Background: an optimization exercise with open tools, aiming at small area, a short achievable clock period and few clock cycles. Do not read the settings as production practice.
Where RTL was checked, it was by simulation tests only, not by an equivalence proof against the original.
The series may have gaps, and a smaller design here may also do less where the tests do not look.
Only the layout flow was run in run 2; the RTL was not checked for function there.
With no activity given, the tool overestimates toggling in this design, so its power and IR-drop figures are unreliable.

==> flow/design.v <==
module padder1(in, byte_num, out);
  input      [31:0] in;
  input      [1:0]  byte_num;
  output reg [31:0] out;
  always @ (*)
    case (byte_num)
    0: out = 32'h6000000;
    1: out = {in[31:24], 24'h060000};
    2: out = {in[31:16], 16'h0600};
    3: out = {in[31:8],   8'h06};
    endcase
endmodule
module padder(clk, reset, in, in_ready, is_last, byte_num, buffer_full, out, out_ready, f_ack);
    input              clk, reset;
    input      [31:0]  in;
    input              in_ready, is_last;
    input      [1:0]   byte_num;
    output             buffer_full;  
    output reg [575:0] out;          
    output             out_ready;    
    input              f_ack;        
    reg                state;       
    reg                done;         
    reg        [17:0]  i;            
    wire       [31:0]  v0;           
    reg        [31:0]  v1;           
    wire               accept,       
                       update;
    assign buffer_full = i[17];
    assign out_ready = buffer_full;
    assign accept = (~ state) & in_ready & (~ buffer_full);  
    assign update = (accept | (state & (~ buffer_full))) & (~ done);  
    always @ (posedge clk)
      if (reset)
        out <= 0;
      else if (update)
        out <= {out[575-32:0], v1};
    always @ (posedge clk)
      if (reset)
        i <= 0;
      else if (f_ack | update)
        i <= {i[16:0], 1'b1} & {18{~ f_ack}};
    always @ (posedge clk)
      if (reset)
        state <= 0;
      else if (is_last)
        state <= 1;
    always @ (posedge clk)
      if (reset)
        done <= 0;
      else if (state & out_ready)
        done <= 1;
    padder1 p0 (in, byte_num, v0);
    always @ (*)
      begin
        if (state)
          begin
            v1 = 0;
            v1[7] = v1[7] | i[16];  
          end
        else if (is_last == 0)
          v1 = in;
        else
          begin
            v1 = v0;
            v1[7] = v1[7] | i[16];
          end
      end
endmodule
module rconst(i, rc);
    input      [23:0] i;
    output reg [63:0] rc;
    always @ (i)
      begin
        rc = 0;
        rc[0] = i[0] | i[4] | i[5] | i[6] | i[7] | i[10] | i[12] | i[13] | i[14] | i[15] | i[20] | i[22];
        rc[1] = i[1] | i[2] | i[4] | i[8] | i[11] | i[12] | i[13] | i[15] | i[16] | i[18] | i[19];
        rc[3] = i[2] | i[4] | i[7] | i[8] | i[9] | i[10] | i[11] | i[12] | i[13] | i[14] | i[18] | i[19] | i[23];
        rc[7] = i[1] | i[2] | i[4] | i[6] | i[8] | i[9] | i[12] | i[13] | i[14] | i[17] | i[20] | i[21];
        rc[15] = i[1] | i[2] | i[3] | i[4] | i[6] | i[7] | i[10] | i[12] | i[14] | i[15] | i[16] | i[18] | i[20] | i[21] | i[23];
        rc[31] = i[3] | i[5] | i[6] | i[10] | i[11] | i[12] | i[19] | i[20] | i[22] | i[23];
        rc[63] = i[2] | i[3] | i[6] | i[7] | i[13] | i[14] | i[15] | i[16] | i[17] | i[19] | i[20] | i[21] | i[23];
      end
endmodule
module round(in, round_const, out);
    input  [1599:0] in;
    input  [63:0]   round_const;
    output [1599:0] out;
    wire   [63:0]   a[4:0][4:0];
    wire   [63:0]   b[4:0];
    wire   [63:0]   c[4:0][4:0], d[4:0][4:0], e[4:0][4:0], f[4:0][4:0], g[4:0][4:0];
    genvar x, y;
    generate
      for(y=0; y<5; y=y+1)
        begin : L0
          for(x=0; x<5; x=x+1)
            begin : L1
              assign a[x][y] = in[1599 - 64*(5*y+x) : 1599 - 64*(5*y+x) - 63];
            end
        end
    endgenerate
    generate
      for(x=0; x<5; x=x+1)
        begin : L2
          assign b[x] = a[x][0] ^ a[x][1] ^ a[x][2] ^ a[x][3] ^ a[x][4];
        end
    endgenerate
    generate
      for(y=0; y<5; y=y+1)
        begin : L3
          for(x=0; x<5; x=x+1)
            begin : L4
              assign c[x][y] = a[x][y] ^ b[(x == 0 ? 4 : x - 1)] ^ {b[(x == 4 ? 0 : x + 1)][62:0], b[(x == 4 ? 0 : x + 1)][63]};
            end
        end
    endgenerate
    assign d[0][0] = c[0][0];
    assign d[1][0] = {c[1][0][62:0], c[1][0][63]};
    assign d[2][0] = {c[2][0][63-62:0], c[2][0][63:63-62+1]};
    assign d[3][0] = {c[3][0][63-28:0], c[3][0][63:63-28+1]};
    assign d[4][0] = {c[4][0][63-27:0], c[4][0][63:63-27+1]};
    assign d[0][1] = {c[0][1][63-36:0], c[0][1][63:63-36+1]};
    assign d[1][1] = {c[1][1][63-44:0], c[1][1][63:63-44+1]};
    assign d[2][1] = {c[2][1][63-6:0], c[2][1][63:63-6+1]};
    assign d[3][1] = {c[3][1][63-55:0], c[3][1][63:63-55+1]};
    assign d[4][1] = {c[4][1][63-20:0], c[4][1][63:63-20+1]};
    assign d[0][2] = {c[0][2][63-3:0], c[0][2][63:63-3+1]};
    assign d[1][2] = {c[1][2][63-10:0], c[1][2][63:63-10+1]};
    assign d[2][2] = {c[2][2][63-43:0], c[2][2][63:63-43+1]};
    assign d[3][2] = {c[3][2][63-25:0], c[3][2][63:63-25+1]};
    assign d[4][2] = {c[4][2][63-39:0], c[4][2][63:63-39+1]};
    assign d[0][3] = {c[0][3][63-41:0], c[0][3][63:63-41+1]};
    assign d[1][3] = {c[1][3][63-45:0], c[1][3][63:63-45+1]};
    assign d[2][3] = {c[2][3][63-15:0], c[2][3][63:63-15+1]};
    assign d[3][3] = {c[3][3][63-21:0], c[3][3][63:63-21+1]};
    assign d[4][3] = {c[4][3][63-8:0], c[4][3][63:63-8+1]};
    assign d[0][4] = {c[0][4][63-18:0], c[0][4][63:63-18+1]};
    assign d[1][4] = {c[1][4][63-2:0], c[1][4][63:63-2+1]};
    assign d[2][4] = {c[2][4][63-61:0], c[2][4][63:63-61+1]};
    assign d[3][4] = {c[3][4][63-56:0], c[3][4][63:63-56+1]};
    assign d[4][4] = {c[4][4][63-14:0], c[4][4][63:63-14+1]};
    assign e[0][0] = d[0][0];
    assign e[0][2] = d[1][0];
    assign e[0][4] = d[2][0];
    assign e[0][1] = d[3][0];
    assign e[0][3] = d[4][0];
    assign e[1][3] = d[0][1];
    assign e[1][0] = d[1][1];
    assign e[1][2] = d[2][1];
    assign e[1][4] = d[3][1];
    assign e[1][1] = d[4][1];
    assign e[2][1] = d[0][2];
    assign e[2][3] = d[1][2];
    assign e[2][0] = d[2][2];
    assign e[2][2] = d[3][2];
    assign e[2][4] = d[4][2];
    assign e[3][4] = d[0][3];
    assign e[3][1] = d[1][3];
    assign e[3][3] = d[2][3];
    assign e[3][0] = d[3][3];
    assign e[3][2] = d[4][3];
    assign e[4][2] = d[0][4];
    assign e[4][4] = d[1][4];
    assign e[4][1] = d[2][4];
    assign e[4][3] = d[3][4];
    assign e[4][0] = d[4][4];
    generate
      for(y=0; y<5; y=y+1)
        begin : L5
          for(x=0; x<5; x=x+1)
            begin : L6
              assign f[x][y] = e[x][y] ^ ((~ e[(x == 4 ? 0 : x + 1)][y]) & e[(x == 3 ? 0 : x == 4 ? 1 : x + 2)][y]);
            end
        end
    endgenerate
    generate
      for(x=0; x<64; x=x+1)
        begin : L60
          if(x==0 || x==1 || x==3 || x==7 || x==15 || x==31 || x==63)
            assign g[0][0][x] = f[0][0][x] ^ round_const[x];
          else
            assign g[0][0][x] = f[0][0][x];
        end
    endgenerate
    generate
      for(y=0; y<5; y=y+1)
        begin : L7
          for(x=0; x<5; x=x+1)
            begin : L8
              if(x!=0 || y!=0)
                assign g[x][y] = f[x][y];
            end
        end
    endgenerate
    generate
      for(y=0; y<5; y=y+1)
        begin : L99
          for(x=0; x<5; x=x+1)
            begin : L100
              assign out[1599 - 64*(5*y+x) : 1599 - 64*(5*y+x) - 63] = g[x][y];
            end
        end
    endgenerate
endmodule
module f_permutation(clk, reset, in, in_ready, ack, out, out_ready);
    input               clk, reset;
    input      [575:0]  in;
    input               in_ready;
    output              ack;
    output reg [1599:0] out;
    output reg          out_ready;
    reg        [22:0]   i;  
    wire       [1599:0] round_in, round_out;
    wire       [63:0]   rc;  
    wire                update;
    wire                accept;
    reg                 calc;  
    assign accept = in_ready & (~ calc);  
    always @ (posedge clk)
      if (reset) i <= 0;
      else       i <= {i[21:0], accept};
    always @ (posedge clk)
      if (reset) calc <= 0;
      else       calc <= (calc & (~ i[22])) | accept;
    assign update = calc | accept;
    assign ack = accept;
    always @ (posedge clk)
      if (reset)
        out_ready <= 0;
      else if (accept)
        out_ready <= 0;
      else if (i[22])  
        out_ready <= 1;
    assign round_in = accept ? {in ^ out[1599:1599-575], out[1599-576:0]} : out;
    rconst
      rconst_ ({i, accept}, rc);
    round
      round_ (round_in, rc, round_out);
    always @ (posedge clk)
      if (reset)
        out <= 0;
      else if (update)
        out <= round_out;
endmodule
module keccak(clk, reset, in, in_ready, is_last, byte_num, buffer_full, out, out_ready);
    input              clk, reset;
    input      [31:0]  in;
    input              in_ready, is_last;
    input      [1:0]   byte_num;
    output             buffer_full;  
    output     [511:0] out;
    output reg         out_ready;
    reg                state;     
    wire       [575:0] padder_out,
                       padder_out_1;  
    wire               padder_out_ready;
    wire               f_ack;
    wire      [1599:0] f_out;
    wire               f_out_ready;
    wire       [511:0] out1;       
    reg        [22:0]  i;          
    genvar w, b;
    assign out1 = f_out[1599:1599-511];
    always @ (posedge clk)
      if (reset)
        i <= 0;
      else
        i <= {i[21:0], state & f_ack};
    always @ (posedge clk)
      if (reset)
        state <= 0;
      else if (is_last)
        state <= 1;
    generate
      for(w=0; w<8; w=w+1)
        begin : L0
          for(b=0; b<8; b=b+1)
            begin : L1
              assign out[(((w)*64 + (b)*8) + 7):((w)*64 + (b)*8)] = out1[(((w)*64 + (7-b)*8) + 7):((w)*64 + (7-b)*8)];
            end
        end
    endgenerate
    generate
      for(w=0; w<9; w=w+1)
        begin : L2
          for(b=0; b<8; b=b+1)
            begin : L3
              assign padder_out[(((w)*64 + (b)*8) + 7):((w)*64 + (b)*8)] = padder_out_1[(((w)*64 + (7-b)*8) + 7):((w)*64 + (7-b)*8)];
            end
        end
    endgenerate
    always @ (posedge clk)
      if (reset)
        out_ready <= 0;
      else if (i[22])
        out_ready <= 1;
    padder
      padder_ (clk, reset, in, in_ready, is_last, byte_num, buffer_full, padder_out_1, padder_out_ready, f_ack);
    f_permutation
      f_permutation_ (clk, reset, padder_out, padder_out_ready, f_ack, f_out, f_out_ready);
endmodule
==> flow/run.sh <==
#!/bin/bash
# synth_recipe.tcl (not shown) runs the flow's synth.tcl, then flattens the netlist and writes it again
# the make line also repeats each setting of config.mk as NAME=value (left out here)
make -C /OpenROAD-flow-scripts/flow DESIGN_CONFIG=/design/flow/config.mk WORK_HOME=/design/flow/orfs CLKGATE_MAP_FILE= SYNTH_SCRIPT=/design/flow/synth_recipe.tcl finish
==> flow/config.mk <==
export PLATFORM = sky130hd
export DESIGN_NAME = keccak
export DESIGN_NICKNAME = keccak
export VERILOG_FILES = /design/flow/design.v
export SDC_FILE = /design/flow/constraint.sdc
export NUM_CORES = 4
export LEC_CHECK = 0
export CAP_MARGIN = 30
export CORE_MARGIN = 2
export CORE_UTILIZATION = 30
export PLACE_DENSITY = 0.35
export SLEW_MARGIN = 30
==> flow/constraint.sdc <==
create_clock -name core_clock -period 6.0 [get_ports {clk}]
set_input_delay 1.2000 -clock core_clock [delete_from_list [all_inputs] [get_ports {clk}]]
set_output_delay 1.2000 -clock core_clock [all_outputs]
set_load 0.01 [all_outputs]
==> results.txt, run 1 <==
Initial Util=0.302; TritonCTS Buffers=323; IO Count=552; Post-Place Cells=between 20000 and 25000; vias in the first global route=roughly 130k; Synth area leader=dfxtp_1; outcome=complete, no violations; global-route wire length before repair=between 1500000 and 2000000 microns; die height=750 microns; Seq cells post-synth=2244; H-tree Lvls=5; CTS sink cnt=2244; Hold Vio Cnt, Final=0; fraction of layout cells with a size suffix above 1=0.126; P&R area growth vs syn=17.9%; multi-input logic area=114000 sq um; routed len/inst=62.9 microns; crit path capture type=register; Synth area leaders=dfxtp_1, xnor3_1, xnor2_1; DR DRC count=0; Final period util=0.884; CTS max path bufs=4; R2R Setup Slk=0.70 ns; Fill cells=56500; RSZ-0062 raised after global routing=false; mapped cell area=167000 sq um; Initial DRC Count=28800; Vias/cell=about 6; hold slack final=0.430 ns; Post-CTS Setup Repair Bufs=0; top cell type's share of synthesized area=0.269; Peak Freq=between 150 and 200 MHz; aggregate global routing overflow=0; async set-or-reset flop fraction in the synthesized netlist=0; sequential share of the synthesized area=0.269; Hold WC Path Type=register to register; placed wire-length estimate=1370000 microns; post-CTS sizing=0; Clock Tree Root=clkbuf_16; Detail Route Antenna Nets=0; Syn Area/Cell=just under 10 sq um; CP arrival=6.18 ns; gpl congestion=~1.2; DRT Pass-1 Iters=8; # Max-Cap Violations=0; Req. time, crit path=between 6 and 7 ns; Post-synth EDFFs=0; core area=553000 sq um; Ys Warns=6; Netlist cell types=62; Mapped Cells=between 15000 and 20000; Port Buf Inserts=around 550; minimum clock period=5.30 ns; crit path kind=register to register; total track usage=0.548; CP Launch Type=register; Die W=between 700 and 800 microns; initial antenna violation count=between 200 and 300; clk latency of the worst-skew pair=1.10 ns; clk_skew=0.0781 ns; nets=17600; Post-CTS Hold Fix Bufs=0; Max FO, Critical Path=45; Slew @ Worst Pin=approximately 1.3 ns; largest net degree at the start of global routing=around 180; count of final setup violators=0; Reg area=45000 sq um; fin. max-slew vios=0; clock-pin transition on the worst setup and hold timing paths=0.06 ns; setup TNS=0 ns; relative slew slack=0.142; main flop type after synthesis=dfxtp_1; row cnt=273; CTS tree=done
Testbench counts for the RTL of run 1, summed over its fixed seeds: cycles 8,304.
## run 1: layout by cell type, fill, tap and decap left out, drive strengths merged, types with 11 or more instances in the layout
cell and instances:
nor2 1771, o21ai 521, clkbuf 491, o211ai 26, nor4 29, a21oi 613
a21o 16, a211oi 907, dfxtp 2244, a311oi 60, nand3b 119, diode 224
nor3 67, and2 33, a311o 69, o211a 16, clkinv 67, nand3 634
or3 128, xor3 116, nor2b 257, or4 14, bufinv 15, nand2 2255
inv 23, xor2 1598, xnor2 1708, and3 66, a22oi 19, xnor3 1836
buf 1356, o221ai 11, nand2b 139, clkdlybuf4s50 550
## run 1: sequential cells by signal, indices dropped and copies added, names as in the netlist
register,count
f_permutation_.calc,1
f_permutation_.i,23
f_permutation_.out,1600
i,23
out_ready,1
padder_.done,1
padder_.i,18
padder_.out,576
padder_.state,1
## run 1: synthesized netlist by cell type, types with 14 or more instances
| library cell | n |
|---|---|
| a211oi_1 | 907 |
| a21o_1 | 16 |
| a21oi_1 | 613 |
| a22oi_1 | 19 |
| a311o_1 | 69 |
| a311oi_1 | 60 |
| and2_1 | 33 |
| and3_1 | 66 |
| buf_1 | 20 |
| buf_2 | 251 |
| buf_4 | 549 |
| buf_6 | 19 |
| clkbuf_1 | 775 |
| dfxtp_1 | 2244 |
| nand2_1 | 2255 |
| nand2b_1 | 139 |
| nand3_1 | 634 |
| nand3b_1 | 102 |
| nand3b_2 | 15 |
| nor2_1 | 1757 |
| nor2b_1 | 257 |
| nor3_1 | 67 |
| nor4_1 | 29 |
| o211a_1 | 16 |
| o211ai_1 | 26 |
| o21ai_0 | 520 |
| or3_1 | 128 |
| or4_1 | 14 |
| xnor2_1 | 1677 |
| xnor2_2 | 19 |
| xnor3_1 | 1834 |
| xor2_1 | 1514 |
| xor2_2 | 43 |
| xor2_4 | 41 |
| xor3_1 | 104 |
## run 1: cell families (layout without fill, tap and decap cells)
family,after synthesis,after routing,synth area share
flops,2244,2244,0.269
other cells,0,224,0
xor+xnor,5258,5258,0.447
mux,4,4,0.000240
compound gates,2292,2292,0.0881
buf+inv,1631,2506,0.0518
simple gates,5533,5533,0.144
## run 1: routing by layer
| metal | up-vias | wire, microns | GRT usage |
|---|---|---|---|
| li1 | 58200 | - | - |
| met1 | 79800 | 580000 | 0.629 |
| met2 | 12800 | 582000 | 0.692 |
| met3 | 3119 | 237000 | 0.303 |
| met4 | 78 | 193000 | 0.542 |
| met5 | - | 2150 | 0.0198 |
## run 1: per-stage QoR
step	area, sq um	worst slack [ns]
floorplan	167000	3.18
finish	197000	0.698
detailed placement	185000	1.04
CTS	196000	0.939
global route	196000	1.07
global placement	184000	0.592
## run 1: worst paths after layout
kind / start / endpoint / cells after the start
max: f_permutation_.calc / f_permutation_.out[68] / 10
min: i[22] / out_ready / 2
max reg2reg: f_permutation_.calc / f_permutation_.out[68] / 10
min reg2reg: i[22] / out_ready / 2
## run 1: cell type report
type | count | area share
diodes | 224 | 0.00285
clock buffers | 491 | 0.0489
clock inverters | 96 | 0.00652
inverters | 13 | 0.000286
multi-input cells | 13100 | 0.580
flip-flops and latches | 2244 | 0.229
well taps | 7287 | 0.0464
repair buffers | 1906 | 0.0861
## run 1: critical path, cell delays in order, from the launching register on
cell and delay (ns):
dfxtp_4 0.87, nand2b_4 0.49, buf_12 0.33, nor2_1 0.21
xor3_1 0.92, buf_4 0.28, xnor3_1 0.35, nor2b_1 0.17
xnor2_1 0.72, buf_4 0.23, a211oi_1 0.06
Run 1, M1 wires:
Scale bar: 200 microns. Supply wires on this layer in grey.
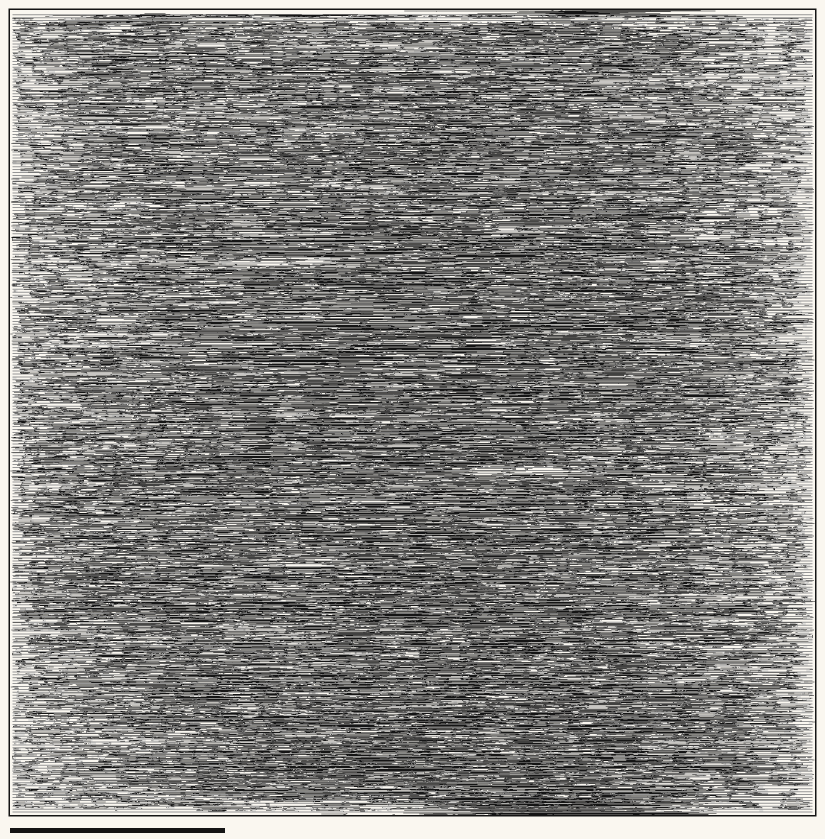
nets with wire on the layer: 16777
share of all routed wire: 36%
longest straight run: 264 microns
main direction: horizontal
Routed Wire Length: 1600000 microns
Via Count: 154000
met1 Resource Use GR: 0.629

Run 1, sequential cells coloured by instance or generate block:
Other sequential cells in the stronger grey, the rest of the logic in the fainter grey.
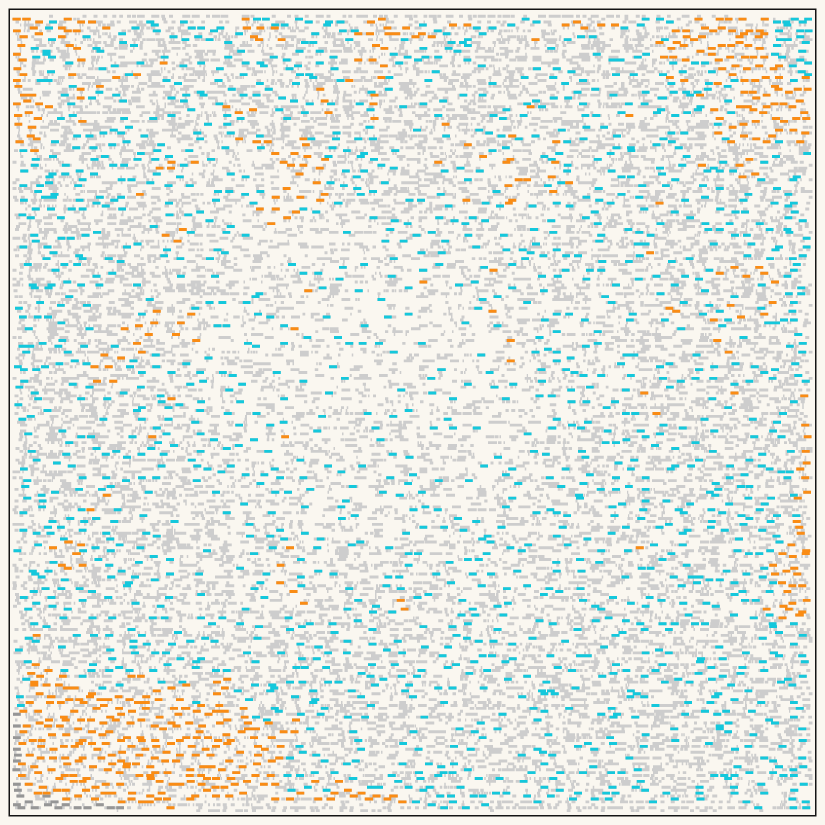
[orange] `padder_` | placed flops: 596 | where: widely spread
[cyan] `f_permutation_` | placed flops: 1624 | where: widely spread
not coloured: 24
final core utilization: 0.355
DIE AREA: 562000 sq um
Post-Layout Cell Count: 25300

Run 1, routed metal per tile:
Scale bar: 200 microns. 37 x 37 tiles, from dark blue (low) to red (high), scaled to the fullest tile. Values are wire area over tile area, all layers added.
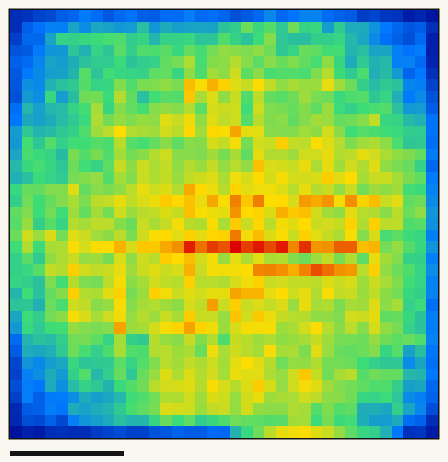
tiles over half the peak: 67%
fullest tile: 0.98
mean over tiles: 0.53
densest ninth of the die: centre

## Run 2: files that changed since run 1, shown whole
==> flow/design.v <==
module padder1(in, byte_num, out);
  input      [31:0] in;
  input      [1:0]  byte_num;
  output reg [31:0] out;
  always @ (*)
    case (byte_num)
    0: out = 32'h6000000;
    1: out = {in[31:24], 24'h060000};
    2: out = {in[31:16], 16'h0600};
    3: out = {in[31:8],   8'h06};
    endcase
endmodule
module padder(s, w, mask, pad, y);
    input      [575:0] s;
    input      [575:0] w;
    input      [17:0]  mask;
    input              pad;
    output     [575:0] y;
    genvar k, b, i;
    generate
      for (k = 0; k < 9; k = k + 1) begin : L
        for (b = 0; b < 8; b = b + 1) begin : B
          for (i = 0; i < 8; i = i + 1) begin : I
            localparam integer P = 575-64*k-63+8*b+i;      
            localparam integer J = 2*k + b/4;              
            localparam integer Q = 32*J + 31-8*(b%4)-7+i;   
            if (k == 8 && b == 7 && i == 7) begin : PD
              kabs a (s[P] ^ pad, w[Q], mask[J], y[P]);
            end else begin : N
              kabs a (s[P], w[Q], mask[J], y[P]);
            end
          end
        end
      end
    endgenerate
endmodule
module rconst(r, rc);
    input      [4:0]  r;
    output reg [63:0] rc;
    always @ (*)
      case (r)
        5'd0:  rc = 64'h0000000000000001;  5'd1:  rc = 64'h0000000000008082;
        5'd2:  rc = 64'h800000000000808A;  5'd3:  rc = 64'h8000000080008000;
        5'd4:  rc = 64'h000000000000808B;  5'd5:  rc = 64'h0000000080000001;
        5'd6:  rc = 64'h8000000080008081;  5'd7:  rc = 64'h8000000000008009;
        5'd8:  rc = 64'h000000000000008A;  5'd9:  rc = 64'h0000000000000088;
        5'd10: rc = 64'h0000000080008009;  5'd11: rc = 64'h000000008000000A;
        5'd12: rc = 64'h000000008000808B;  5'd13: rc = 64'h800000000000008B;
        5'd14: rc = 64'h8000000000008089;  5'd15: rc = 64'h8000000000008003;
        5'd16: rc = 64'h8000000000008002;  5'd17: rc = 64'h8000000000000080;
        5'd18: rc = 64'h000000000000800A;  5'd19: rc = 64'h800000008000000A;
        5'd20: rc = 64'h8000000080008081;  5'd21: rc = 64'h8000000000008080;
        5'd22: rc = 64'h0000000080000001;  5'd23: rc = 64'h8000000080008008;
        default: rc = 64'h0;
      endcase
endmodule
module round(in, round_const, en, hold, s, out);
    input  [1599:0] in;
    input  [63:0]   round_const;
    input           en, hold;
    input  [1599:0] s;
    output [1599:0] out;
    wire   [63:0]   a[0:24];    
    wire   [63:0]   c[0:4];     
    wire   [63:0]   d[0:4];     
    wire   [63:0]   b[0:24];    
    wire   [63:0]   f[0:24];    
    localparam [8*25-1:0] ROT = {8'd14, 8'd56, 8'd61, 8'd2,  8'd18,
                                 8'd8,  8'd21, 8'd15, 8'd45, 8'd41,
                                 8'd39, 8'd25, 8'd43, 8'd10, 8'd3,
                                 8'd20, 8'd55, 8'd6,  8'd44, 8'd36,
                                 8'd27, 8'd28, 8'd62, 8'd1,  8'd0};
    localparam [4:0] INV = 5'b01010;   
    genvar x, y, z;
    generate
      for (y = 0; y < 5; y = y + 1) begin : L0
        for (x = 0; x < 5; x = x + 1) begin : L1
          assign a[5*y+x] = in[1599-64*(5*y+x) -: 64];
        end
      end
      for (x = 0; x < 5; x = x + 1) begin : L2
        for (z = 0; z < 64; z = z + 1) begin : Z
          wire p0, p1, p2;
          kx2 c0 (a[x][z], a[x+5][z], p0);
          kx2 c1 (a[x+10][z], a[x+15][z], p1);
          kx2 c2 (p1, a[x+20][z], p2);
          kx2 c3 (p0, p2, c[x][z]);
        end
      end
      for (x = 0; x < 5; x = x + 1) begin : L3
        for (z = 0; z < 64; z = z + 1) begin : Z
          kx2 q (c[(x+4)%5][z], c[(x+1)%5][(z+63)%64], d[x][z]);
        end
      end
      for (y = 0; y < 5; y = y + 1) begin : L4
        for (x = 0; x < 5; x = x + 1) begin : L5
          localparam integer R = ROT[8*(5*y+x) +: 8];
          localparam integer T = 5*((2*x+3*y)%5) + y;
          wire [63:0] e;
          for (z = 0; z < 64; z = z + 1) begin : Z
            if (INV[y]) begin : I
              kxn2 t (a[5*y+x][z], d[x][z], e[z]);
            end else begin : P
              kx2 t (a[5*y+x][z], d[x][z], e[z]);
            end
          end
          if (R == 0) begin : N
            assign b[T] = e;
          end else begin : Y
            assign b[T] = {e[63-R:0], e[63:64-R]};
          end
        end
      end
      for (y = 0; y < 5; y = y + 1) begin : L6
        for (x = 0; x < 5; x = x + 1) begin : L7
          localparam integer X1 = (x+1)%5;
          localparam integer X2 = (x+2)%5;
          localparam integer QT = (!INV[X1] && INV[X2]) ? 0 : 1;
          localparam integer FI = (INV[x] ? 1 : 0) ^ QT;   
          for (z = 0; z < 64; z = z + 1) begin : Z
            wire t, a0;
            if (INV[X1] && !INV[X2]) begin : NA
              kna n (b[5*y+X1][z], b[5*y+X2][z], t);
            end else if (!INV[X1] && INV[X2]) begin : NO
              kno n (b[5*y+X1][z], b[5*y+X2][z], t);
            end else if (!INV[X1]) begin : OB0
              kob n (b[5*y+X1][z], b[5*y+X2][z], t);
            end else begin : OB1
              kob n (b[5*y+X2][z], b[5*y+X1][z], t);
            end
            if (y == 0 && x == 0 && (z == 0 || z == 1 || z == 3 || z == 7 || z == 15 || z == 31 || z == 63)) begin : IO
              kx2 i (b[0][z], round_const[z], a0);
            end else begin : NI
              assign a0 = b[5*y+x][z];
            end
            if (FI) begin : XN
              kxn2 h (a0, t, f[5*y+x][z]);
            end else begin : XP
              kx2 h (a0, t, f[5*y+x][z]);
            end
            kmux m (f[5*y+x][z], en, s[1599-64*(5*y+x)-63+z], hold, out[1599-64*(5*y+x)-63+z]);
          end
        end
      end
    endgenerate
endmodule
module kx2(a, b, y);
    input  a, b;
    output y;
    assign y = a ^ b;
endmodule
module kxn2(a, b, y);
    input  a, b;
    output y;
    assign y = ~(a ^ b);
endmodule
module kna(a, b, y);
    input  a, b;
    output y;
    assign y = ~(a & b);
endmodule
module kno(a, b, y);
    input  a, b;
    output y;
    assign y = ~(a | b);
endmodule
module kob(a, b, y);
    input  a, b;
    output y;
    assign y = a | ~b;
endmodule
module kmux(a, b, c, d, y);
    input  a, b, c, d;
    output y;
    assign y = (a & b) | (c & d);
endmodule
module kabs(s, w, m, y);
    input  s, w, m;
    output y;
    assign y = s ^ (w & m);
endmodule
module f_permutation(s, w, mask, pad, en, hold, rnd, next);
    input      [1599:0] s;
    input      [575:0]  w;
    input      [17:0]   mask;
    input               pad;
    input               en, hold;
    input      [4:0]    rnd;
    output     [1599:0] next;
    wire       [575:0]  absorbed;
    wire       [63:0]   rc;
    padder padder_ (s[1599:1024], w, mask, pad, absorbed);
    rconst rconst_ (rnd, rc);
    round round_ ({absorbed, s[1023:0]}, rc, en, hold, s, next);
endmodule
module keccak(clk, reset, in, in_ready, is_last, byte_num, buffer_full, out, out_ready);
    input              clk, reset;
    input      [31:0]  in;
    input              in_ready, is_last;
    input      [1:0]   byte_num;
    output             buffer_full;
    output     [511:0] out;
    output reg         out_ready;
    reg       [1599:0] s;          
    reg        [575:0] w;          
    reg        [17:0]  wv;         
    reg                blk_full;   
    reg                last_in;    
    reg                go;         
    reg                run;        
    reg                en, hold;   
    reg        [4:0]   rnd;
    reg                fin;        
    reg        [17:0]  mask;       
    reg                pad;        
    wire               take;
    wire       [17:0]  wsel, we;
    wire       [31:0]  v0, din;
    wire               blk_full_n, run_n, go_n, en_n, last_in_n;
    wire       [17:0]  wv_n;
    wire               rnd_last;
    wire      [1599:0] s_n;
    wire       [511:0] out1;
    assign buffer_full = blk_full;
    assign take = in_ready & ~blk_full & ~last_in;
    assign wsel = {wv[16:0], 1'b1} & ~wv;
    assign we = wsel & {18{take}};
    padder1 p0 (in, byte_num, v0);
    assign din = is_last ? v0 : in;
    assign rnd_last = (rnd == 5'd23);
    assign blk_full_n = (blk_full & ~go) | (take & (is_last | wv[16]));
    assign run_n = go | (run & ~rnd_last);
    assign go_n = blk_full_n & ~run_n;
    assign en_n = go_n | run_n;
    assign wv_n = go ? 18'd0 : take ? {wv[16:0], 1'b1} : wv;
    assign last_in_n = last_in | (take & is_last);
    always @ (posedge clk)
      if (reset) begin
        wv <= 0;
        blk_full <= 0;
        last_in <= 0;
        go <= 0;
        run <= 0;
        en <= 0;
        hold <= 0;
        rnd <= 0;
        fin <= 0;
        mask <= 0;
        pad <= 0;
        out_ready <= 0;
      end else begin
        wv <= wv_n;
        mask <= wv_n & {18{go_n}};
        pad <= last_in_n & go_n;
        blk_full <= blk_full_n;
        last_in <= last_in_n;
        go <= go_n;
        run <= run_n;
        en <= en_n;
        hold <= ~en_n;
        if (go | run)
          rnd <= rnd_last ? 5'd0 : rnd + 5'd1;
        if (go)
          fin <= last_in;
        if (run & rnd_last & fin)
          out_ready <= 1;
      end
    genvar j;
    generate
      for (j = 0; j < 18; j = j + 1) begin : W
        always @ (posedge clk)
          if (we[j])
            w[32*j +: 32] <= din;
      end
    endgenerate
    f_permutation f_permutation_ (s, w, mask, pad, en, hold, rnd, s_n);
    always @ (posedge clk)
      s <= s_n;
    assign out1 = s[1599:1599-511];
    genvar x, b;
    generate
      for (x = 0; x < 8; x = x + 1) begin : L0
        for (b = 0; b < 8; b = b + 1) begin : L1
          assign out[(((x)*64 + (b)*8) + 7):((x)*64 + (b)*8)] = out1[(((x)*64 + (7-b)*8) + 7):((x)*64 + (7-b)*8)];
        end
      end
    endgenerate
endmodule
==> flow/config.mk <==
export PLATFORM = sky130hd
export DESIGN_NAME = keccak
export DESIGN_NICKNAME = keccak
export VERILOG_FILES = /design/flow/design.v
export SDC_FILE = /design/flow/constraint.sdc
export NUM_CORES = 4
export LEC_CHECK = 0
export CAP_MARGIN = 30
export CORE_MARGIN = 2
export CORE_UTILIZATION = 55
export PLACE_DENSITY = 0.65
export SETUP_SLACK_MARGIN = 3.0
export SLEW_MARGIN = 30
export SYNTH_HIERARCHICAL = 1
==> run 2 against run 1 <==
Synthesized cell count shrank 28%. The flow now stops in global routing (5_1_grt). Synthesized area shrank 24%.
==> results.txt, run 2 <==
outcome=stopped before the end; Last stage=global routing (5_1_grt); Stop Error=[ERROR GRT-0116] Global routing finished with congestion. Check the congestion regions in the DRC Viewer.; die height=roughly 480 microns; Ys Warns=10; global-route wire length before repair=around 1700000 microns; total track usage=0.996; placed wire-length estimate=between 600000 and 700000 microns; largest net degree at the start of global routing=a little over 200; Syn Area/Cell=10.4 sq um; Die W=483 microns; aggregate global routing overflow=between 10000 and 15000; Initial Util=0.554; Clock Tree Root=clkbuf_16; mapped cell area=roughly 130000 sq um; Port Buf Inserts=about 550; Mapped Cells=between 10000 and 15000; IO Count=about 550; vias in the first global route=172000; Post-CTS Hold Fix Bufs=0; TritonCTS Buffers=between 200 and 250; row cnt=175; CTS sink cnt=2226; H-tree Lvls=4; gpl congestion=1.28; CTS max path bufs=3
run 2: worst max-delay path by stage:
stage               startpoint      end  slack [ns]
floorplan                 hold     s[0]       -2.80
global placement      mask[15]  s[1530]        0.06
detailed placement     mask[7]   s[405]        0.89
CTS                    mask[6]   s[671]        2.73
run 2: metrics by stage:
stage | std cells | worst slack [ns] | instance area (sq um) | setup TNS, ns | hold slack [ns]
2_1_floorplan | 12200 | -2.80 | 126000 | -4475.88 | 0.460
3_3_place_gp | 15700 | 0.0644 | 137000 | 0 | 0.460
3_5_place_dp | 15700 | 0.888 | 139000 | 0 | 0.469
4_1_cts | 18500 | 2.73 | 219000 | 0 | 0.483
run 2: what timing repair did:
action                      CTS
setup endpoints to repair  2485
pin swaps                  1438
gates cloned                 21
buffers inserted           2363
gates resized for setup    6564
run 2: routing by layer:
metal / GRT overflow / GRT usage
met5: 47 / 0.760
met4: 2956 / 1.03
met1: 516 / 0.933
met3: 382 / 0.887
met2: 8710 / 1.16
## Run 3: what changed since run 2
--- a/flow/design.v
+++ b/flow/design.v
@@ -213,4 +213,2 @@
     reg                fin;        
-    reg        [17:0]  mask;       
-    reg                pad;        
     wire               take;
@@ -218,4 +216,3 @@
     wire       [31:0]  v0, din;
-    wire               blk_full_n, run_n, go_n, en_n, last_in_n;
-    wire       [17:0]  wv_n;
+    wire               blk_full_n, run_n, go_n, en_n;
     wire               rnd_last;
@@ -234,4 +231,2 @@
     assign en_n = go_n | run_n;
-    assign wv_n = go ? 18'd0 : take ? {wv[16:0], 1'b1} : wv;
-    assign last_in_n = last_in | (take & is_last);
     always @ (posedge clk)
@@ -247,11 +242,10 @@
         fin <= 0;
-        mask <= 0;
-        pad <= 0;
         out_ready <= 0;
       end else begin
-        wv <= wv_n;
-        mask <= wv_n & {18{go_n}};
-        pad <= last_in_n & go_n;
+        if (go)
+          wv <= 0;
+        else if (take)
+          wv <= {wv[16:0], 1'b1};
         blk_full <= blk_full_n;
-        last_in <= last_in_n;
+        last_in <= last_in | (take & is_last);
         go <= go_n;
@@ -275,3 +269,3 @@
     endgenerate
-    f_permutation f_permutation_ (s, w, mask, pad, en, hold, rnd, s_n);
+    f_permutation f_permutation_ (s, w, wv & {18{go}}, go & last_in, en, hold, rnd, s_n);
     always @ (posedge clk)
--- a/flow/config.mk
+++ b/flow/config.mk
@@ -11,3 +11,2 @@
 export PLACE_DENSITY = 0.65
-export SETUP_SLACK_MARGIN = 3.0
 export SLEW_MARGIN = 30
Run 3, sequential cells coloured by netlist name:
Other sequential cells in the stronger grey, the rest of the logic in the fainter grey.
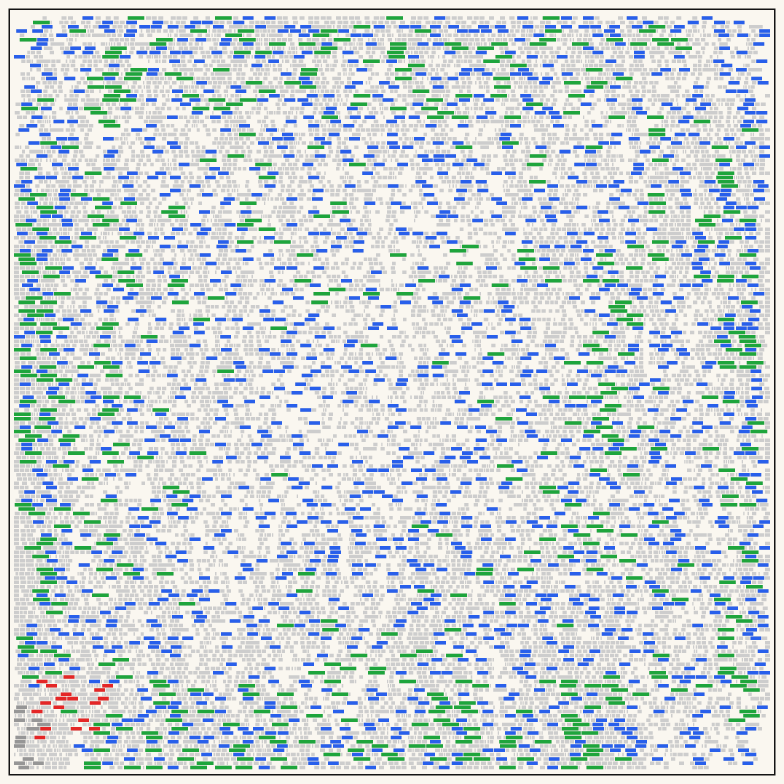
[red] `wv` | placed flops: 18 | where: lower left
[green] `w` | placed flops: 576 | where: widely spread
[blue] `s` | placed flops: 1600 | where: widely spread

Run 3, routed metal per tile:
Scale bar: 100 microns. 24 x 24 tiles, from dark blue (low) to red (high), scaled to the fullest tile. Values are wire area over tile area, all layers added.
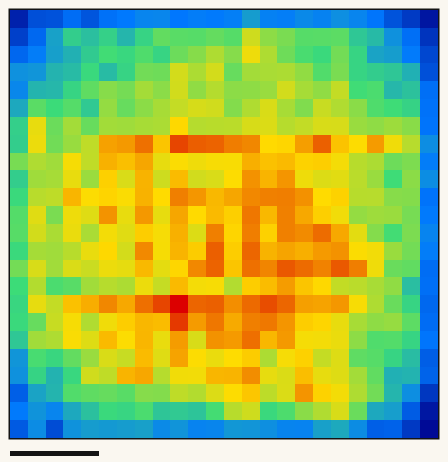
fullest tile: 1.1
densest ninth of the die: centre
mean over tiles: 0.69
routed len/inst: 44.8 microns
Routed Wire Length: 776000 microns
Via Count: 117000

Run 3, metal 2:
Scale bar: 100 microns.
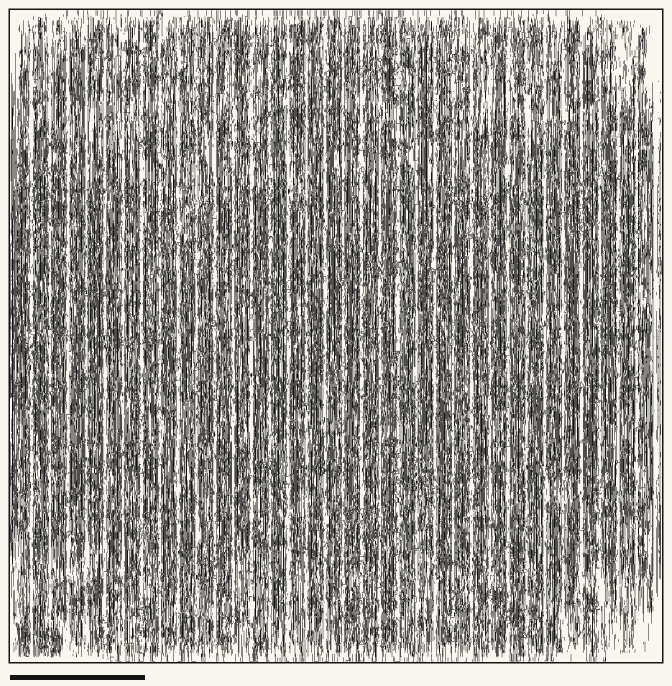
main direction: vertical
share of all routed wire: 36%
met2 Track Usage GR: 0.815

Run 3, static IR drop:
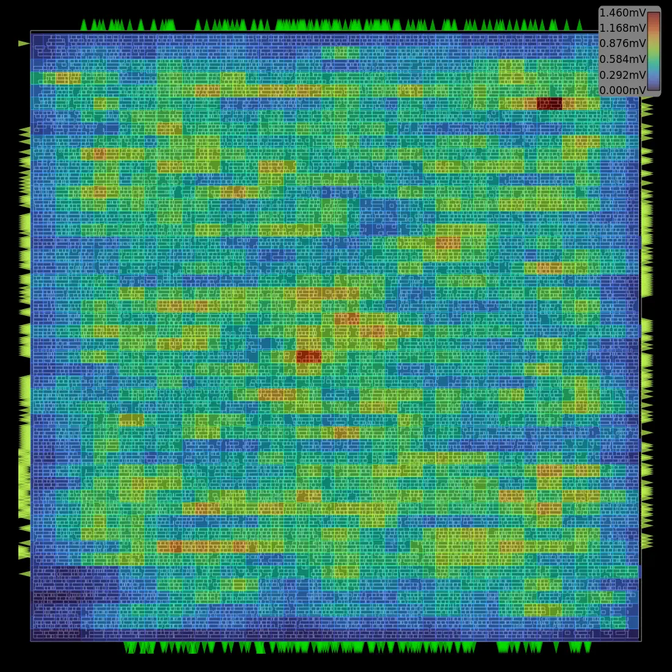

==> run 3 against run 2 <==
Now clean on timing, DRC and antenna. Synthesized area decreased by 0.30%. Synthesized cell count barely moved.
==> results.txt, run 3 <==
Port Buf Inserts=approximately 550; setup TNS=0 ns; commonest non-fill, non-tap cells in the layout=xor2_1, xnor2_1, dfxtp_1, a22o_1, buf_4; RSZ-0062 raised after global routing=false; row cnt=175; outcome=complete, no violations; crit path kind=register to register; mapped cell area=126000 sq um; Clock Tree Root=clkbuf_16; global-route wire length before repair=987000 microns; Initial DRC Count=around 24000; Final period util=0.934; Initial Util=0.553; CTS tree=done; initial antenna violation count=54; placed wire-length estimate=631000 microns; Slew @ Worst Pin=1.34 ns; minimum clock period=roughly 5.6 ns; Die W=482 microns; crit path capture type=register; # Max-Cap Violations=0; clock-pin transition on the worst setup and hold timing paths=0.06 ns; die height=roughly 480 microns; H-tree Lvls=4; Ys Warns=10; CP Launch Type=register; DRT Pass-1 Iters=13; hold slack final=between 0.4 and 0.5 ns; Req. time, crit path=6.81 ns; Regs by FF count=s (1600), w (576), wv (18); clk latency of the worst-skew pair=around 0.95 ns; fin. max-slew vios=0; CTS max path bufs=3; CTS sink cnt=~2200; most common cell after layout, fill and taps aside=xor2_1; nets=14100; Mapped Cells=12200; DIE AREA=233000 sq um; total track usage=0.644; vias in the first global route=roughly 100k; Peak Freq=179 MHz; Hold Vio Cnt, Final=0; P&R area growth vs syn=22.9%; gpl congestion=1.29; count of final setup violators=0
Testbench counts for the RTL of run 3, summed over its fixed seeds: cycles 8,129.
[run 3: critical path, cell delays in order (launching register included)]
cell     delay (ns)
dfxtp_1        0.69
and2_4         0.54
buf_12         0.27
nand2_1        0.26
xnor2_1        0.62
xor2_1         0.25
xor2_1         0.63
xor2_1         0.78
xor2_1         0.40
buf_4          0.32
xnor2_1        0.15
buf_4          0.15
a22o_1         0.21
[run 3: per-layer routing]
layer	part of all wire	global-route usage
met5	0.0059	0.0862
met4	0.13	0.643
met3	0.19	0.427
met2	0.36	0.815
met1	0.31	0.688
[run 3: worst paths after layout]
path | start | endpoint | slack (ns) | cells past startpoint
hold reg to reg | out_ready | out_ready | 0.49 | 2
hold / removal | out_ready | out_ready | 0.49 | 2
setup / recovery | wv[9] | s[1137] | 0.40 | 12
setup reg to reg | wv[9] | s[1137] | 0.40 | 12
[run 3: through the flow]
step	instance area (sq um)	setup slack [ns]	instances	utilization
after floorplan	126000	-2.80	12200	-
after global placement	146000	0.963	16800	0.640
after detailed placement	146000	0.858	16800	0.641
after CTS	154000	0.818	17200	0.678
after global routing	155000	0.659	17200	0.679
final	155000	0.398	17300	0.680
[run 3: layout make-up]
cell class              instances  area [sq um]  share of cell area
multi-input cells            9403         73900               0.478
flip-flops and latches       2207         50000               0.323
repair buffers               2145         18500               0.120
clock buffers                 352          7110              0.0459
well taps                    3009          3760              0.0243
clock inverters               107          1200             0.00774
diodes                         90           225             0.00146
inverters                      10          37.5            0.000243
Run 3, M1 wires:
Scale bar: 100 microns. Supply wires on this layer in grey.
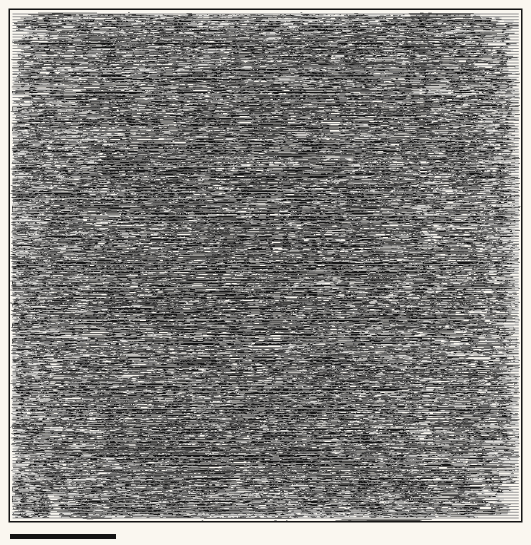

## Run 4: what changed since run 3
--- a/flow/design.v
+++ b/flow/design.v
@@ -189,7 +189,8 @@
     output     [1599:0] next;
-    wire       [575:0]  absorbed;
+    wire       [1599:0] r;
     wire       [63:0]   rc;
-    padder padder_ (s[1599:1024], w, mask, pad, absorbed);
     rconst rconst_ (rnd, rc);
-    round round_ ({absorbed, s[1023:0]}, rc, en, hold, s, next);
+    round round_ (s, rc, en, hold, s, r);
+    padder padder_ (r[1599:1024], w, mask, pad, next[1599:1024]);
+    assign next[1023:0] = r[1023:0];
 endmodule
@@ -208,3 +209,3 @@
     reg                last_in;    
-    reg                go;         
+    reg                ab;         
     reg                run;        
@@ -213,2 +214,4 @@
     reg                fin;        
+    reg        [17:0]  mask;       
+    reg                pad;        
     wire               take;
@@ -216,3 +219,4 @@
     wire       [31:0]  v0, din;
-    wire               blk_full_n, run_n, go_n, en_n;
+    wire               blk_full_n, run_n, ab_n, last_in_n;
+    wire       [17:0]  wv_n;
     wire               rnd_last;
@@ -227,6 +231,7 @@
     assign rnd_last = (rnd == 5'd23);
-    assign blk_full_n = (blk_full & ~go) | (take & (is_last | wv[16]));
-    assign run_n = go | (run & ~rnd_last);
-    assign go_n = blk_full_n & ~run_n;
-    assign en_n = go_n | run_n;
+    assign blk_full_n = (blk_full & ~ab) | (take & (is_last | wv[16]));
+    assign run_n = ab | (run & ~rnd_last);
+    assign ab_n = blk_full_n & (~run_n | (run & (rnd == 5'd22)));
+    assign wv_n = ab ? 18'd0 : take ? {wv[16:0], 1'b1} : wv;
+    assign last_in_n = last_in | (take & is_last);
     always @ (posedge clk)
@@ -236,3 +241,3 @@
         last_in <= 0;
-        go <= 0;
+        ab <= 0;
         run <= 0;
@@ -242,17 +247,20 @@
         fin <= 0;
+        mask <= 0;
+        pad <= 0;
         out_ready <= 0;
       end else begin
-        if (go)
-          wv <= 0;
-        else if (take)
-          wv <= {wv[16:0], 1'b1};
+        wv <= wv_n;
+        mask <= wv_n & {18{ab_n}};
+        pad <= last_in_n & ab_n;
         blk_full <= blk_full_n;
-        last_in <= last_in | (take & is_last);
-        go <= go_n;
+        last_in <= last_in_n;
+        ab <= ab_n;
         run <= run_n;
-        en <= en_n;
-        hold <= ~en_n;
-        if (go | run)
-          rnd <= rnd_last ? 5'd0 : rnd + 5'd1;
-        if (go)
+        en <= run_n;
+        hold <= ~run_n;
+        if (ab)
+          rnd <= 5'd0;
+        else if (run)
+          rnd <= rnd + 5'd1;
+        if (ab)
           fin <= last_in;
@@ -269,3 +277,3 @@
     endgenerate
-    f_permutation f_permutation_ (s, w, wv & {18{go}}, go & last_in, en, hold, rnd, s_n);
+    f_permutation f_permutation_ (s, w, mask, pad, en, hold, rnd, s_n);
     always @ (posedge clk)
--- a/flow/config.mk
+++ b/flow/config.mk
@@ -11,2 +11,3 @@
 export PLACE_DENSITY = 0.65
+export SETUP_SLACK_MARGIN = 2.0
 export SLEW_MARGIN = 30
Run 4, M1 wires:
Scale bar: 100 microns. Supply wires on this layer in grey.
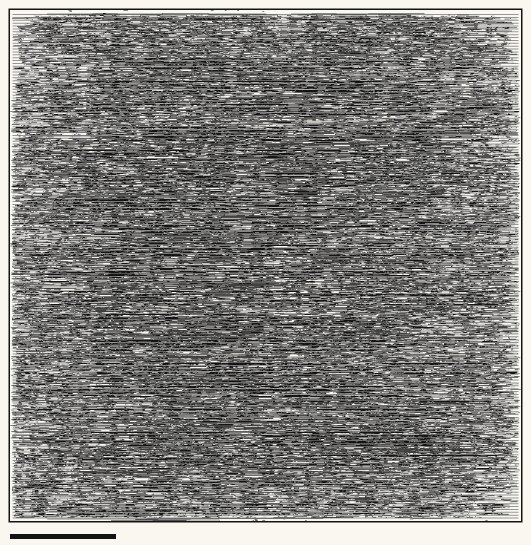
nets with wire on the layer: 12396
wire length on this layer: 246 mm
longest straight run: 282 microns
share of all routed wire: 31%

Run 4, metal 2:
Scale bar: 100 microns.
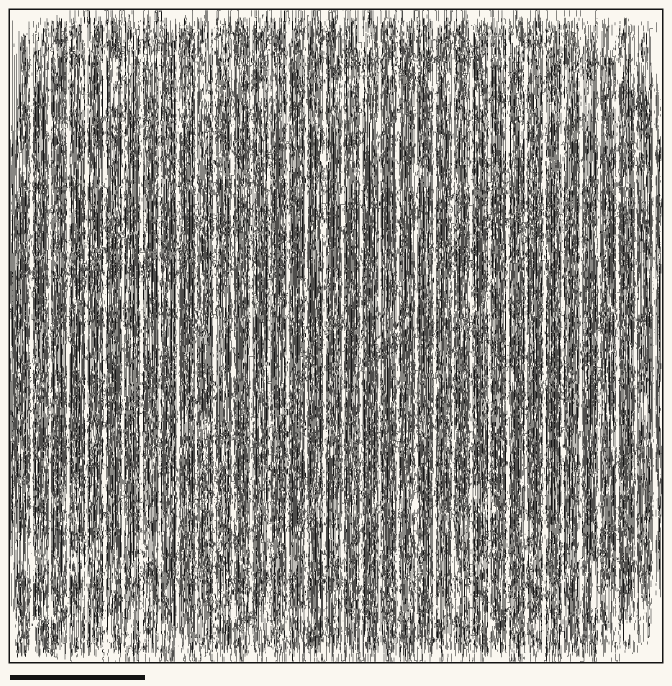
main direction: vertical
wire length on this layer: 282 mm
longest straight run: 194 microns
nets with wire on the layer: 11287

Run 4, sequential cells coloured by netlist name:
Other sequential cells in the stronger grey, the rest of the logic in the fainter grey.
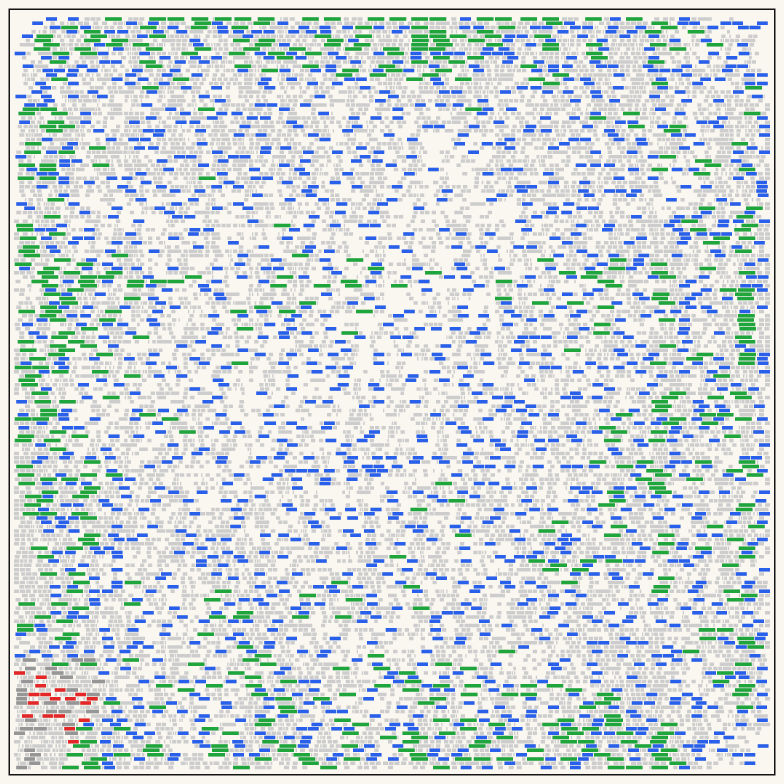
[green] `w` | placed flops: 576 | where: widely spread
[blue] `s` | placed flops: 1600 | where: widely spread
[red] `wv` | placed flops: 18 | where: lower left
final core utilization: 0.652
Reg area: 50400 sq um

Run 4, final layout:
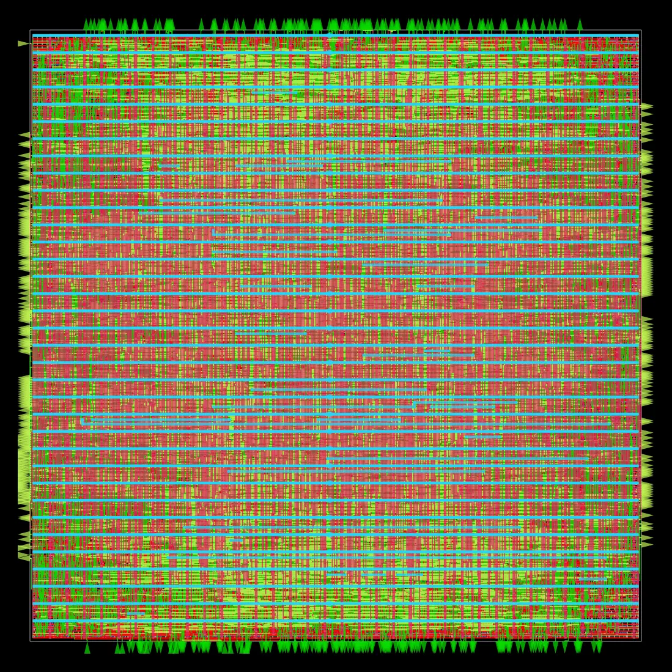
Routed Wire Length: 789000 microns
die height: 483 microns
IO Count: 552
design area: 148000 sq um

==> run 4 against run 3 <==
Final cell count shrank 6.9%. First-iteration DRC count shrank 0.94%. Die area grew 0.23%. Highest routed layer unchanged. Worst hold slack gained 0.0093 ns. Utilization shrank 2.8 points. Wire length grew 1.7%. Critical path type unchanged. Maximum frequency grew 28%. Sequential share of layout area grew 1.7 points. Synthesized area grew 0.23%.
==> results.txt, run 4 <==
Via Count=113000; minimum clock period=4.37 ns; # Max-Cap Violations=0; Clock Tree Root=clkbuf_16; Hold WC Path Type=register to register; Vias/cell=7.04; Die W=483 microns; total track usage=0.649; global-route wire length before repair=996000 microns; Ys Warns=10; placed wire-length estimate=between 600000 and 700000 microns; CTS tree=done; Detail Route Antenna Nets=0; aggregate global routing overflow=0; routed len/inst=just under 50 microns; Regs by FF count=s (1600), w (576); row cnt=between 150 and 200; Final period util=0.729; Post-CTS Setup Repair Bufs=0; clk latency of the worst-skew pair=around 1 ns; nets=approximately 13000; Mapped Cells=12200; count of final setup violators=0; Biggest register=s; Max FO, Critical Path=5; Post-Layout Cell Count=16100; largest net degree at the start of global routing=189; Hold Vio Cnt, Final=0; Fill cells=about 18000; CTS sink cnt=2225; relative slew slack=0.0606; DR DRC count=0; number of flip-flops in the largest register=1600; multi-input logic area=between 70000 and 80000 sq um; commonest non-fill, non-tap cells in the layout=xor2_1, xnor2_1, dfxtp_1, a22o_1, nand2_1; clock-pin transition on the worst setup and hold timing paths=0.06 ns; Post-CTS Hold Fix Bufs=0; P&R area growth vs syn=17.6%; Area after DPL=138000 sq um; mapped cell area=126000 sq um; initial antenna violation count=between 60 and 70; CP arrival=5.31 ns; Initial DRC Count=23700; gpl congestion=1.29; DIE AREA=~230000 sq um; Req. time, crit path=approximately 6.9 ns; vias in the first global route=99400; Slew @ Worst Pin=1.41 ns; clk_skew=0.0587 ns; Initial Util=0.554; outcome=complete, no violations; core area=228000 sq um; most common cell after layout, fill and taps aside=xor2_1; DRT Pass-1 Iters=10; crit path capture type=register; CTS max path bufs=4; fin. max-slew vios=0; Port Buf Inserts=551; CP Launch Type=register; Syn Area/Cell=between 10 and 15 sq um; H-tree Lvls=5; fraction of layout cells with a size suffix above 1=0.104; Peak Freq=229 MHz; TritonCTS Buffers=275; crit path kind=register to register; RSZ-0062 raised after global routing=true; Post-Place Cells=approximately 16000
Testbench counts for the RTL of run 4, summed over its fixed seeds: cycles 8,225.
-- run 4: timing repair --
item / 4_1_cts / 5_1_grt
endpoints found under the setup margin: 17 / 48
hold endpoints to repair: 0 / 0
resized for setup: 8 / 27
-- run 4: worst max-delay path, cell delays in order (launching register included) --
cell,delay (ns)
dfxtp_1,0.55
xor2_1,0.26
xor2_1,0.20
xor2_1,0.60
xor2_1,0.50
xnor2_1,0.91
nand2_1,0.17
xnor2_1,0.87
a22o_1,0.27
-- run 4: routing by layer --
layer	wire length, microns	up-vias	global-route usage
met1	246000	55300	0.691
met4	107000	66	0.658
met3	150000	3783	0.432
li1	-	41600	-
met5	3560	-	0.0680
met2	282000	12700	0.819
-- run 4: worst paths after layout --
path	startpoint	endpoint	slack, ns	cells past startpoint
worst max-delay path	s[551]	s[502]	1.63	8
worst min-delay path	out_ready	out_ready	0.50	2
worst max register to register	s[551]	s[502]	1.63	8
worst min register to register	out_ready	out_ready	0.50	2
-- run 4: metrics by stage --
stage	setup slack, ns	setup TNS (ns)	util
6_report	1.63	0	0.652
5_1_grt	1.85	0	0.651
4_1_cts	2.01	0	0.645
3_5_place_dp	1.66	0	0.607
3_3_place_gp	0.534	0	0.598
2_1_floorplan	-3.18	-4676.63	-
-- run 4: final cells by class --
type / instances / share of cell area
multi-input cells: 9397 / 0.516
flip-flops and latches: 2225 / 0.339
repair buffers: 934 / 0.0596
clock buffers: 390 / 0.0524
well taps: 3009 / 0.0254
clock inverters: 90 / 0.00583
diodes: 63 / 0.00106
inverters: 12 / 0.000304
Run 4, routed metal per tile:
Scale bar: 100 microns. 24 x 24 tiles, from dark blue (low) to red (high), scaled to the fullest tile. Values are wire area over tile area, all layers added.
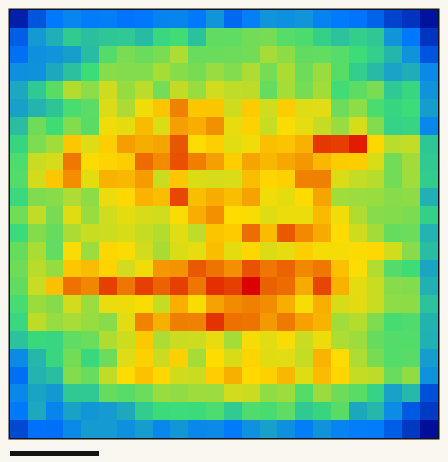

## Run 5: what changed since run 4
==> flow/flow/run.sh (new file) <==
#!/bin/bash
# The standard layout (standard.sh), with the ports buffered by buf_2 cells
# instead of the delay buffers buffer_ports picks by default.
set -euo pipefail
export BUFFER_PORTS_ARGS="-buffer_cell sky130_fd_sc_hd__buf_2"
bash standard.sh > standard_flow.log 2>&1
==> flow/standard.sh (new file) <==
#!/bin/bash
# synth_recipe.tcl (not shown) runs the flow's synth.tcl, then flattens the netlist and writes it again
# the make line also repeats each setting of config.mk as NAME=value (left out here)
make -C /OpenROAD-flow-scripts/flow DESIGN_CONFIG=/design/flow/config.mk WORK_HOME=/design/flow/orfs CLKGATE_MAP_FILE= SYNTH_SCRIPT=/design/flow/synth_recipe.tcl "${@:-finish}"
--- a/flow/config.mk
+++ b/flow/config.mk
@@ -9,5 +9,5 @@
 export CORE_MARGIN = 2
-export CORE_UTILIZATION = 55
-export PLACE_DENSITY = 0.65
-export SETUP_SLACK_MARGIN = 2.0
+export CORE_UTILIZATION = 50
+export PLACE_DENSITY = 0.6
+export SETUP_SLACK_MARGIN = 2.8
 export SLEW_MARGIN = 30
removed: flow/run.sh
Run 5, routed metal per tile:
Scale bar: 200 microns. 25 x 25 tiles, from dark blue (low) to red (high), scaled to the fullest tile. Values are wire area over tile area, all layers added.
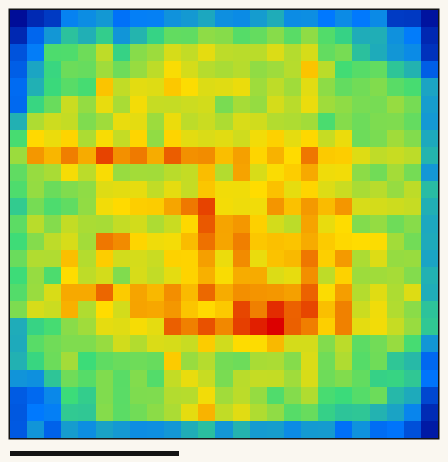
routed len/inst: 49.0 microns
Routed Wire Length: 830000 microns
total track usage: 0.622
Via Count: 114000

Run 5, M1 wires:
Scale bar: 200 microns. Supply wires on this layer in grey.
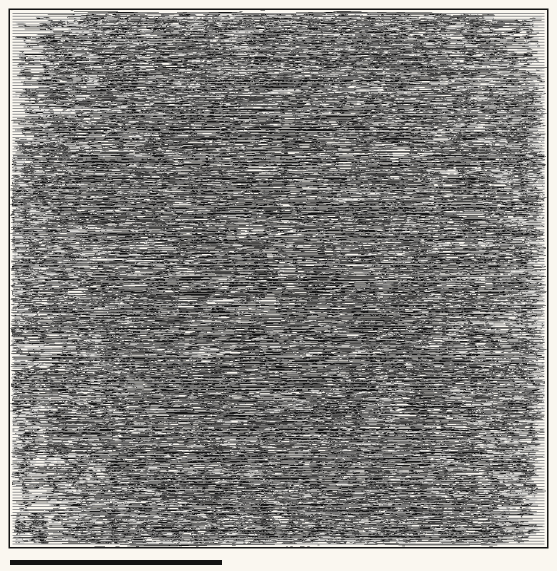
met1 Resource Use GR: 0.672

==> run 5 against run 4 <==
Via count is 0.77% higher. Flip-flop and latch count stayed put. Highest routed layer unchanged.
==> results.txt, run 5 <==
largest net degree at the start of global routing=192; crit path cell chain=xor2_1 > xor2_1 > xor2_4 > xor2_2 > xor2_2 > nor2_1 > xnor2_4 > a22o_1; Syn Area/Cell=10.4 sq um; RR Endpoint=s[512]; Post-CTS Hold Fix Bufs=0; DR DRC count=0; gpl congestion=1.23; aggregate global routing overflow=0; hold_sp=out_ready; Max FO, Critical Path=5; Hold Vio Cnt, Final=0; Post-Layout Cell Count=16900; count of final setup violators=0; Post-Place Cells=~16000; Biggest register=s; H-tree Lvls=5; crit path kind=register to register; Peak Freq=about 280 MHz; CP Buf/Inv Count=0; reg2reg path depth=8; die height=506 microns; relative slew slack=0.161; Regs by FF count=s (1600), w (576); global-route wire length before repair=approximately 1000000 microns; TritonCTS Buffers=279; CTS max path bufs=4; hold path depth=2; IO Count=roughly 550; Detail Route Antenna Nets=0; core area=251000 sq um; R2R Setup Slk=2.44 ns; Final period util=0.594; Fill cells=18700; wl on met1=259000 microns; Hold WC Path Type=register to register; delay-heaviest family, CP=XOR/XNOR gates; Area after DPL=approximately 140000 sq um; fin. max-slew vios=0; Slew @ Worst Pin=1.26 ns; Clock Tree Root=clkbuf_16; CTS sink cnt=about 2200; design area=roughly 170000 sq um; number of flip-flops in the largest register=1600; minimum clock period=3.56 ns; Hold Crit Endpoint=out_ready; # Max-Cap Violations=0; CP arrival=4.46 ns; vias in the first global route=101000; most common cell after layout, fill and taps aside=xor2_1; clk latency of the worst-skew pair=roughly 0.97 ns; fraction of layout cells with a size suffix above 1=0.261; Top Layer Used=met5; commonest non-fill, non-tap cells in the layout=xor2_1, xnor2_1, a22o_1, dfxtp_1, nand2_1; multi-input logic area=92900 sq um; Met2 Routed Length=303000 microns; initial antenna violation count=86; mapped cell area=between 100000 and 150000 sq um; placed wire-length estimate=665000 microns; reg-to-reg critical path startpoint=s[950]; outcome=complete, no violations; Crit-path slowest cell=xnor2_4; Vias/cell=6.75; clk_skew=between 0.06 and 0.07 ns
Run 5, final layout:
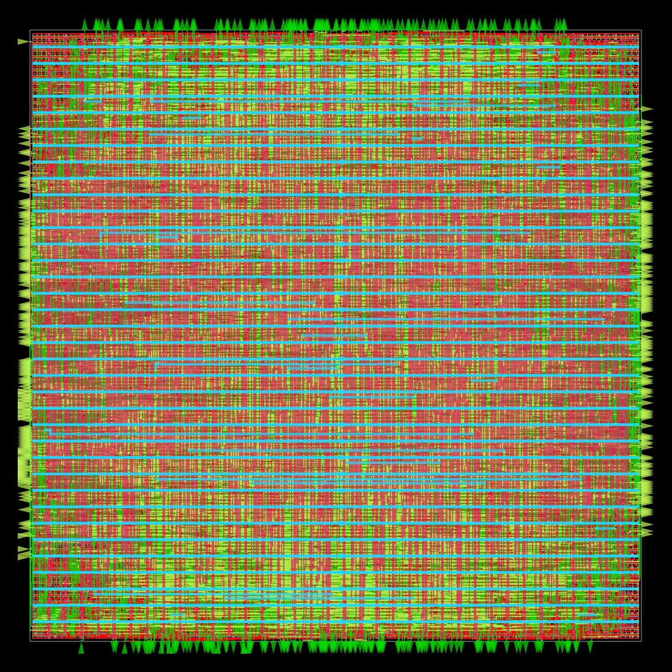
final core utilization: 0.670
DIE AREA: 256000 sq um
row cnt: 184

Run 5, static IR drop:
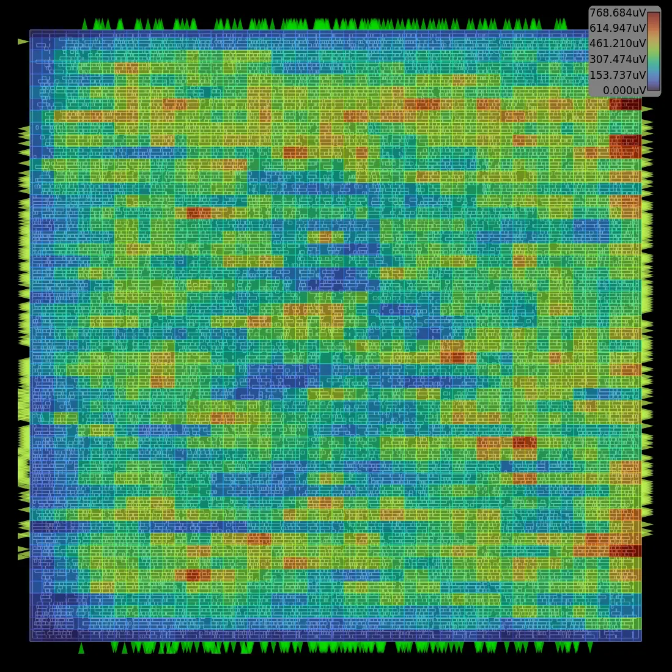

-- run 5: worst register-to-register path, delay by kind of cell, from the launching register on --
family          cells  cell delay (ns)
flops               1             0.46
compound gates      1             0.24
xor+xnor            6             2.58
simple gates        1             0.23
-- run 5: area by class of cell --
| cell class | count | area share |
|---|---|---|
| antenna | 73 | 0.00108 |
| clock buffer | 382 | 0.0458 |
| clock inverter | 107 | 0.00661 |
| inverter | 12 | 0.000268 |
| multi-input combinational | 9397 | 0.552 |
| sequential | 2225 | 0.299 |
| tap | 3348 | 0.0249 |
| timing repair buffer | 1393 | 0.0703 |
-- run 5: worst max-delay path by stage --
stage	slack, ns	cells past startpoint	startpoint	endpoint
final	2.44	8	s[950]	s[512]
after global routing	2.58	8	s[950]	s[512]
after CTS	2.52	8	s[950]	s[512]
after detailed placement	1.79	9	s[576]	s[1359]
after global placement	0.39	9	s[768]	s[1493]
after floorplan	-3.18	3	hold	s[1087]
-- run 5: routing by layer --
layer | up-vias | global-route usage
li1 | 41900 | -
met1 | 56600 | 0.672
met2 | 12200 | 0.787
met3 | 3580 | 0.395
met4 | 56 | 0.630
met5 | - | 0.0963
-- run 5: repair_timing --
item	4_1_cts	5_1_grt
cloned	0	0
endpoints found under the setup margin	1498	1154
gates resized for setup	1327	551
pin swaps	121	275
hold endpoints to repair	0	0
buffers inserted	125	295
-- run 5: stage by stage --
step | worst slack [ns] | utilization
6_report | 2.44 | 0.670
5_1_grt | 2.58 | 0.670
4_1_cts | 2.52 | 0.635
3_5_place_dp | 1.79 | 0.547
3_3_place_gp | 0.390 | 0.536
2_1_floorplan | -3.18 | -
Run 5, sequential cells coloured by netlist name:
Other sequential cells in the stronger grey, the rest of the logic in the fainter grey.
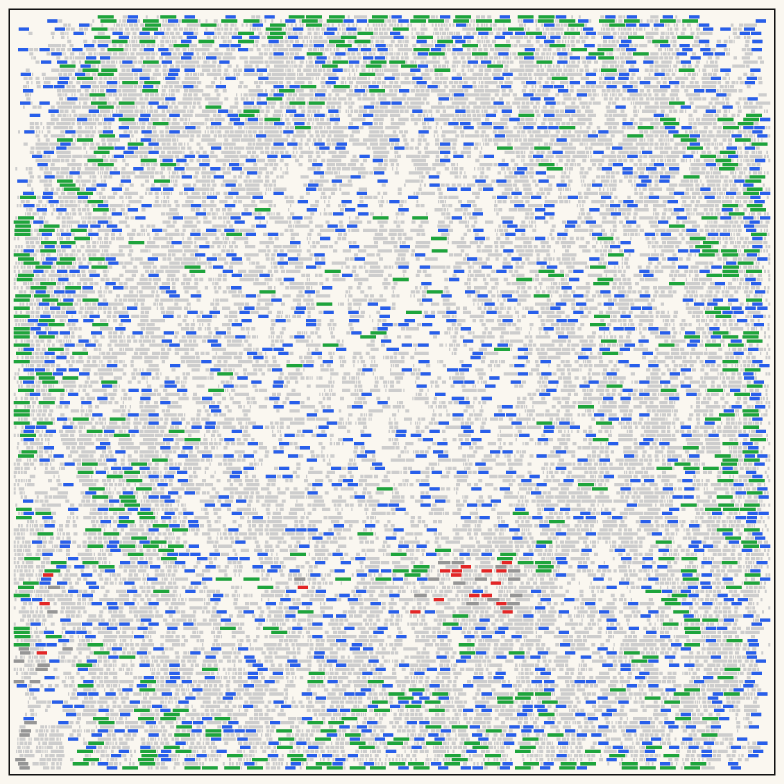

## Run 6: what changed since run 5
--- a/flow/config.mk
+++ b/flow/config.mk
@@ -11,3 +11,3 @@
 export PLACE_DENSITY = 0.6
-export SETUP_SLACK_MARGIN = 2.8
+export SETUP_SLACK_MARGIN = 3.1
 export SLEW_MARGIN = 30
Run 6, sequential cells coloured by netlist name:
Other sequential cells in the stronger grey, the rest of the logic in the fainter grey.
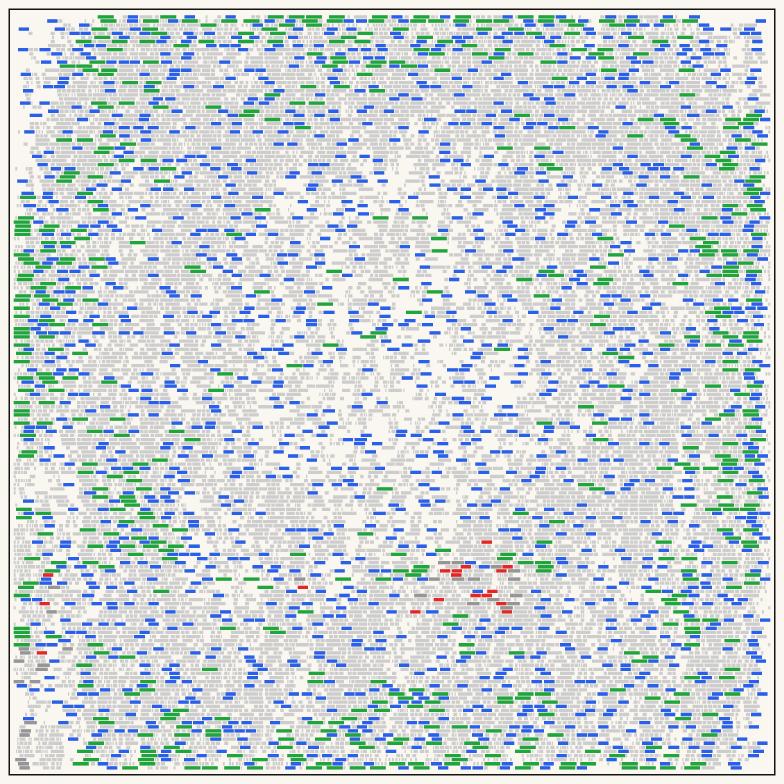
[blue] `s` | placed flops: 1600 | where: widely spread
[green] `w` | placed flops: 576 | where: widely spread
[red] `wv` | placed flops: 18
final core utilization: 0.758
Reg area: 51200 sq um

Run 6, metal 2:
Scale bar: 200 microns.
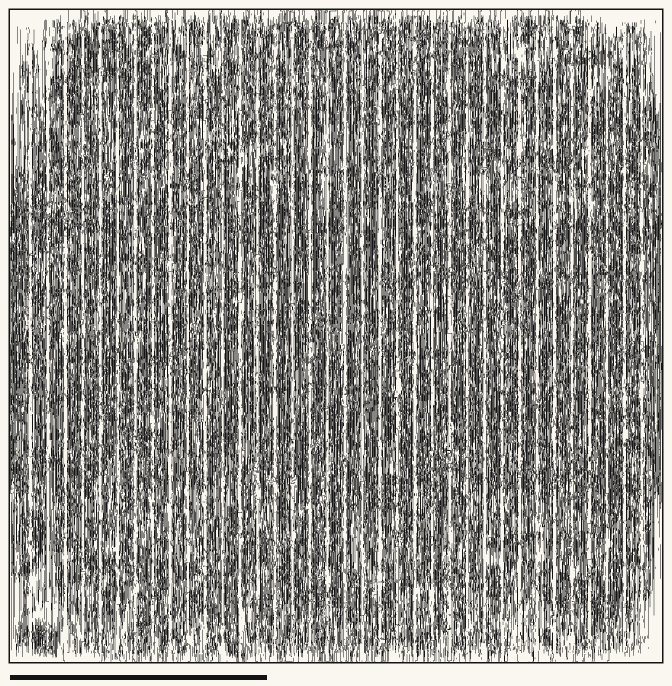
met2 Track Usage GR: 0.814
Routed Wire Length: 866000 microns

==> run 6 against run 5 <==
Still clean on timing, DRC and antenna. Synthesized cell count did not move. Setup slack improved by 0.37 ns. Non-clock buffer count rose by 1078. Largest cell class unchanged. Synthesized area did not move. Worst hold slack got worse by 0.0041 ns. Final cell count rose by 6.5%. Clock skew rose by 0.0081 ns. Die area did not move.
==> results.txt, run 6 <==
RSZ-0062 raised after global routing=true; Port Buf Inserts=551; TritonCTS Buffers=279; design area=approximately 190000 sq um; Req. time, crit path=approximately 6.9 ns; CP Depth=10; aggregate global routing overflow=0; Detail Route Antenna Nets=0; CP arrival=4.05 ns; crit path cell chain=xor2_1 > xor2_1 > xor2_2 > buf_4 > xor2_4 > xor2_2 > nand2b_1 > xor2_1 > a22o_1 > xnor2_1; hold slack final=0.501 ns; DR DRC count=0; # Max-Cap Violations=0; die height=506 microns; clock-pin transition on the worst setup and hold timing paths=0.06 ns; CP Launch Type=register; Clock Tree Root=clkbuf_16; Biggest register=s; number of flip-flops in the largest register=1600; CP Buf/Inv Count=1; Mapped Cells=12200; total track usage=0.642; reg2reg path depth=10; Area after DPL=137000 sq um; CTS sink cnt=2225; outcome=complete, no violations; delay-heaviest family, CP=XOR/XNOR gates; vias in the first global route=108000; Regs by FF count=s (1600), w (576); mapped cell area=around 130000 sq um; Post-CTS Hold Fix Bufs=0; Ys Warns=10; Max FO, Critical Path=3; H-tree Lvls=5; Hold WC Path Type=register to register; hold path depth=2; clk latency of the worst-skew pair=around 0.97 ns; Syn Area/Cell=10.4 sq um; initial antenna violation count=70; CTS max path bufs=4; commonest non-fill, non-tap cells in the layout=xnor2_1, a22o_1, xor2_1, nand2_1, buf_4; Final period util=0.532; row cnt=roughly 180; DIE AREA=256000 sq um
Run 6, M1 wires:
Scale bar: 200 microns. Supply wires on this layer in grey.
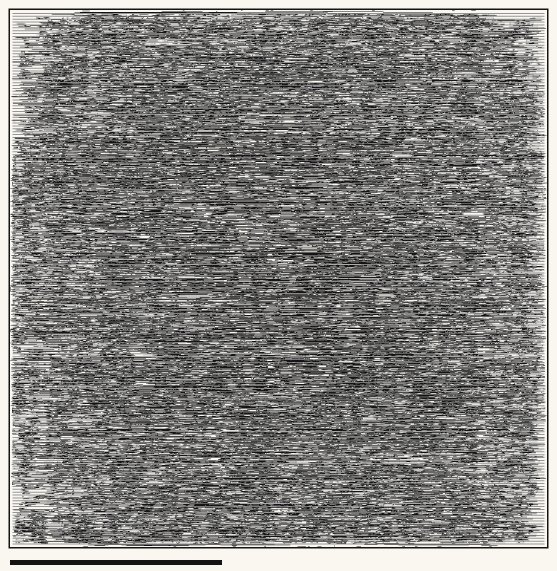
nets with wire on the layer: 13652
longest straight run: 238 microns
main direction: horizontal

Run 6, static IR drop:
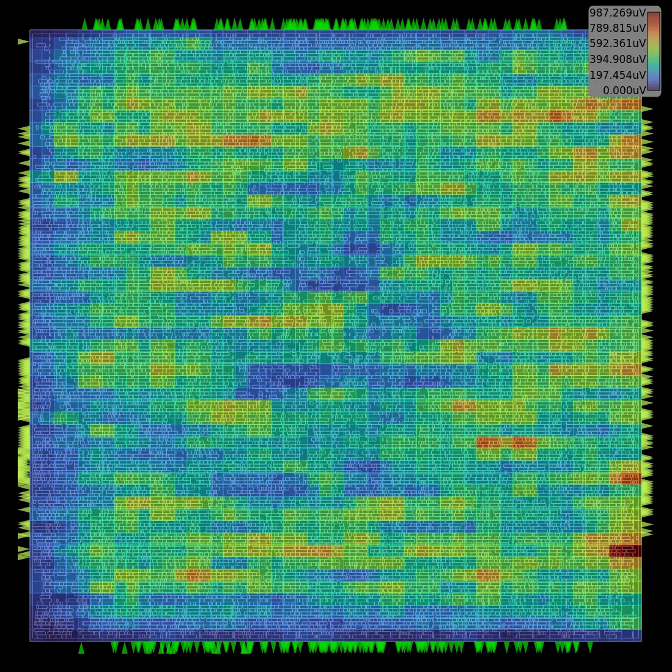

==> run 6: worst register-to-register path, stage by stage, from the launching register on <==
cell and delay (ns):
dfxtp_1 0.50, xor2_1 0.22, xor2_1 0.29, xor2_2 0.19, buf_4 0.20, xor2_4 0.30
xor2_2 0.52, nand2b_1 0.17, xor2_1 0.21, a22o_1 0.30, xnor2_1 0.21
==> run 6: final cells by class <==
cell class | instances | area, sq um | area share
inverter | 12 | 45.0 | 0.000237
clock inverter | 107 | 1110 | 0.00585
timing repair buffer | 2471 | 25400 | 0.133
antenna | 93 | 233 | 0.00122
clock buffer | 382 | 7710 | 0.0405
multi-input combinational | 9397 | 100000 | 0.528
sequential | 2225 | 51200 | 0.269
tap | 3348 | 4190 | 0.0220
==> run 6: per-layer routing <==
layer	wire length (microns)	vias to the layer above	part of all wire	global-route usage
met2	315000	13700	0.36	0.814
met4	121000	68	0.14	0.650
met3	165000	4631	0.19	0.424
li1	-	43800	-	-
met5	6010	-	0.0069	0.0728
met1	259000	60600	0.30	0.683
==> run 6: path summary, 6_finish.rpt <==
check | from | endpoint | slack (ns)
worst max register to register | s[657] | s[1070] | 2.81
worst max-delay path | s[657] | s[1070] | 2.81
worst min register to register | w[467] | s[1099] | 0.50
worst min-delay path | w[467] | s[1099] | 0.50
==> run 6: repair_timing <==
item                                   in CTS  in global routing
resized for setup                        2453                929
endpoints found under the hold margin       0                  0
pin swaps                                 656                270
setup endpoints to repair                1741               1650
setup buffers                             967                532
==> run 6: per-stage QoR <==
step | setup slack (ns)
2_1_floorplan | -3.18
3_3_place_gp | 0.390
3_5_place_dp | 1.79
4_1_cts | 2.91
5_1_grt | 2.84
6_report | 2.81
Run 6, routed metal per tile:
Scale bar: 200 microns. 25 x 25 tiles, from dark blue (low) to red (high), scaled to the fullest tile. Values are wire area over tile area, all layers added.
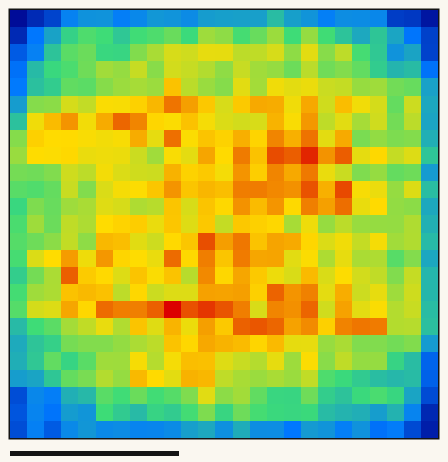

## Run 7: what changed since run 6
--- a/flow/design.v
+++ b/flow/design.v
@@ -269,10 +269,13 @@
       end
-    genvar j;
+    wire       [575:0] w_n;
+    genvar j, i;
     generate
       for (j = 0; j < 18; j = j + 1) begin : W
-        always @ (posedge clk)
-          if (we[j])
-            w[32*j +: 32] <= din;
-      end
-    endgenerate
+        for (i = 0; i < 32; i = i + 1) begin : B
+          kmux m (din[i], we[j], w[32*j+i], ~we[j], w_n[32*j+i]);
+        end
+      end
+    endgenerate
+    always @ (posedge clk)
+      w <= w_n;
     f_permutation f_permutation_ (s, w, mask, pad, en, hold, rnd, s_n);
--- a/flow/config.mk
+++ b/flow/config.mk
@@ -10,4 +10,7 @@
 export CORE_UTILIZATION = 50
+export CTS_BUF_LIST = sky130_fd_sc_hd__clkbuf_16
+export CTS_CLUSTER_DIAMETER = 90
+export CTS_CLUSTER_SIZE = 24
 export PLACE_DENSITY = 0.6
-export SETUP_SLACK_MARGIN = 3.1
+export SETUP_SLACK_MARGIN = 2.8
 export SLEW_MARGIN = 30
Run 7, routed metal per tile:
Scale bar: 200 microns. 25 x 25 tiles, from dark blue (low) to red (high), scaled to the fullest tile. Values are wire area over tile area, all layers added.
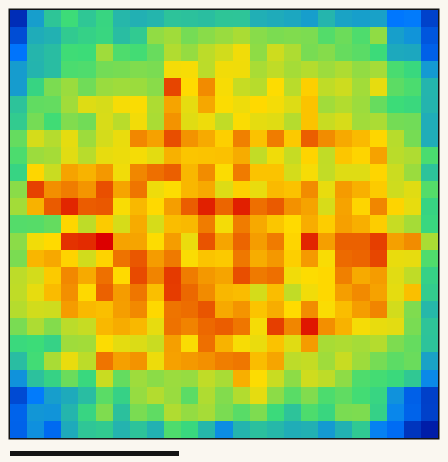
Via Count: 121000
Routed Wire Length: 869000 microns
total track usage: 0.650
routed len/inst: 49.8 microns

Run 7, sequential cells coloured by netlist name:
Other sequential cells in the stronger grey, the rest of the logic in the fainter grey.
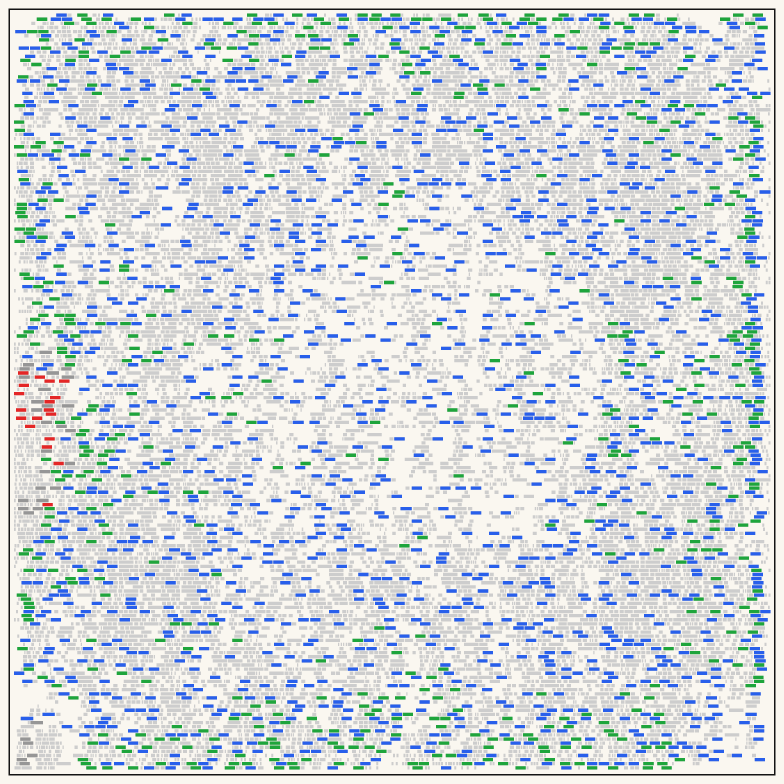
[green] `w` | placed flops: 576 | where: widely spread
[red] `wv` | placed flops: 18 | where: middle left
[blue] `s` | placed flops: 1600 | where: widely spread

Run 7, M1 wires:
Scale bar: 200 microns. Supply wires on this layer in grey.
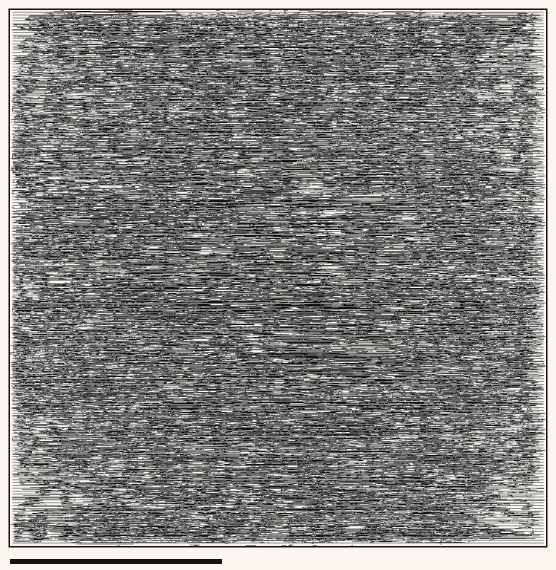
met1 Resource Use GR: 0.686

Run 7, final layout:
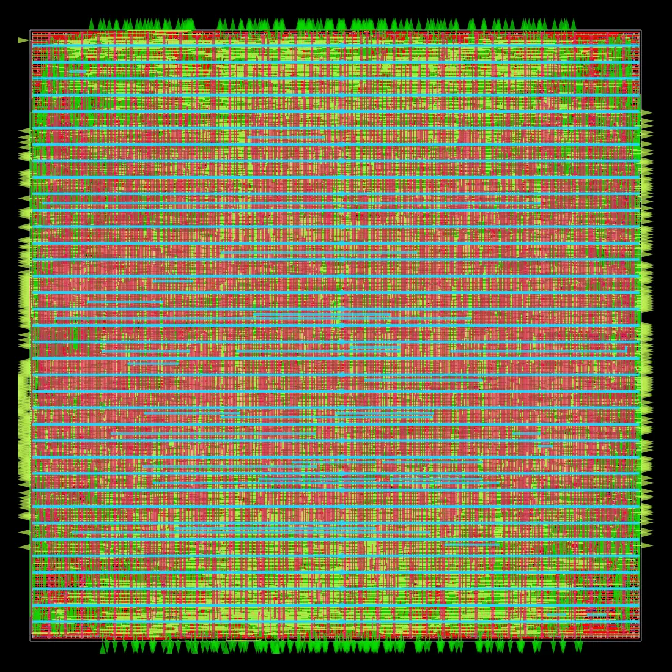
Post-Layout Cell Count: 17400
DIE AREA: 255000 sq um
final core utilization: 0.656

==> run 7 against run 6 <==
Die area fell by 0.46%. First-iteration DRC count increased by 2.8%. Synthesized cell count is 4.9% higher. Non-clock buffer count down 925. Flip-flop and latch count unchanged. Wire length up 0.26%.
==> results.txt, run 7 <==
CTS sink cnt=2225; initial antenna violation count=just under 70; outcome=complete, no violations; CTS max path bufs=3; Detail Route Antenna Nets=0; Port Buf Inserts=about 550; IO Count=552; met2 Track Usage GR=0.827; GR peak layer=met2; R2R Setup Slk=approximately 2.4 ns; nets=approximately 14000; H-tree Lvls=4; crit path capture type=register; final worst slack=2.38 ns; Biggest register=s; fin. max-slew vios=0; largest net degree at the start of global routing=186; DR DRC count=0; placed wire-length estimate=685000 microns; number of flip-flops in the largest register=between 1500 and 2000; relative slew slack=0.115; Reg area=44700 sq um; count of final setup violators=0; Clock Tree Root=clkbuf_16; CP Launch Type=register; core area=251000 sq um; row cnt=about 180; Post-CTS Hold Fix Bufs=0; clk_skew=0.0515 ns; fraction of layout cells with a size suffix above 1=0.248; Vias/cell=6.96; Max FO, Critical Path=5; Initial DRC Count=25100; P&R area growth vs syn=30.9%; commonest non-fill, non-tap cells in the layout=a22o_1, dfxtp_1, xor2_1, xnor2_1, nand2_1; pre-CTS WS=1.71 ns; RR Endpoint=s[418]; Hold WC Path Type=register to register; Regs by FF count=s (1600), w (576); Fill cells=19300; Initial Util=0.501; design area=around 160000 sq um; Critical Path Start=s[711]; CTS tree=done; Req. time, crit path=~6.8 ns; Hold Vio Cnt, Final=0; Final period util=0.603; CP arrival=between 4 and 5 ns; most common cell after layout, fill and taps aside=a22o_1; clock-pin transition on the worst setup and hold timing paths=roughly 0.10 ns; vias in the first global route=107000; Mapped Cells=12800; gpl congestion=1.24; reg-to-reg critical path startpoint=s[711]; Peak Freq=about 280 MHz; reg2reg path depth=8; mapped cell area=126000 sq um; clk latency of the worst-skew pair=~0.89 ns; Slew @ Worst Pin=1.33 ns; die height=505 microns; setup TNS=0 ns; RSZ-0062 raised after global routing=true; minimum clock period=between 3 and 4 ns; # Max-Cap Violations=0; Critical Path End=s[418]; Ys Warns=10; DRT Pass-1 Iters=9; Syn Area/Cell=9.84 sq um; multi-input logic area=97700 sq um; Die W=505 microns; crit path kind=register to register; global-route wire length before repair=1090000 microns; Area after DPL=138000 sq um; TritonCTS Buffers=roughly 140; aggregate global routing overflow=0; GR Layer Usage met3=0.434
Testbench counts for the RTL of run 7, summed over its fixed seeds: cycles 8,225.
==> run 7: worst min-delay path by stage <==
stage                      start  endpoint  slack (ns)  cells past startpoint
after floorplan             w[0]      w[0]        0.44                      1
after global placement    w[326]    w[326]        0.46                      1
after detailed placement  w[352]    w[352]        0.45                      1
after CTS                 w[424]    w[424]        0.48                      1
after global routing      w[437]    w[437]        0.49                      1
final                     w[518]    w[518]        0.48                      1
==> run 7: cell type report <==
| class | instances | area share |
|---|---|---|
| timing repair buffer | 1546 | 0.0780 |
| inverter | 30 | 0.000731 |
| multi-input combinational | 9973 | 0.594 |
| sequential | 2225 | 0.272 |
| antenna | 72 | 0.00110 |
| clock buffer | 151 | 0.0230 |
| tap | 3348 | 0.0255 |
| clock inverter | 90 | 0.00560 |
==> run 7: per-stage QoR <==
step | hold slack, ns | instances
floorplan | 0.443 | 12800
global placement | 0.456 | 16600
detailed placement | 0.454 | 16600
CTS | 0.480 | 17000
global route | 0.488 | 17400
finish | 0.483 | 17400
==> run 7: critical path, stage by stage, from the launching register on <==
cell      delay, ns
dfxtp_1        0.48
xor2_1         0.21
xor2_1         0.26
xor2_2         0.52
xor2_4         0.40
xor2_4         0.88
nand2b_1       0.18
xor2_1         0.26
a22o_1         0.30
==> run 7: what timing repair did <==
action | CTS | global route
gates resized for setup | 1223 | 597
buffers inserted | 132 | 349
pin swaps | 123 | 292
endpoints found under the setup margin | 1479 | 1261
==> run 7: per-layer routing <==
layer,part of all wire,vias to the layer above
li1,-,44200
met5,0.0040,-
met2,0.36,13300
met4,0.14,62
met1,0.31,59600
met3,0.19,4188
## Run 8: what changed since run 7
--- a/flow/config.mk
+++ b/flow/config.mk
@@ -7,5 +7,5 @@
 export LEC_CHECK = 0
-export CAP_MARGIN = 30
+export CAP_MARGIN = 20
 export CORE_MARGIN = 2
-export CORE_UTILIZATION = 50
+export CORE_UTILIZATION = 55
 export CTS_BUF_LIST = sky130_fd_sc_hd__clkbuf_16
@@ -13,5 +13,5 @@
 export CTS_CLUSTER_SIZE = 24
-export PLACE_DENSITY = 0.6
+export PLACE_DENSITY = 0.68
 export SETUP_SLACK_MARGIN = 2.8
-export SLEW_MARGIN = 30
+export SLEW_MARGIN = 20
 export SYNTH_HIERARCHICAL = 1
==> run 8 against run 7 <==
The flow now stops in global routing (5_1_grt). Synthesized area unchanged. Synthesized cell count unchanged.
==> results.txt, run 8 <==
outcome=stopped before the end; Last stage=global routing (5_1_grt); Stop Error=[ERROR GRT-0232] Routing congestion too high. Check the congestion heatmap in the GUI.; Area after DPL=134000 sq um; placed wire-length estimate=657000 microns; grt repair worst endpoint=s[1382]$_DFF_P_/D; CTS max path bufs=3; largest net degree at the start of global routing=193; CTS sink cnt=between 2000 and 2500; Mapped Cells=12800; gpl congestion=1.27; WEP type=register data pin; Die W=482 microns; aggregate global routing overflow=32; TritonCTS Buffers=139; Post-CTS Hold Fix Bufs=0; Clock Tree Root=clkbuf_16; mapped cell area=126000 sq um; H-tree Lvls=4; Port Buf Inserts=about 550; Initial Util=0.553; row cnt=approximately 180; Post-Place Cells=16300; IO Count=552; Ys Warns=10; die height=between 400 and 500 microns; total track usage=0.738; Syn Area/Cell=9.84 sq um
## run 8: routing by layer
layer,overflow,GRT usage
met1,0,0.763
met2,21,0.893
met3,0,0.588
met4,11,0.709
met5,0,0.172
## run 8: stage by stage
stage	utilization	worst slack, ns
global placement	0.588	1.23
CTS	0.671	2.51
floorplan	-	-3.18
detailed placement	0.591	1.72
## run 8: timing repair
item                       4_1_cts
setup endpoints to repair     1446
pin swaps                      107
hold endpoints to repair         0
resized for setup             1403
setup buffers                  106
## run 8: worst max path at each step
stage | end | slack, ns | cells after the start
floorplan | s[1087] | -3.18 | 3
global placement | s[373] | 1.23 | 9
detailed placement | s[1237] | 1.72 | 9
CTS | s[1079] | 2.51 | 9
## Run 9: what changed since run 8
==> flow/flow/run.sh (replaced) <==
#!/bin/bash
# The standard layout (standard.sh), with the ports buffered by buf_1 cells
# instead of the delay buffers buffer_ports picks by default.
set -euo pipefail
export BUFFER_PORTS_ARGS="-buffer_cell sky130_fd_sc_hd__buf_1"
bash standard.sh > standard_flow.log 2>&1
--- a/flow/config.mk
+++ b/flow/config.mk
@@ -7,5 +7,5 @@
 export LEC_CHECK = 0
-export CAP_MARGIN = 20
+export CAP_MARGIN = 30
 export CORE_MARGIN = 2
-export CORE_UTILIZATION = 55
+export CORE_UTILIZATION = 50
 export CTS_BUF_LIST = sky130_fd_sc_hd__clkbuf_16
@@ -13,5 +13,5 @@
 export CTS_CLUSTER_SIZE = 24
-export PLACE_DENSITY = 0.68
-export SETUP_SLACK_MARGIN = 2.8
-export SLEW_MARGIN = 20
+export PLACE_DENSITY = 0.6
+export SETUP_SLACK_MARGIN = 2.5
+export SLEW_MARGIN = 30
 export SYNTH_HIERARCHICAL = 1
Run 9, static IR drop:
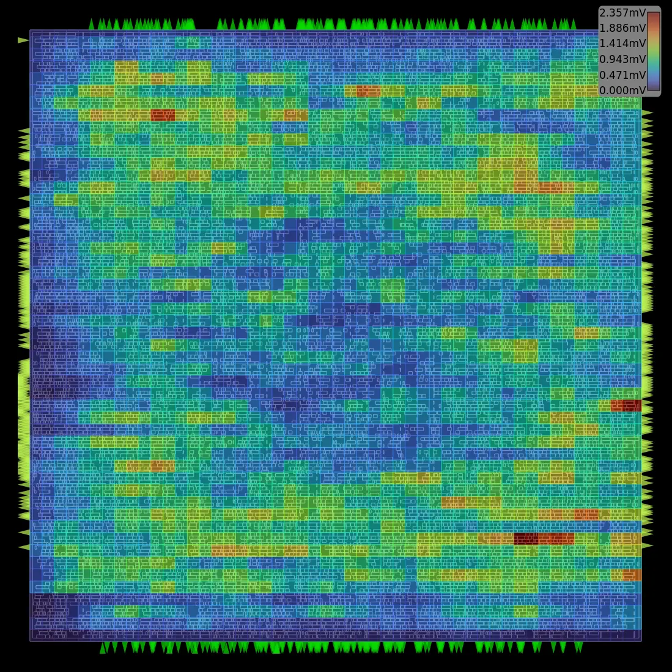

Run 9, M1 wires:
Scale bar: 200 microns. Supply wires on this layer in grey.
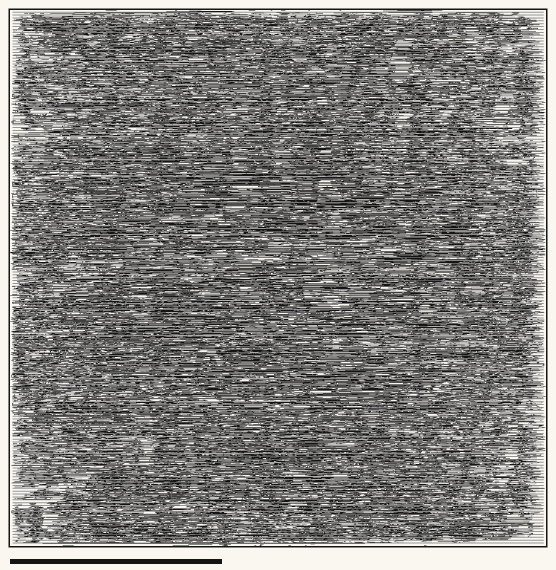
main direction: horizontal
longest straight run: 304 microns
nets with wire on the layer: 13002
met1 Resource Use GR: 0.692
Via Count: 119000

Run 9, sequential cells coloured by netlist name:
Other sequential cells in the stronger grey, the rest of the logic in the fainter grey.
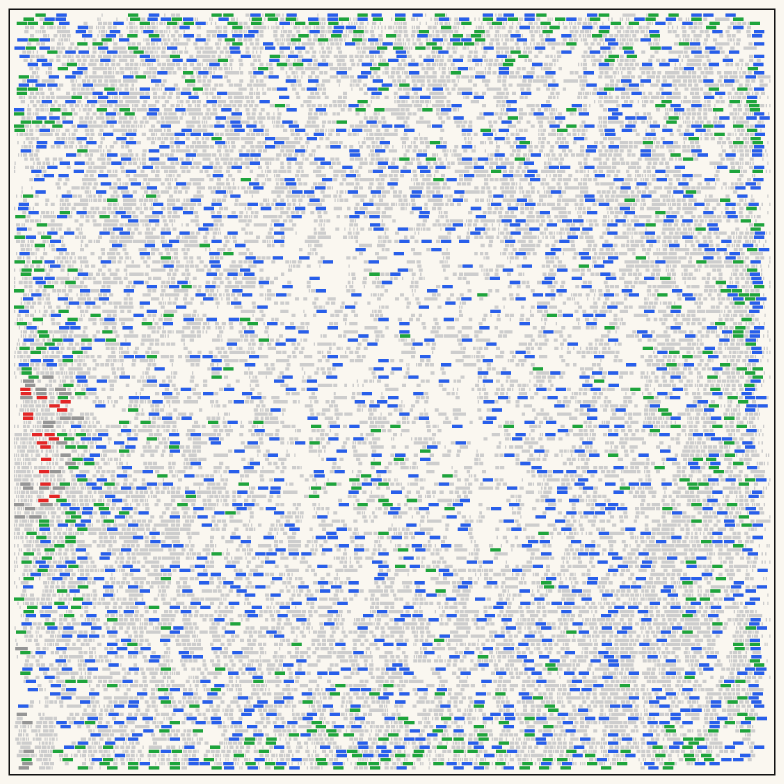
[red] `wv` | placed flops: 18 | where: middle left
[green] `w` | placed flops: 576 | where: widely spread
[blue] `s` | placed flops: 1600 | where: widely spread
not coloured: 31

Run 9, routed metal per tile:
Scale bar: 200 microns. 25 x 25 tiles, from dark blue (low) to red (high), scaled to the fullest tile. Values are wire area over tile area, all layers added.
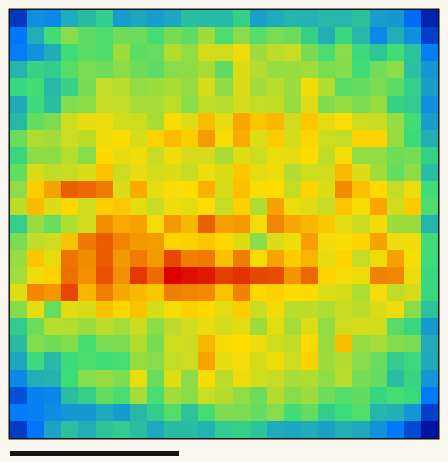
tiles over half the peak: 78%
mean over tiles: 0.68
fullest tile: 1.1

==> run 9 against run 8 <==
The run now finishes clean. Synthesized area unchanged. Synthesized cell count stayed put.
==> results.txt, run 9 <==
Routed Wire Length=866000 microns; hold slack final=0.479 ns; Final period util=0.645; core area=251000 sq um; DIE AREA=255000 sq um; Syn Area/Cell=around 10 sq um; clk_skew=0.0407 ns; Max FO, Critical Path=5; die height=about 510 microns; RSZ-0062 raised after global routing=true; Fill cells=21200; Initial Util=0.501; gpl congestion=1.25; Regs by FF count=s (1600), w (576); crit path capture type=register; commonest non-fill, non-tap cells in the layout=xor2_1, dfxtp_1, a22o_1, xnor2_1, nand2_1; Post-CTS Hold Fix Bufs=0; Ys Warns=10; outcome=complete, no violations; row cnt=184; Vias/cell=7.01; R2R Setup Slk=2.13 ns; Critical Path End=s[617]; most common cell after layout, fill and taps aside=xor2_1; Req. time, crit path=6.82 ns; H-tree Lvls=4; minimum clock period=3.87 ns; DR DRC count=0; Die W=505 microns; Mapped Cells=12800; fin. max-slew vios=0; Biggest register=s; aggregate global routing overflow=0; CP Launch Type=register; P&R area growth vs syn=19.1%; Slew @ Worst Pin=1.30 ns; count of final setup violators=0; relative slew slack=0.132; routed len/inst=50.9 microns; fraction of layout cells with a size suffix above 1=0.146; Initial DRC Count=25600; RR Endpoint=s[617]; DRT Pass-1 Iters=15; CP arrival=about 4.7 ns; setup TNS=0 ns; reg-to-reg critical path startpoint=s[478]; placed wire-length estimate=695000 microns; CTS max path bufs=3; initial antenna violation count=70; clock-pin transition on the worst setup and hold timing paths=0.10 ns; pre-CTS WS=1.56 ns; largest net degree at the start of global routing=between 150 and 200; IO Count=552
[run 9: area by class of cell]
| type | instances | area (sq um) | share of cell area |
|---|---|---|---|
| clock buffers | 149 | 3730 | 0.0249 |
| flip-flops and latches | 2225 | 44600 | 0.298 |
| well taps | 3348 | 4190 | 0.0280 |
| inverters | 30 | 120 | 0.000803 |
| clock inverters | 92 | 966 | 0.00645 |
| repair buffers | 1134 | 7340 | 0.0491 |
| diodes | 69 | 173 | 0.00115 |
| multi-input cells | 9973 | 88600 | 0.592 |
[run 9: worst min-delay path by stage]
stage / cells after the start / slack [ns] / end / from
finish: 1 / 0.48 / w[201] / w[201]
global route: 1 / 0.49 / w[150] / w[150]
CTS: 1 / 0.48 / w[471] / w[471]
detailed placement: 2 / 0.45 / out_ready / out_ready
global placement: 2 / 0.45 / out_ready / out_ready
floorplan: 1 / 0.44 / w[0] / w[0]
[run 9: per-stage QoR]
stage / utilization / cells / instance area (sq um)
2_1_floorplan: - / 12800 / 126000
3_3_place_gp: 0.536 / 16700 / 134000
3_5_place_dp: 0.548 / 16700 / 137000
4_1_cts: 0.579 / 16900 / 145000
5_1_grt: 0.596 / 17000 / 150000
6_report: 0.597 / 17000 / 150000
[run 9: per-layer routing]
layer | track usage | routed length [microns] | vias up
li1 | - | - | 43700
met1 | 0.692 | 271000 | 58700
met2 | 0.833 | 312000 | 13000
met3 | 0.431 | 162000 | 3786
met4 | 0.651 | 118000 | 58
met5 | 0.0490 | 2770 | -
[run 9: critical path: stages, from the launching register on]
cell,delay (ns)
dfxtp_1,0.54
xor2_1,0.22
xor2_1,0.26
xor2_2,0.53
xor2_2,0.52
xor2_2,0.55
buf_4,0.34
nand2_1,0.12
xnor2_2,0.46
a22o_1,0.23
[run 9: timing repair]
action,4_1_cts,5_1_grt
setup endpoints to repair,637,733
gates resized for setup,357,381
pin swaps,7,43
setup buffers,7,35
Run 9, metal 2:
Scale bar: 200 microns.
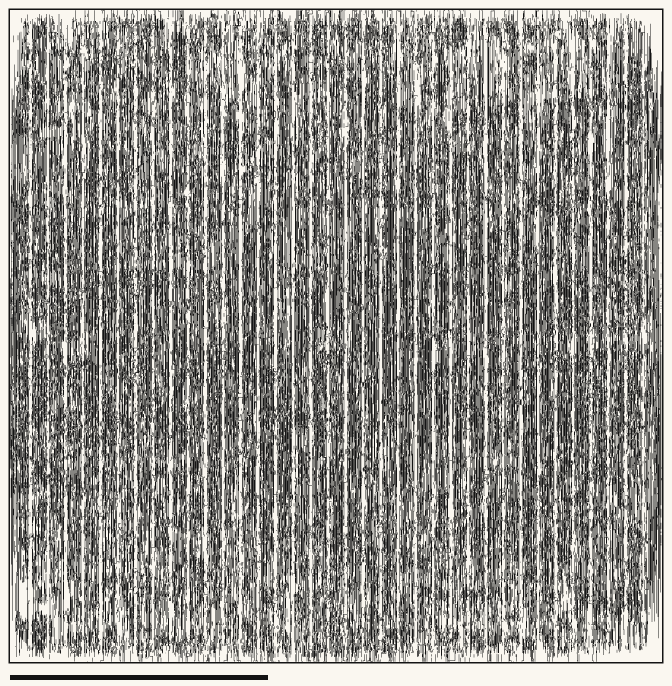

## Run 10: what changed since run 9
--- a/flow/config.mk
+++ b/flow/config.mk
@@ -14,3 +14,3 @@
 export PLACE_DENSITY = 0.6
-export SETUP_SLACK_MARGIN = 2.5
+export SETUP_SLACK_MARGIN = 2.2
 export SLEW_MARGIN = 30
Run 10, metal 2:
Scale bar: 200 microns.
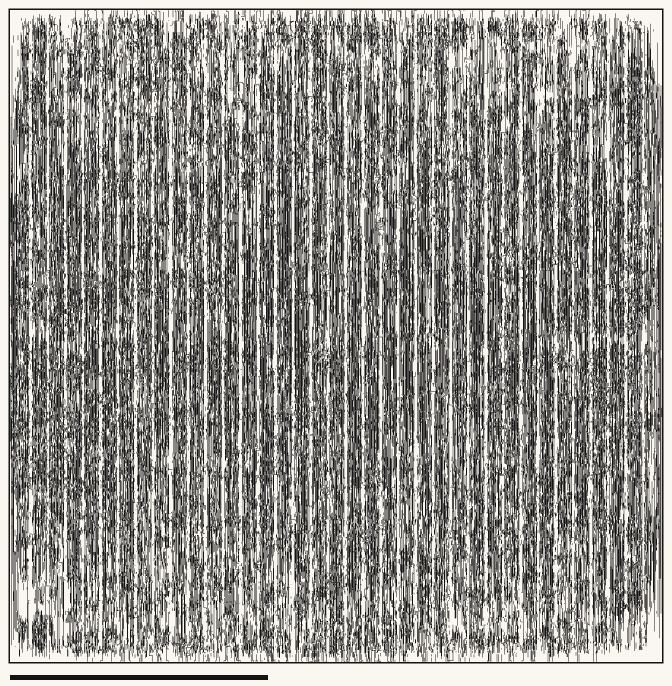
main direction: vertical
wire length on this layer: 309 mm
nets with wire on the layer: 11853

Run 10, routed metal per tile:
Scale bar: 200 microns. 25 x 25 tiles, from dark blue (low) to red (high), scaled to the fullest tile. Values are wire area over tile area, all layers added.
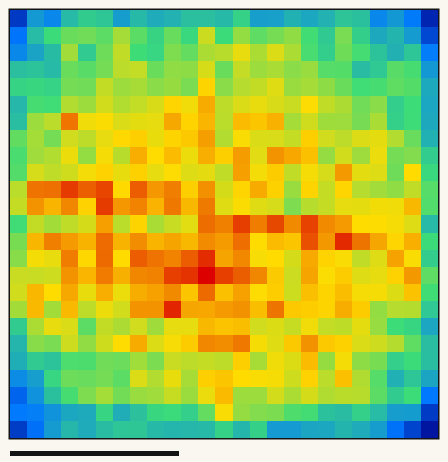
Via Count: 119000
routed len/inst: 50.8 microns
Routed Wire Length: 865000 microns

==> run 10 against run 9 <==
First-iteration DRC count is 0.51% higher. Flip-flop and latch count stayed put. Maximum frequency is 7.7% lower. Non-clock buffer count is 35 lower. Synthesized area stayed put. Critical endpoint is now s[869].
==> results.txt, run 10 <==
outcome=complete, no violations; initial antenna violation count=83; clk_skew=between 0.04 and 0.05 ns; Die W=505 microns; global-route wire length before repair=1090000 microns; total track usage=0.649; Port Buf Inserts=551; most common cell after layout, fill and taps aside=xor2_1; crit path capture type=register; Initial Util=0.501; # Max-Cap Violations=0; Initial DRC Count=25700; DIE AREA=around 260000 sq um; Ys Warns=10; Regs by FF count=s (1600), w (576); count of final setup violators=0; Mapped Cells=12800; crit path kind=register to register; H-tree Lvls=4; Vias/cell=around 7; Peak Freq=239 MHz; Detail Route Antenna Nets=0; Critical Path Start=s[543]; reg-to-reg critical path startpoint=s[543]; vias in the first global route=104000; setup TNS=0 ns; CTS max path bufs=3; fraction of layout cells with a size suffix above 1=0.117; CTS sink cnt=2225; CTS tree=done; nets=between 10000 and 15000; Hold WC Path Type=register to register; aggregate global routing overflow=0; die height=505 microns; Slew @ Worst Pin=1.34 ns; mapped cell area=approximately 130000 sq um; core area=251000 sq um; final worst slack=1.81 ns; TritonCTS Buffers=140; P&R area growth vs syn=15.0%; gpl congestion=1.25; CP arrival=4.96 ns; Hold Vio Cnt, Final=0; Final period util=0.698; DRT Pass-1 Iters=10; commonest non-fill, non-tap cells in the layout=xor2_1, dfxtp_1, a22o_1, xnor2_1, nand2_1; CP Launch Type=register; minimum clock period=between 4 and 5 ns; largest net degree at the start of global routing=between 150 and 200; Max FO, Critical Path=5; Biggest register=s
Run 10, final layout:
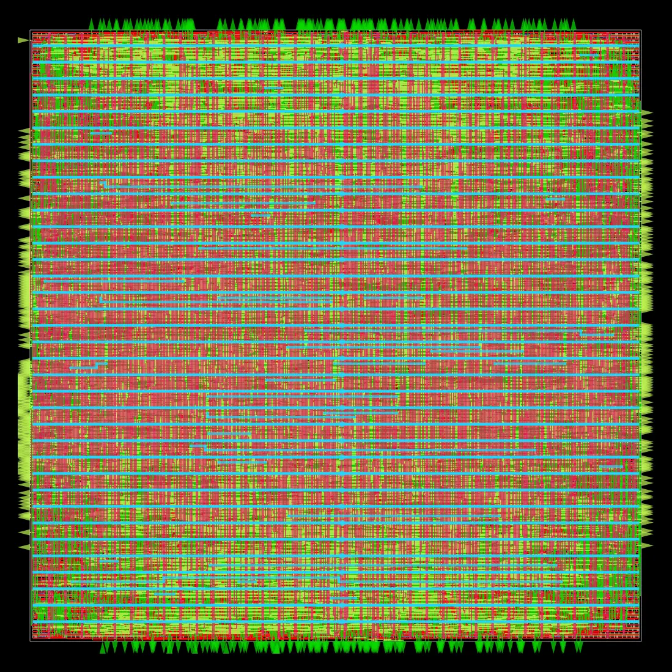
final core utilization: 0.576
design area: 144000 sq um

Run 10, sequential cells coloured by netlist name:
Other sequential cells in the stronger grey, the rest of the logic in the fainter grey.
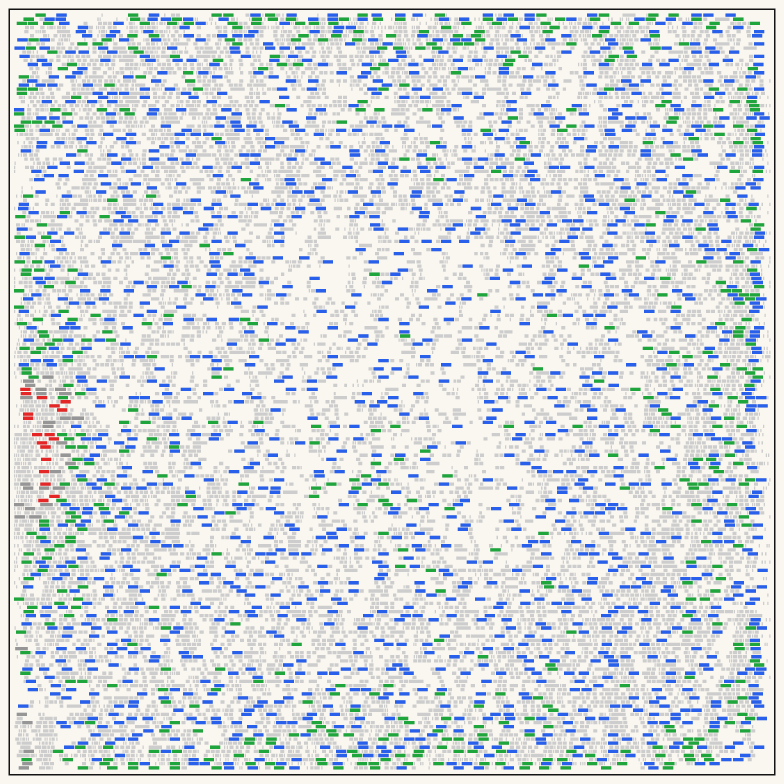
[blue] `s` | placed flops: 1600 | where: widely spread
[green] `w` | placed flops: 576 | where: widely spread
[red] `wv` | placed flops: 18 | where: middle left
not coloured: 31
sequential cell area share: 0.309
Reg area: 44600 sq um

-- run 10: final timing paths --
check                           slack [ns]     end  depth (start not counted)
worst max register to register        1.81  s[869]                          7
worst min-delay path                  0.48  w[201]                          1
worst max-delay path                  1.81  s[869]                          7
worst min register to register        0.48  w[201]                          1
-- run 10: area by class of cell --
cell class | count | area, sq um
fillers | 21800 | 106000
well taps | 3348 | 4190
inverters | 30 | 120
clock inverters | 92 | 966
clock buffers | 149 | 3730
flip-flops and latches | 2225 | 44600
multi-input cells | 9973 | 83900
diodes | 91 | 228
repair buffers | 1099 | 6770
-- run 10: what timing repair did --
item | in CTS | in global routing
resized for setup | 45 | 85
setup buffers | 0 | 2
hold buffers | 0 | 0
pin swaps | 1 | 4
setup endpoints to repair | 104 | 178
-- run 10: per-layer routing --
metal  part of all wire  wire length [microns]  GRT usage
met1               0.31                 272000      0.689
met2               0.36                 309000      0.829
met3               0.19                 161000      0.419
met4               0.14                 119000      0.657
met5             0.0040                   3490     0.0715
-- run 10: critical path, cell delays in order (launching register included) --
cell     delay (ns)
dfxtp_1        0.52
xor2_1         0.20
xor2_1         0.25
xor2_2         0.83
xor2_1         0.50
xnor2_2        1.02
xnor2_1        0.42
a22o_1         0.34
Run 10, M1 wires:
Scale bar: 200 microns. Supply wires on this layer in grey.
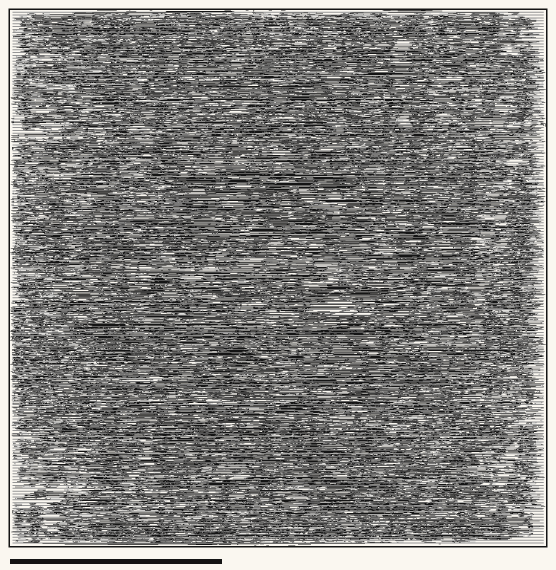

## Run 11: what changed since run 10
--- a/flow/design.v
+++ b/flow/design.v
@@ -12,3 +12,3 @@
 endmodule
-module padder(s, w, mask, pad, y);
+module padder(s, w, mask, pad, rc, y);
     input      [575:0] s;
@@ -17,2 +17,3 @@
     input              pad;
+    input      [63:0]  rc;
     output     [575:0] y;
@@ -28,2 +29,5 @@
               kabs a (s[P] ^ pad, w[Q], mask[J], y[P]);
+            end else if (k == 0 && (8*b+i == 0 || 8*b+i == 1 || 8*b+i == 3 || 8*b+i == 7 ||
+                                    8*b+i == 15 || 8*b+i == 31 || 8*b+i == 63)) begin : RC
+              kabs a (s[P] ^ rc[8*b+i], w[Q], mask[J], y[P]);
             end else begin : N
@@ -56,6 +60,5 @@
 endmodule
-module round(in, round_const, en, hold, s, out);
+module round(in, en, enb, hold, s, out);
     input  [1599:0] in;
-    input  [63:0]   round_const;
-    input           en, hold;
+    input           en, enb, hold;
     input  [1599:0] s;
@@ -66,3 +69,2 @@
     wire   [63:0]   b[0:24];    
-    wire   [63:0]   f[0:24];    
     localparam [8*25-1:0] ROT = {8'd14, 8'd56, 8'd61, 8'd2,  8'd18,
@@ -72,3 +74,3 @@
                                  8'd27, 8'd28, 8'd62, 8'd1,  8'd0};
-    localparam [4:0] INV = 5'b01010;   
+    localparam [4:0] INV = 5'b00000;   
     genvar x, y, z;
@@ -122,21 +124,20 @@
             if (INV[X1] && !INV[X2]) begin : NA
-              kna n (b[5*y+X1][z], b[5*y+X2][z], t);
+              kna3 n (b[5*y+X1][z], b[5*y+X2][z], en, t);
             end else if (!INV[X1] && INV[X2]) begin : NO
-              kno n (b[5*y+X1][z], b[5*y+X2][z], t);
+              kno3 n (b[5*y+X1][z], b[5*y+X2][z], enb, t);
             end else if (!INV[X1]) begin : OB0
-              kob n (b[5*y+X1][z], b[5*y+X2][z], t);
+              kob3 n (b[5*y+X1][z], b[5*y+X2][z], en, t);
             end else begin : OB1
-              kob n (b[5*y+X2][z], b[5*y+X1][z], t);
-            end
-            if (y == 0 && x == 0 && (z == 0 || z == 1 || z == 3 || z == 7 || z == 15 || z == 31 || z == 63)) begin : IO
-              kx2 i (b[0][z], round_const[z], a0);
-            end else begin : NI
-              assign a0 = b[5*y+x][z];
+              kob3 n (b[5*y+X2][z], b[5*y+X1][z], en, t);
+            end
+            if (INV[x]) begin : MI
+              kmuxn m (enb, b[5*y+x][z], hold, s[1599-64*(5*y+x)-63+z], a0);
+            end else begin : MP
+              kmux m (b[5*y+x][z], en, s[1599-64*(5*y+x)-63+z], hold, a0);
             end
             if (FI) begin : XN
-              kxn2 h (a0, t, f[5*y+x][z]);
+              kxn2 h (a0, t, out[1599-64*(5*y+x)-63+z]);
             end else begin : XP
-              kx2 h (a0, t, f[5*y+x][z]);
-            end
-            kmux m (f[5*y+x][z], en, s[1599-64*(5*y+x)-63+z], hold, out[1599-64*(5*y+x)-63+z]);
+              kx2 h (a0, t, out[1599-64*(5*y+x)-63+z]);
+            end
           end
@@ -156,16 +157,16 @@
 endmodule
-module kna(a, b, y);
-    input  a, b;
-    output y;
-    assign y = ~(a & b);
-endmodule
-module kno(a, b, y);
-    input  a, b;
-    output y;
-    assign y = ~(a | b);
-endmodule
-module kob(a, b, y);
-    input  a, b;
-    output y;
-    assign y = a | ~b;
+module kna3(a, b, c, y);
+    input  a, b, c;
+    output y;
+    assign y = ~(a & b & c);
+endmodule
+module kno3(a, b, c, y);
+    input  a, b, c;
+    output y;
+    assign y = ~(a | b | c);
+endmodule
+module kob3(a, b, c, y);
+    input  a, b, c;
+    output y;
+    assign y = a | ~b | ~c;
 endmodule
@@ -176,2 +177,7 @@
 endmodule
+module kmuxn(a, b, c, d, y);
+    input  a, b, c, d;
+    output y;
+    assign y = ~((~a & ~b) | (c & d));
+endmodule
 module kabs(s, w, m, y);
@@ -181,3 +187,3 @@
 endmodule
-module f_permutation(s, w, mask, pad, en, hold, rnd, next);
+module f_permutation(s, w, mask, pad, en, enb, hold, rnd, next);
     input      [1599:0] s;
@@ -186,3 +192,3 @@
     input               pad;
-    input               en, hold;
+    input               en, enb, hold;
     input      [4:0]    rnd;
@@ -192,4 +198,4 @@
     rconst rconst_ (rnd, rc);
-    round round_ (s, rc, en, hold, s, r);
-    padder padder_ (r[1599:1024], w, mask, pad, next[1599:1024]);
+    round round_ (s, en, enb, hold, s, r);
+    padder padder_ (r[1599:1024], w, mask, pad, rc & {64{en}}, next[1599:1024]);
     assign next[1023:0] = r[1023:0];
@@ -211,3 +217,3 @@
     reg                run;        
-    reg                en, hold;   
+    reg                en, enb, hold;   
     reg        [4:0]   rnd;
@@ -244,2 +250,3 @@
         en <= 0;
+        enb <= 1;
         hold <= 0;
@@ -259,2 +266,3 @@
         en <= run_n;
+        enb <= ~run_n;
         hold <= ~run_n;
@@ -280,3 +288,3 @@
       w <= w_n;
-    f_permutation f_permutation_ (s, w, mask, pad, en, hold, rnd, s_n);
+    f_permutation f_permutation_ (s, w, mask, pad, en, enb, hold, rnd, s_n);
     always @ (posedge clk)
==> flow/flow/run.sh (replaced) <==
#!/bin/bash
# The standard layout (standard.sh), with the ports buffered by buf_2 cells
# instead of the delay buffers buffer_ports picks by default.
set -euo pipefail
export BUFFER_PORTS_ARGS="-buffer_cell sky130_fd_sc_hd__buf_2"
bash standard.sh > standard_flow.log 2>&1
--- a/flow/config.mk
+++ b/flow/config.mk
@@ -14,3 +14,3 @@
 export PLACE_DENSITY = 0.6
-export SETUP_SLACK_MARGIN = 2.2
+export SETUP_SLACK_MARGIN = 2.8
 export SLEW_MARGIN = 30
Run 11, M1 wires:
Scale bar: 200 microns. Supply wires on this layer in grey.
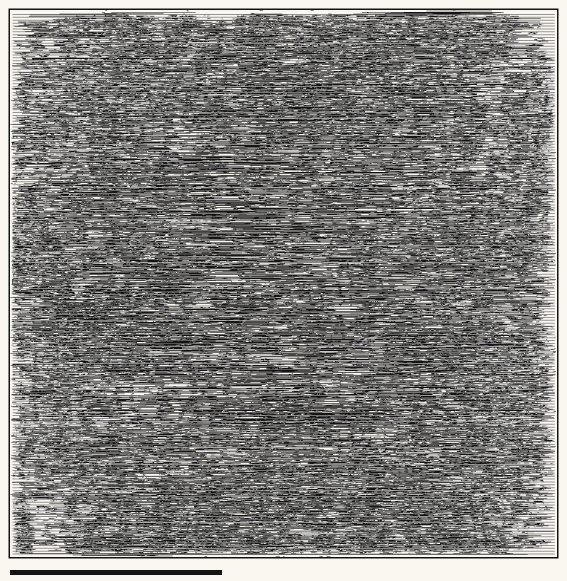
nets with wire on the layer: 13064
share of all routed wire: 31%
main direction: horizontal
Routed Wire Length: 899000 microns
met1 Resource Use GR: 0.684
Via Count: 126000

Run 11, routed metal per tile:
Scale bar: 200 microns. 26 x 26 tiles, from dark blue (low) to red (high), scaled to the fullest tile. Values are wire area over tile area, all layers added.
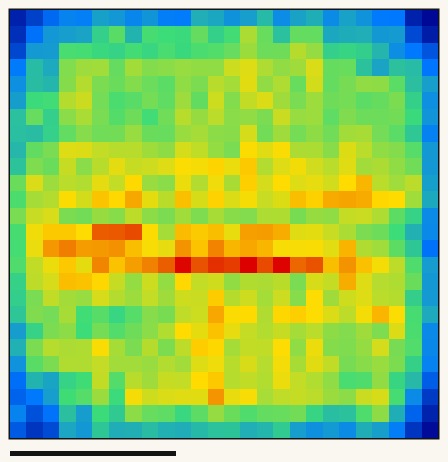
fullest tile: 1.2
mean over tiles: 0.68
tiles over half the peak: 75%
nearly empty tiles: 0.10%
routed len/inst: 51.8 microns
total track usage: 0.648

Run 11, final layout:
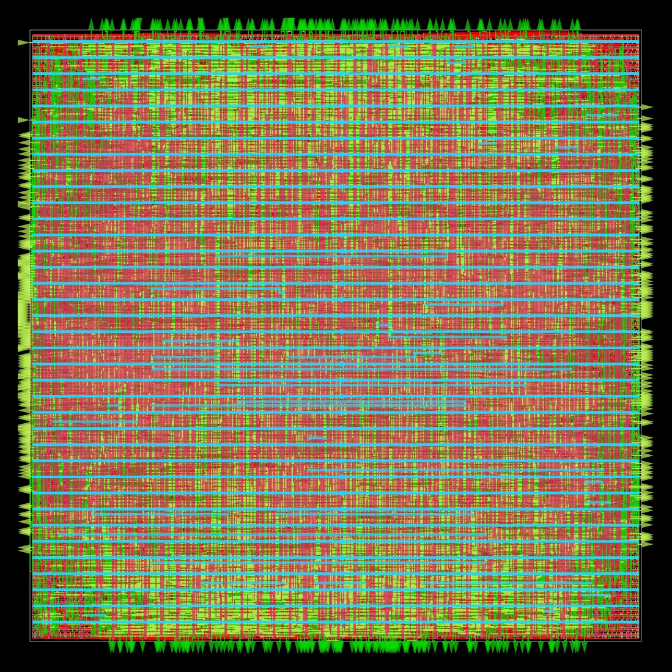
Die W: 516 microns
row cnt: 187
DIE AREA: 266000 sq um

Run 11, sequential cells coloured by netlist name:
Other sequential cells in the stronger grey, the rest of the logic in the fainter grey.
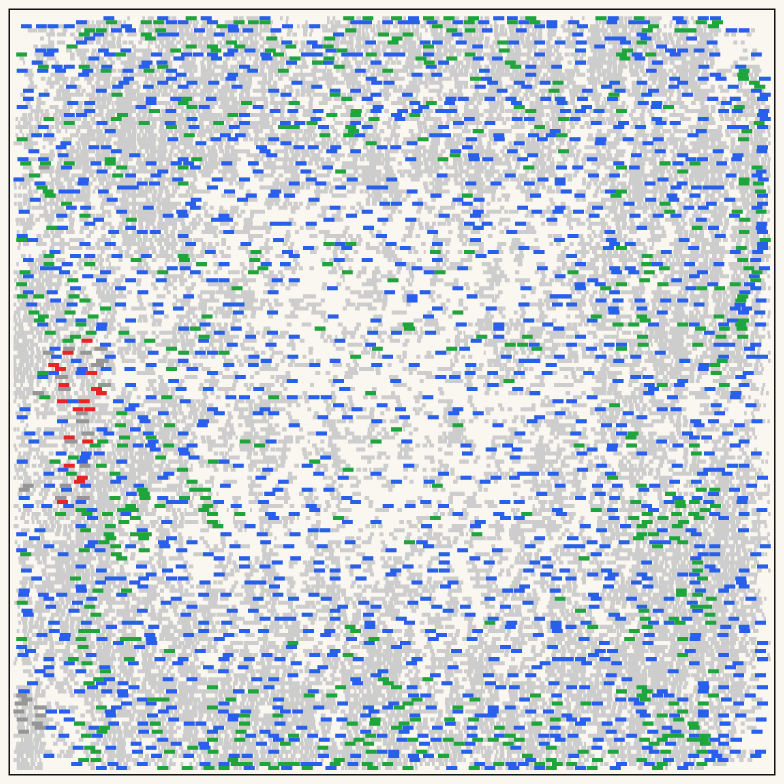
[blue] `s` | placed flops: 1600 | where: widely spread
[red] `wv` | placed flops: 18 | where: middle left
[green] `w` | placed flops: 576 | where: widely spread

==> run 11 against run 10 <==
Clock skew is 0.031 ns higher. Still clean. Clock-buffer cell count grew 1. Critical path depth unchanged. Utilization increased by 4.8 points.
==> results.txt, run 11 <==
Post-Layout Cell Count=17300; Hold Vio Cnt, Final=0; Detail Route Antenna Nets=0; commonest non-fill, non-tap cells in the layout=dfxtp_1, xnor2_1, a22o_1, xor2_1, nand3b_1; Port Buf Inserts=551; Regs by FF count=s (1600), w (576); Post-Place Cells=16800; Syn Area/Cell=just over 10 sq um; outcome=complete, no violations; minimum clock period=roughly 3.5 ns; mapped cell area=~130000 sq um; IO Count=552; Mapped Cells=12800; CTS max path bufs=3; Peak Freq=roughly 280 MHz; initial antenna violation count=between 100 and 150; TritonCTS Buffers=140; Clock Tree Root=clkbuf_16; Final period util=0.588; DRT Pass-1 Iters=14; pre-CTS WS=1.91 ns; global-route wire length before repair=1130000 microns; fin. max-slew vios=0; crit path capture type=register; CP Launch Type=register; CTS tree=done; placed wire-length estimate=716000 microns; final worst slack=about 2.5 ns; clk_skew=about 0.073 ns; multi-input logic area=99100 sq um; CTS sink cnt=~2200; # Max-Cap Violations=0; setup TNS=0 ns; DR DRC count=0; crit path kind=register to register; CP arrival=approximately 4.4 ns; Initial DRC Count=approximately 28000; vias in the first global route=109000; relative slew slack=0.142; Hold WC Path Type=register to register; RSZ-0062 raised after global routing=true; most common cell after layout, fill and taps aside=dfxtp_1; largest net degree at the start of global routing=216; P&R area growth vs syn=23.9%; core area=approximately 260000 sq um; Ys Warns=10; Biggest register=s
Testbench counts for the RTL of run 11, summed over its fixed seeds: cycles 8,225.
-- run 11: per-layer routing --
metal / track usage / wire length, microns
met3: 0.428 / 168000
met5: 0.0457 / 3500
met1: 0.684 / 279000
met4: 0.669 / 123000
met2: 0.825 / 325000
-- run 11: worst paths after layout --
path | from | to | slack, ns | cells after the start
worst max-delay path | s[410] | s[629] | 2.47 | 7
worst min-delay path | w[353] | s[1273] | 0.46 | 2
worst max register to register | s[410] | s[629] | 2.47 | 7
worst min register to register | w[353] | s[1273] | 0.46 | 2
-- run 11: critical path: stages, from the launching register on --
cell     delay (ns)
dfxtp_1        0.43
xor2_1         0.20
xor2_1         0.46
xor2_2         0.55
xor2_4         0.59
xor2_4         0.73
a22o_1         0.30
xnor2_1        0.15
-- run 11: metrics by stage --
step | utilization | hold slack (ns)
final | 0.624 | 0.462
after global routing | 0.622 | 0.483
after CTS | 0.597 | 0.456
after detailed placement | 0.552 | 0.454
after global placement | 0.541 | 0.455
after floorplan | - | 0.443
-- run 11: area by class of cell --
class                   count  share of cell area
multi-input cells        9980               0.611
inverters                  30            0.000694
repair buffers           1199              0.0549
well taps                3496              0.0270
clock buffers             150              0.0231
clock inverters            89             0.00572
flip-flops and latches   2225               0.275
diodes                    172             0.00265
-- run 11: timing repair --
| item | CTS | global route |
|---|---|---|
| resized for setup | 760 | 523 |
| hold buffers | 0 | 0 |
| buffers inserted | 15 | 118 |
| cloned | 0 | 0 |
| setup endpoints to repair | 1320 | 1029 |
| pin swaps | 33 | 124 |
| endpoints found under the hold margin | 0 | 0 |

==> static timing again, ports no longer ideal <==
In the flow no input, the clock included, has a driving cell. The finished layouts below were timed again as built, in two steps.
Step 1 (the two cells are an assumption about what drives the block):
set clk [get_ports {clk}]
set_driving_cell -lib_cell sky130_fd_sc_hd__clkbuf_16 $clk
set_driving_cell -lib_cell sky130_fd_sc_hd__buf_2 [delete_from_list [all_inputs] $clk]
Step 2 also shifts input and output timing later by t, the mid clock arrival at the registers, as if the neighbouring blocks saw the same clock.
Three values: no drivers, after step 1, after step 2; two values: the first two.
| run | shift t [ns] | slack for setup (ns) | pins driven straight from the clock port |
|---|---|---|---|
| run 1 | 1.198 | 0.698 / 0.698 / 0.698 | 1 |
| run 3 | 1.042 | 0.398 / 0.398 / 0.398 | 1 |
| run 4 | 1.105 | 1.626 / 1.626 / 1.420 | 1 |
| run 5 | 1.047 | 2.437 / 2.437 / 1.610 | 1 |
| run 6 | 1.053 | 2.808 / 2.808 / 1.968 | 1 |
| run 7 | 0.994 | 2.381 / 2.381 / 1.949 | 1 |
| run 9 | 0.985 | 2.133 / 2.133 / 1.786 | 1 |
| run 10 | 0.986 | 1.810 / 1.810 / 1.799 | 1 |
| run 11 | 1.010 | 2.470 / 2.470 / 2.007 | 1 |
After both steps setup and hold are still met in every run listed. For run 6, which loses most, drivers alone change the setup slack by 0.000 ns; drivers and shift together by -0.840 ns.
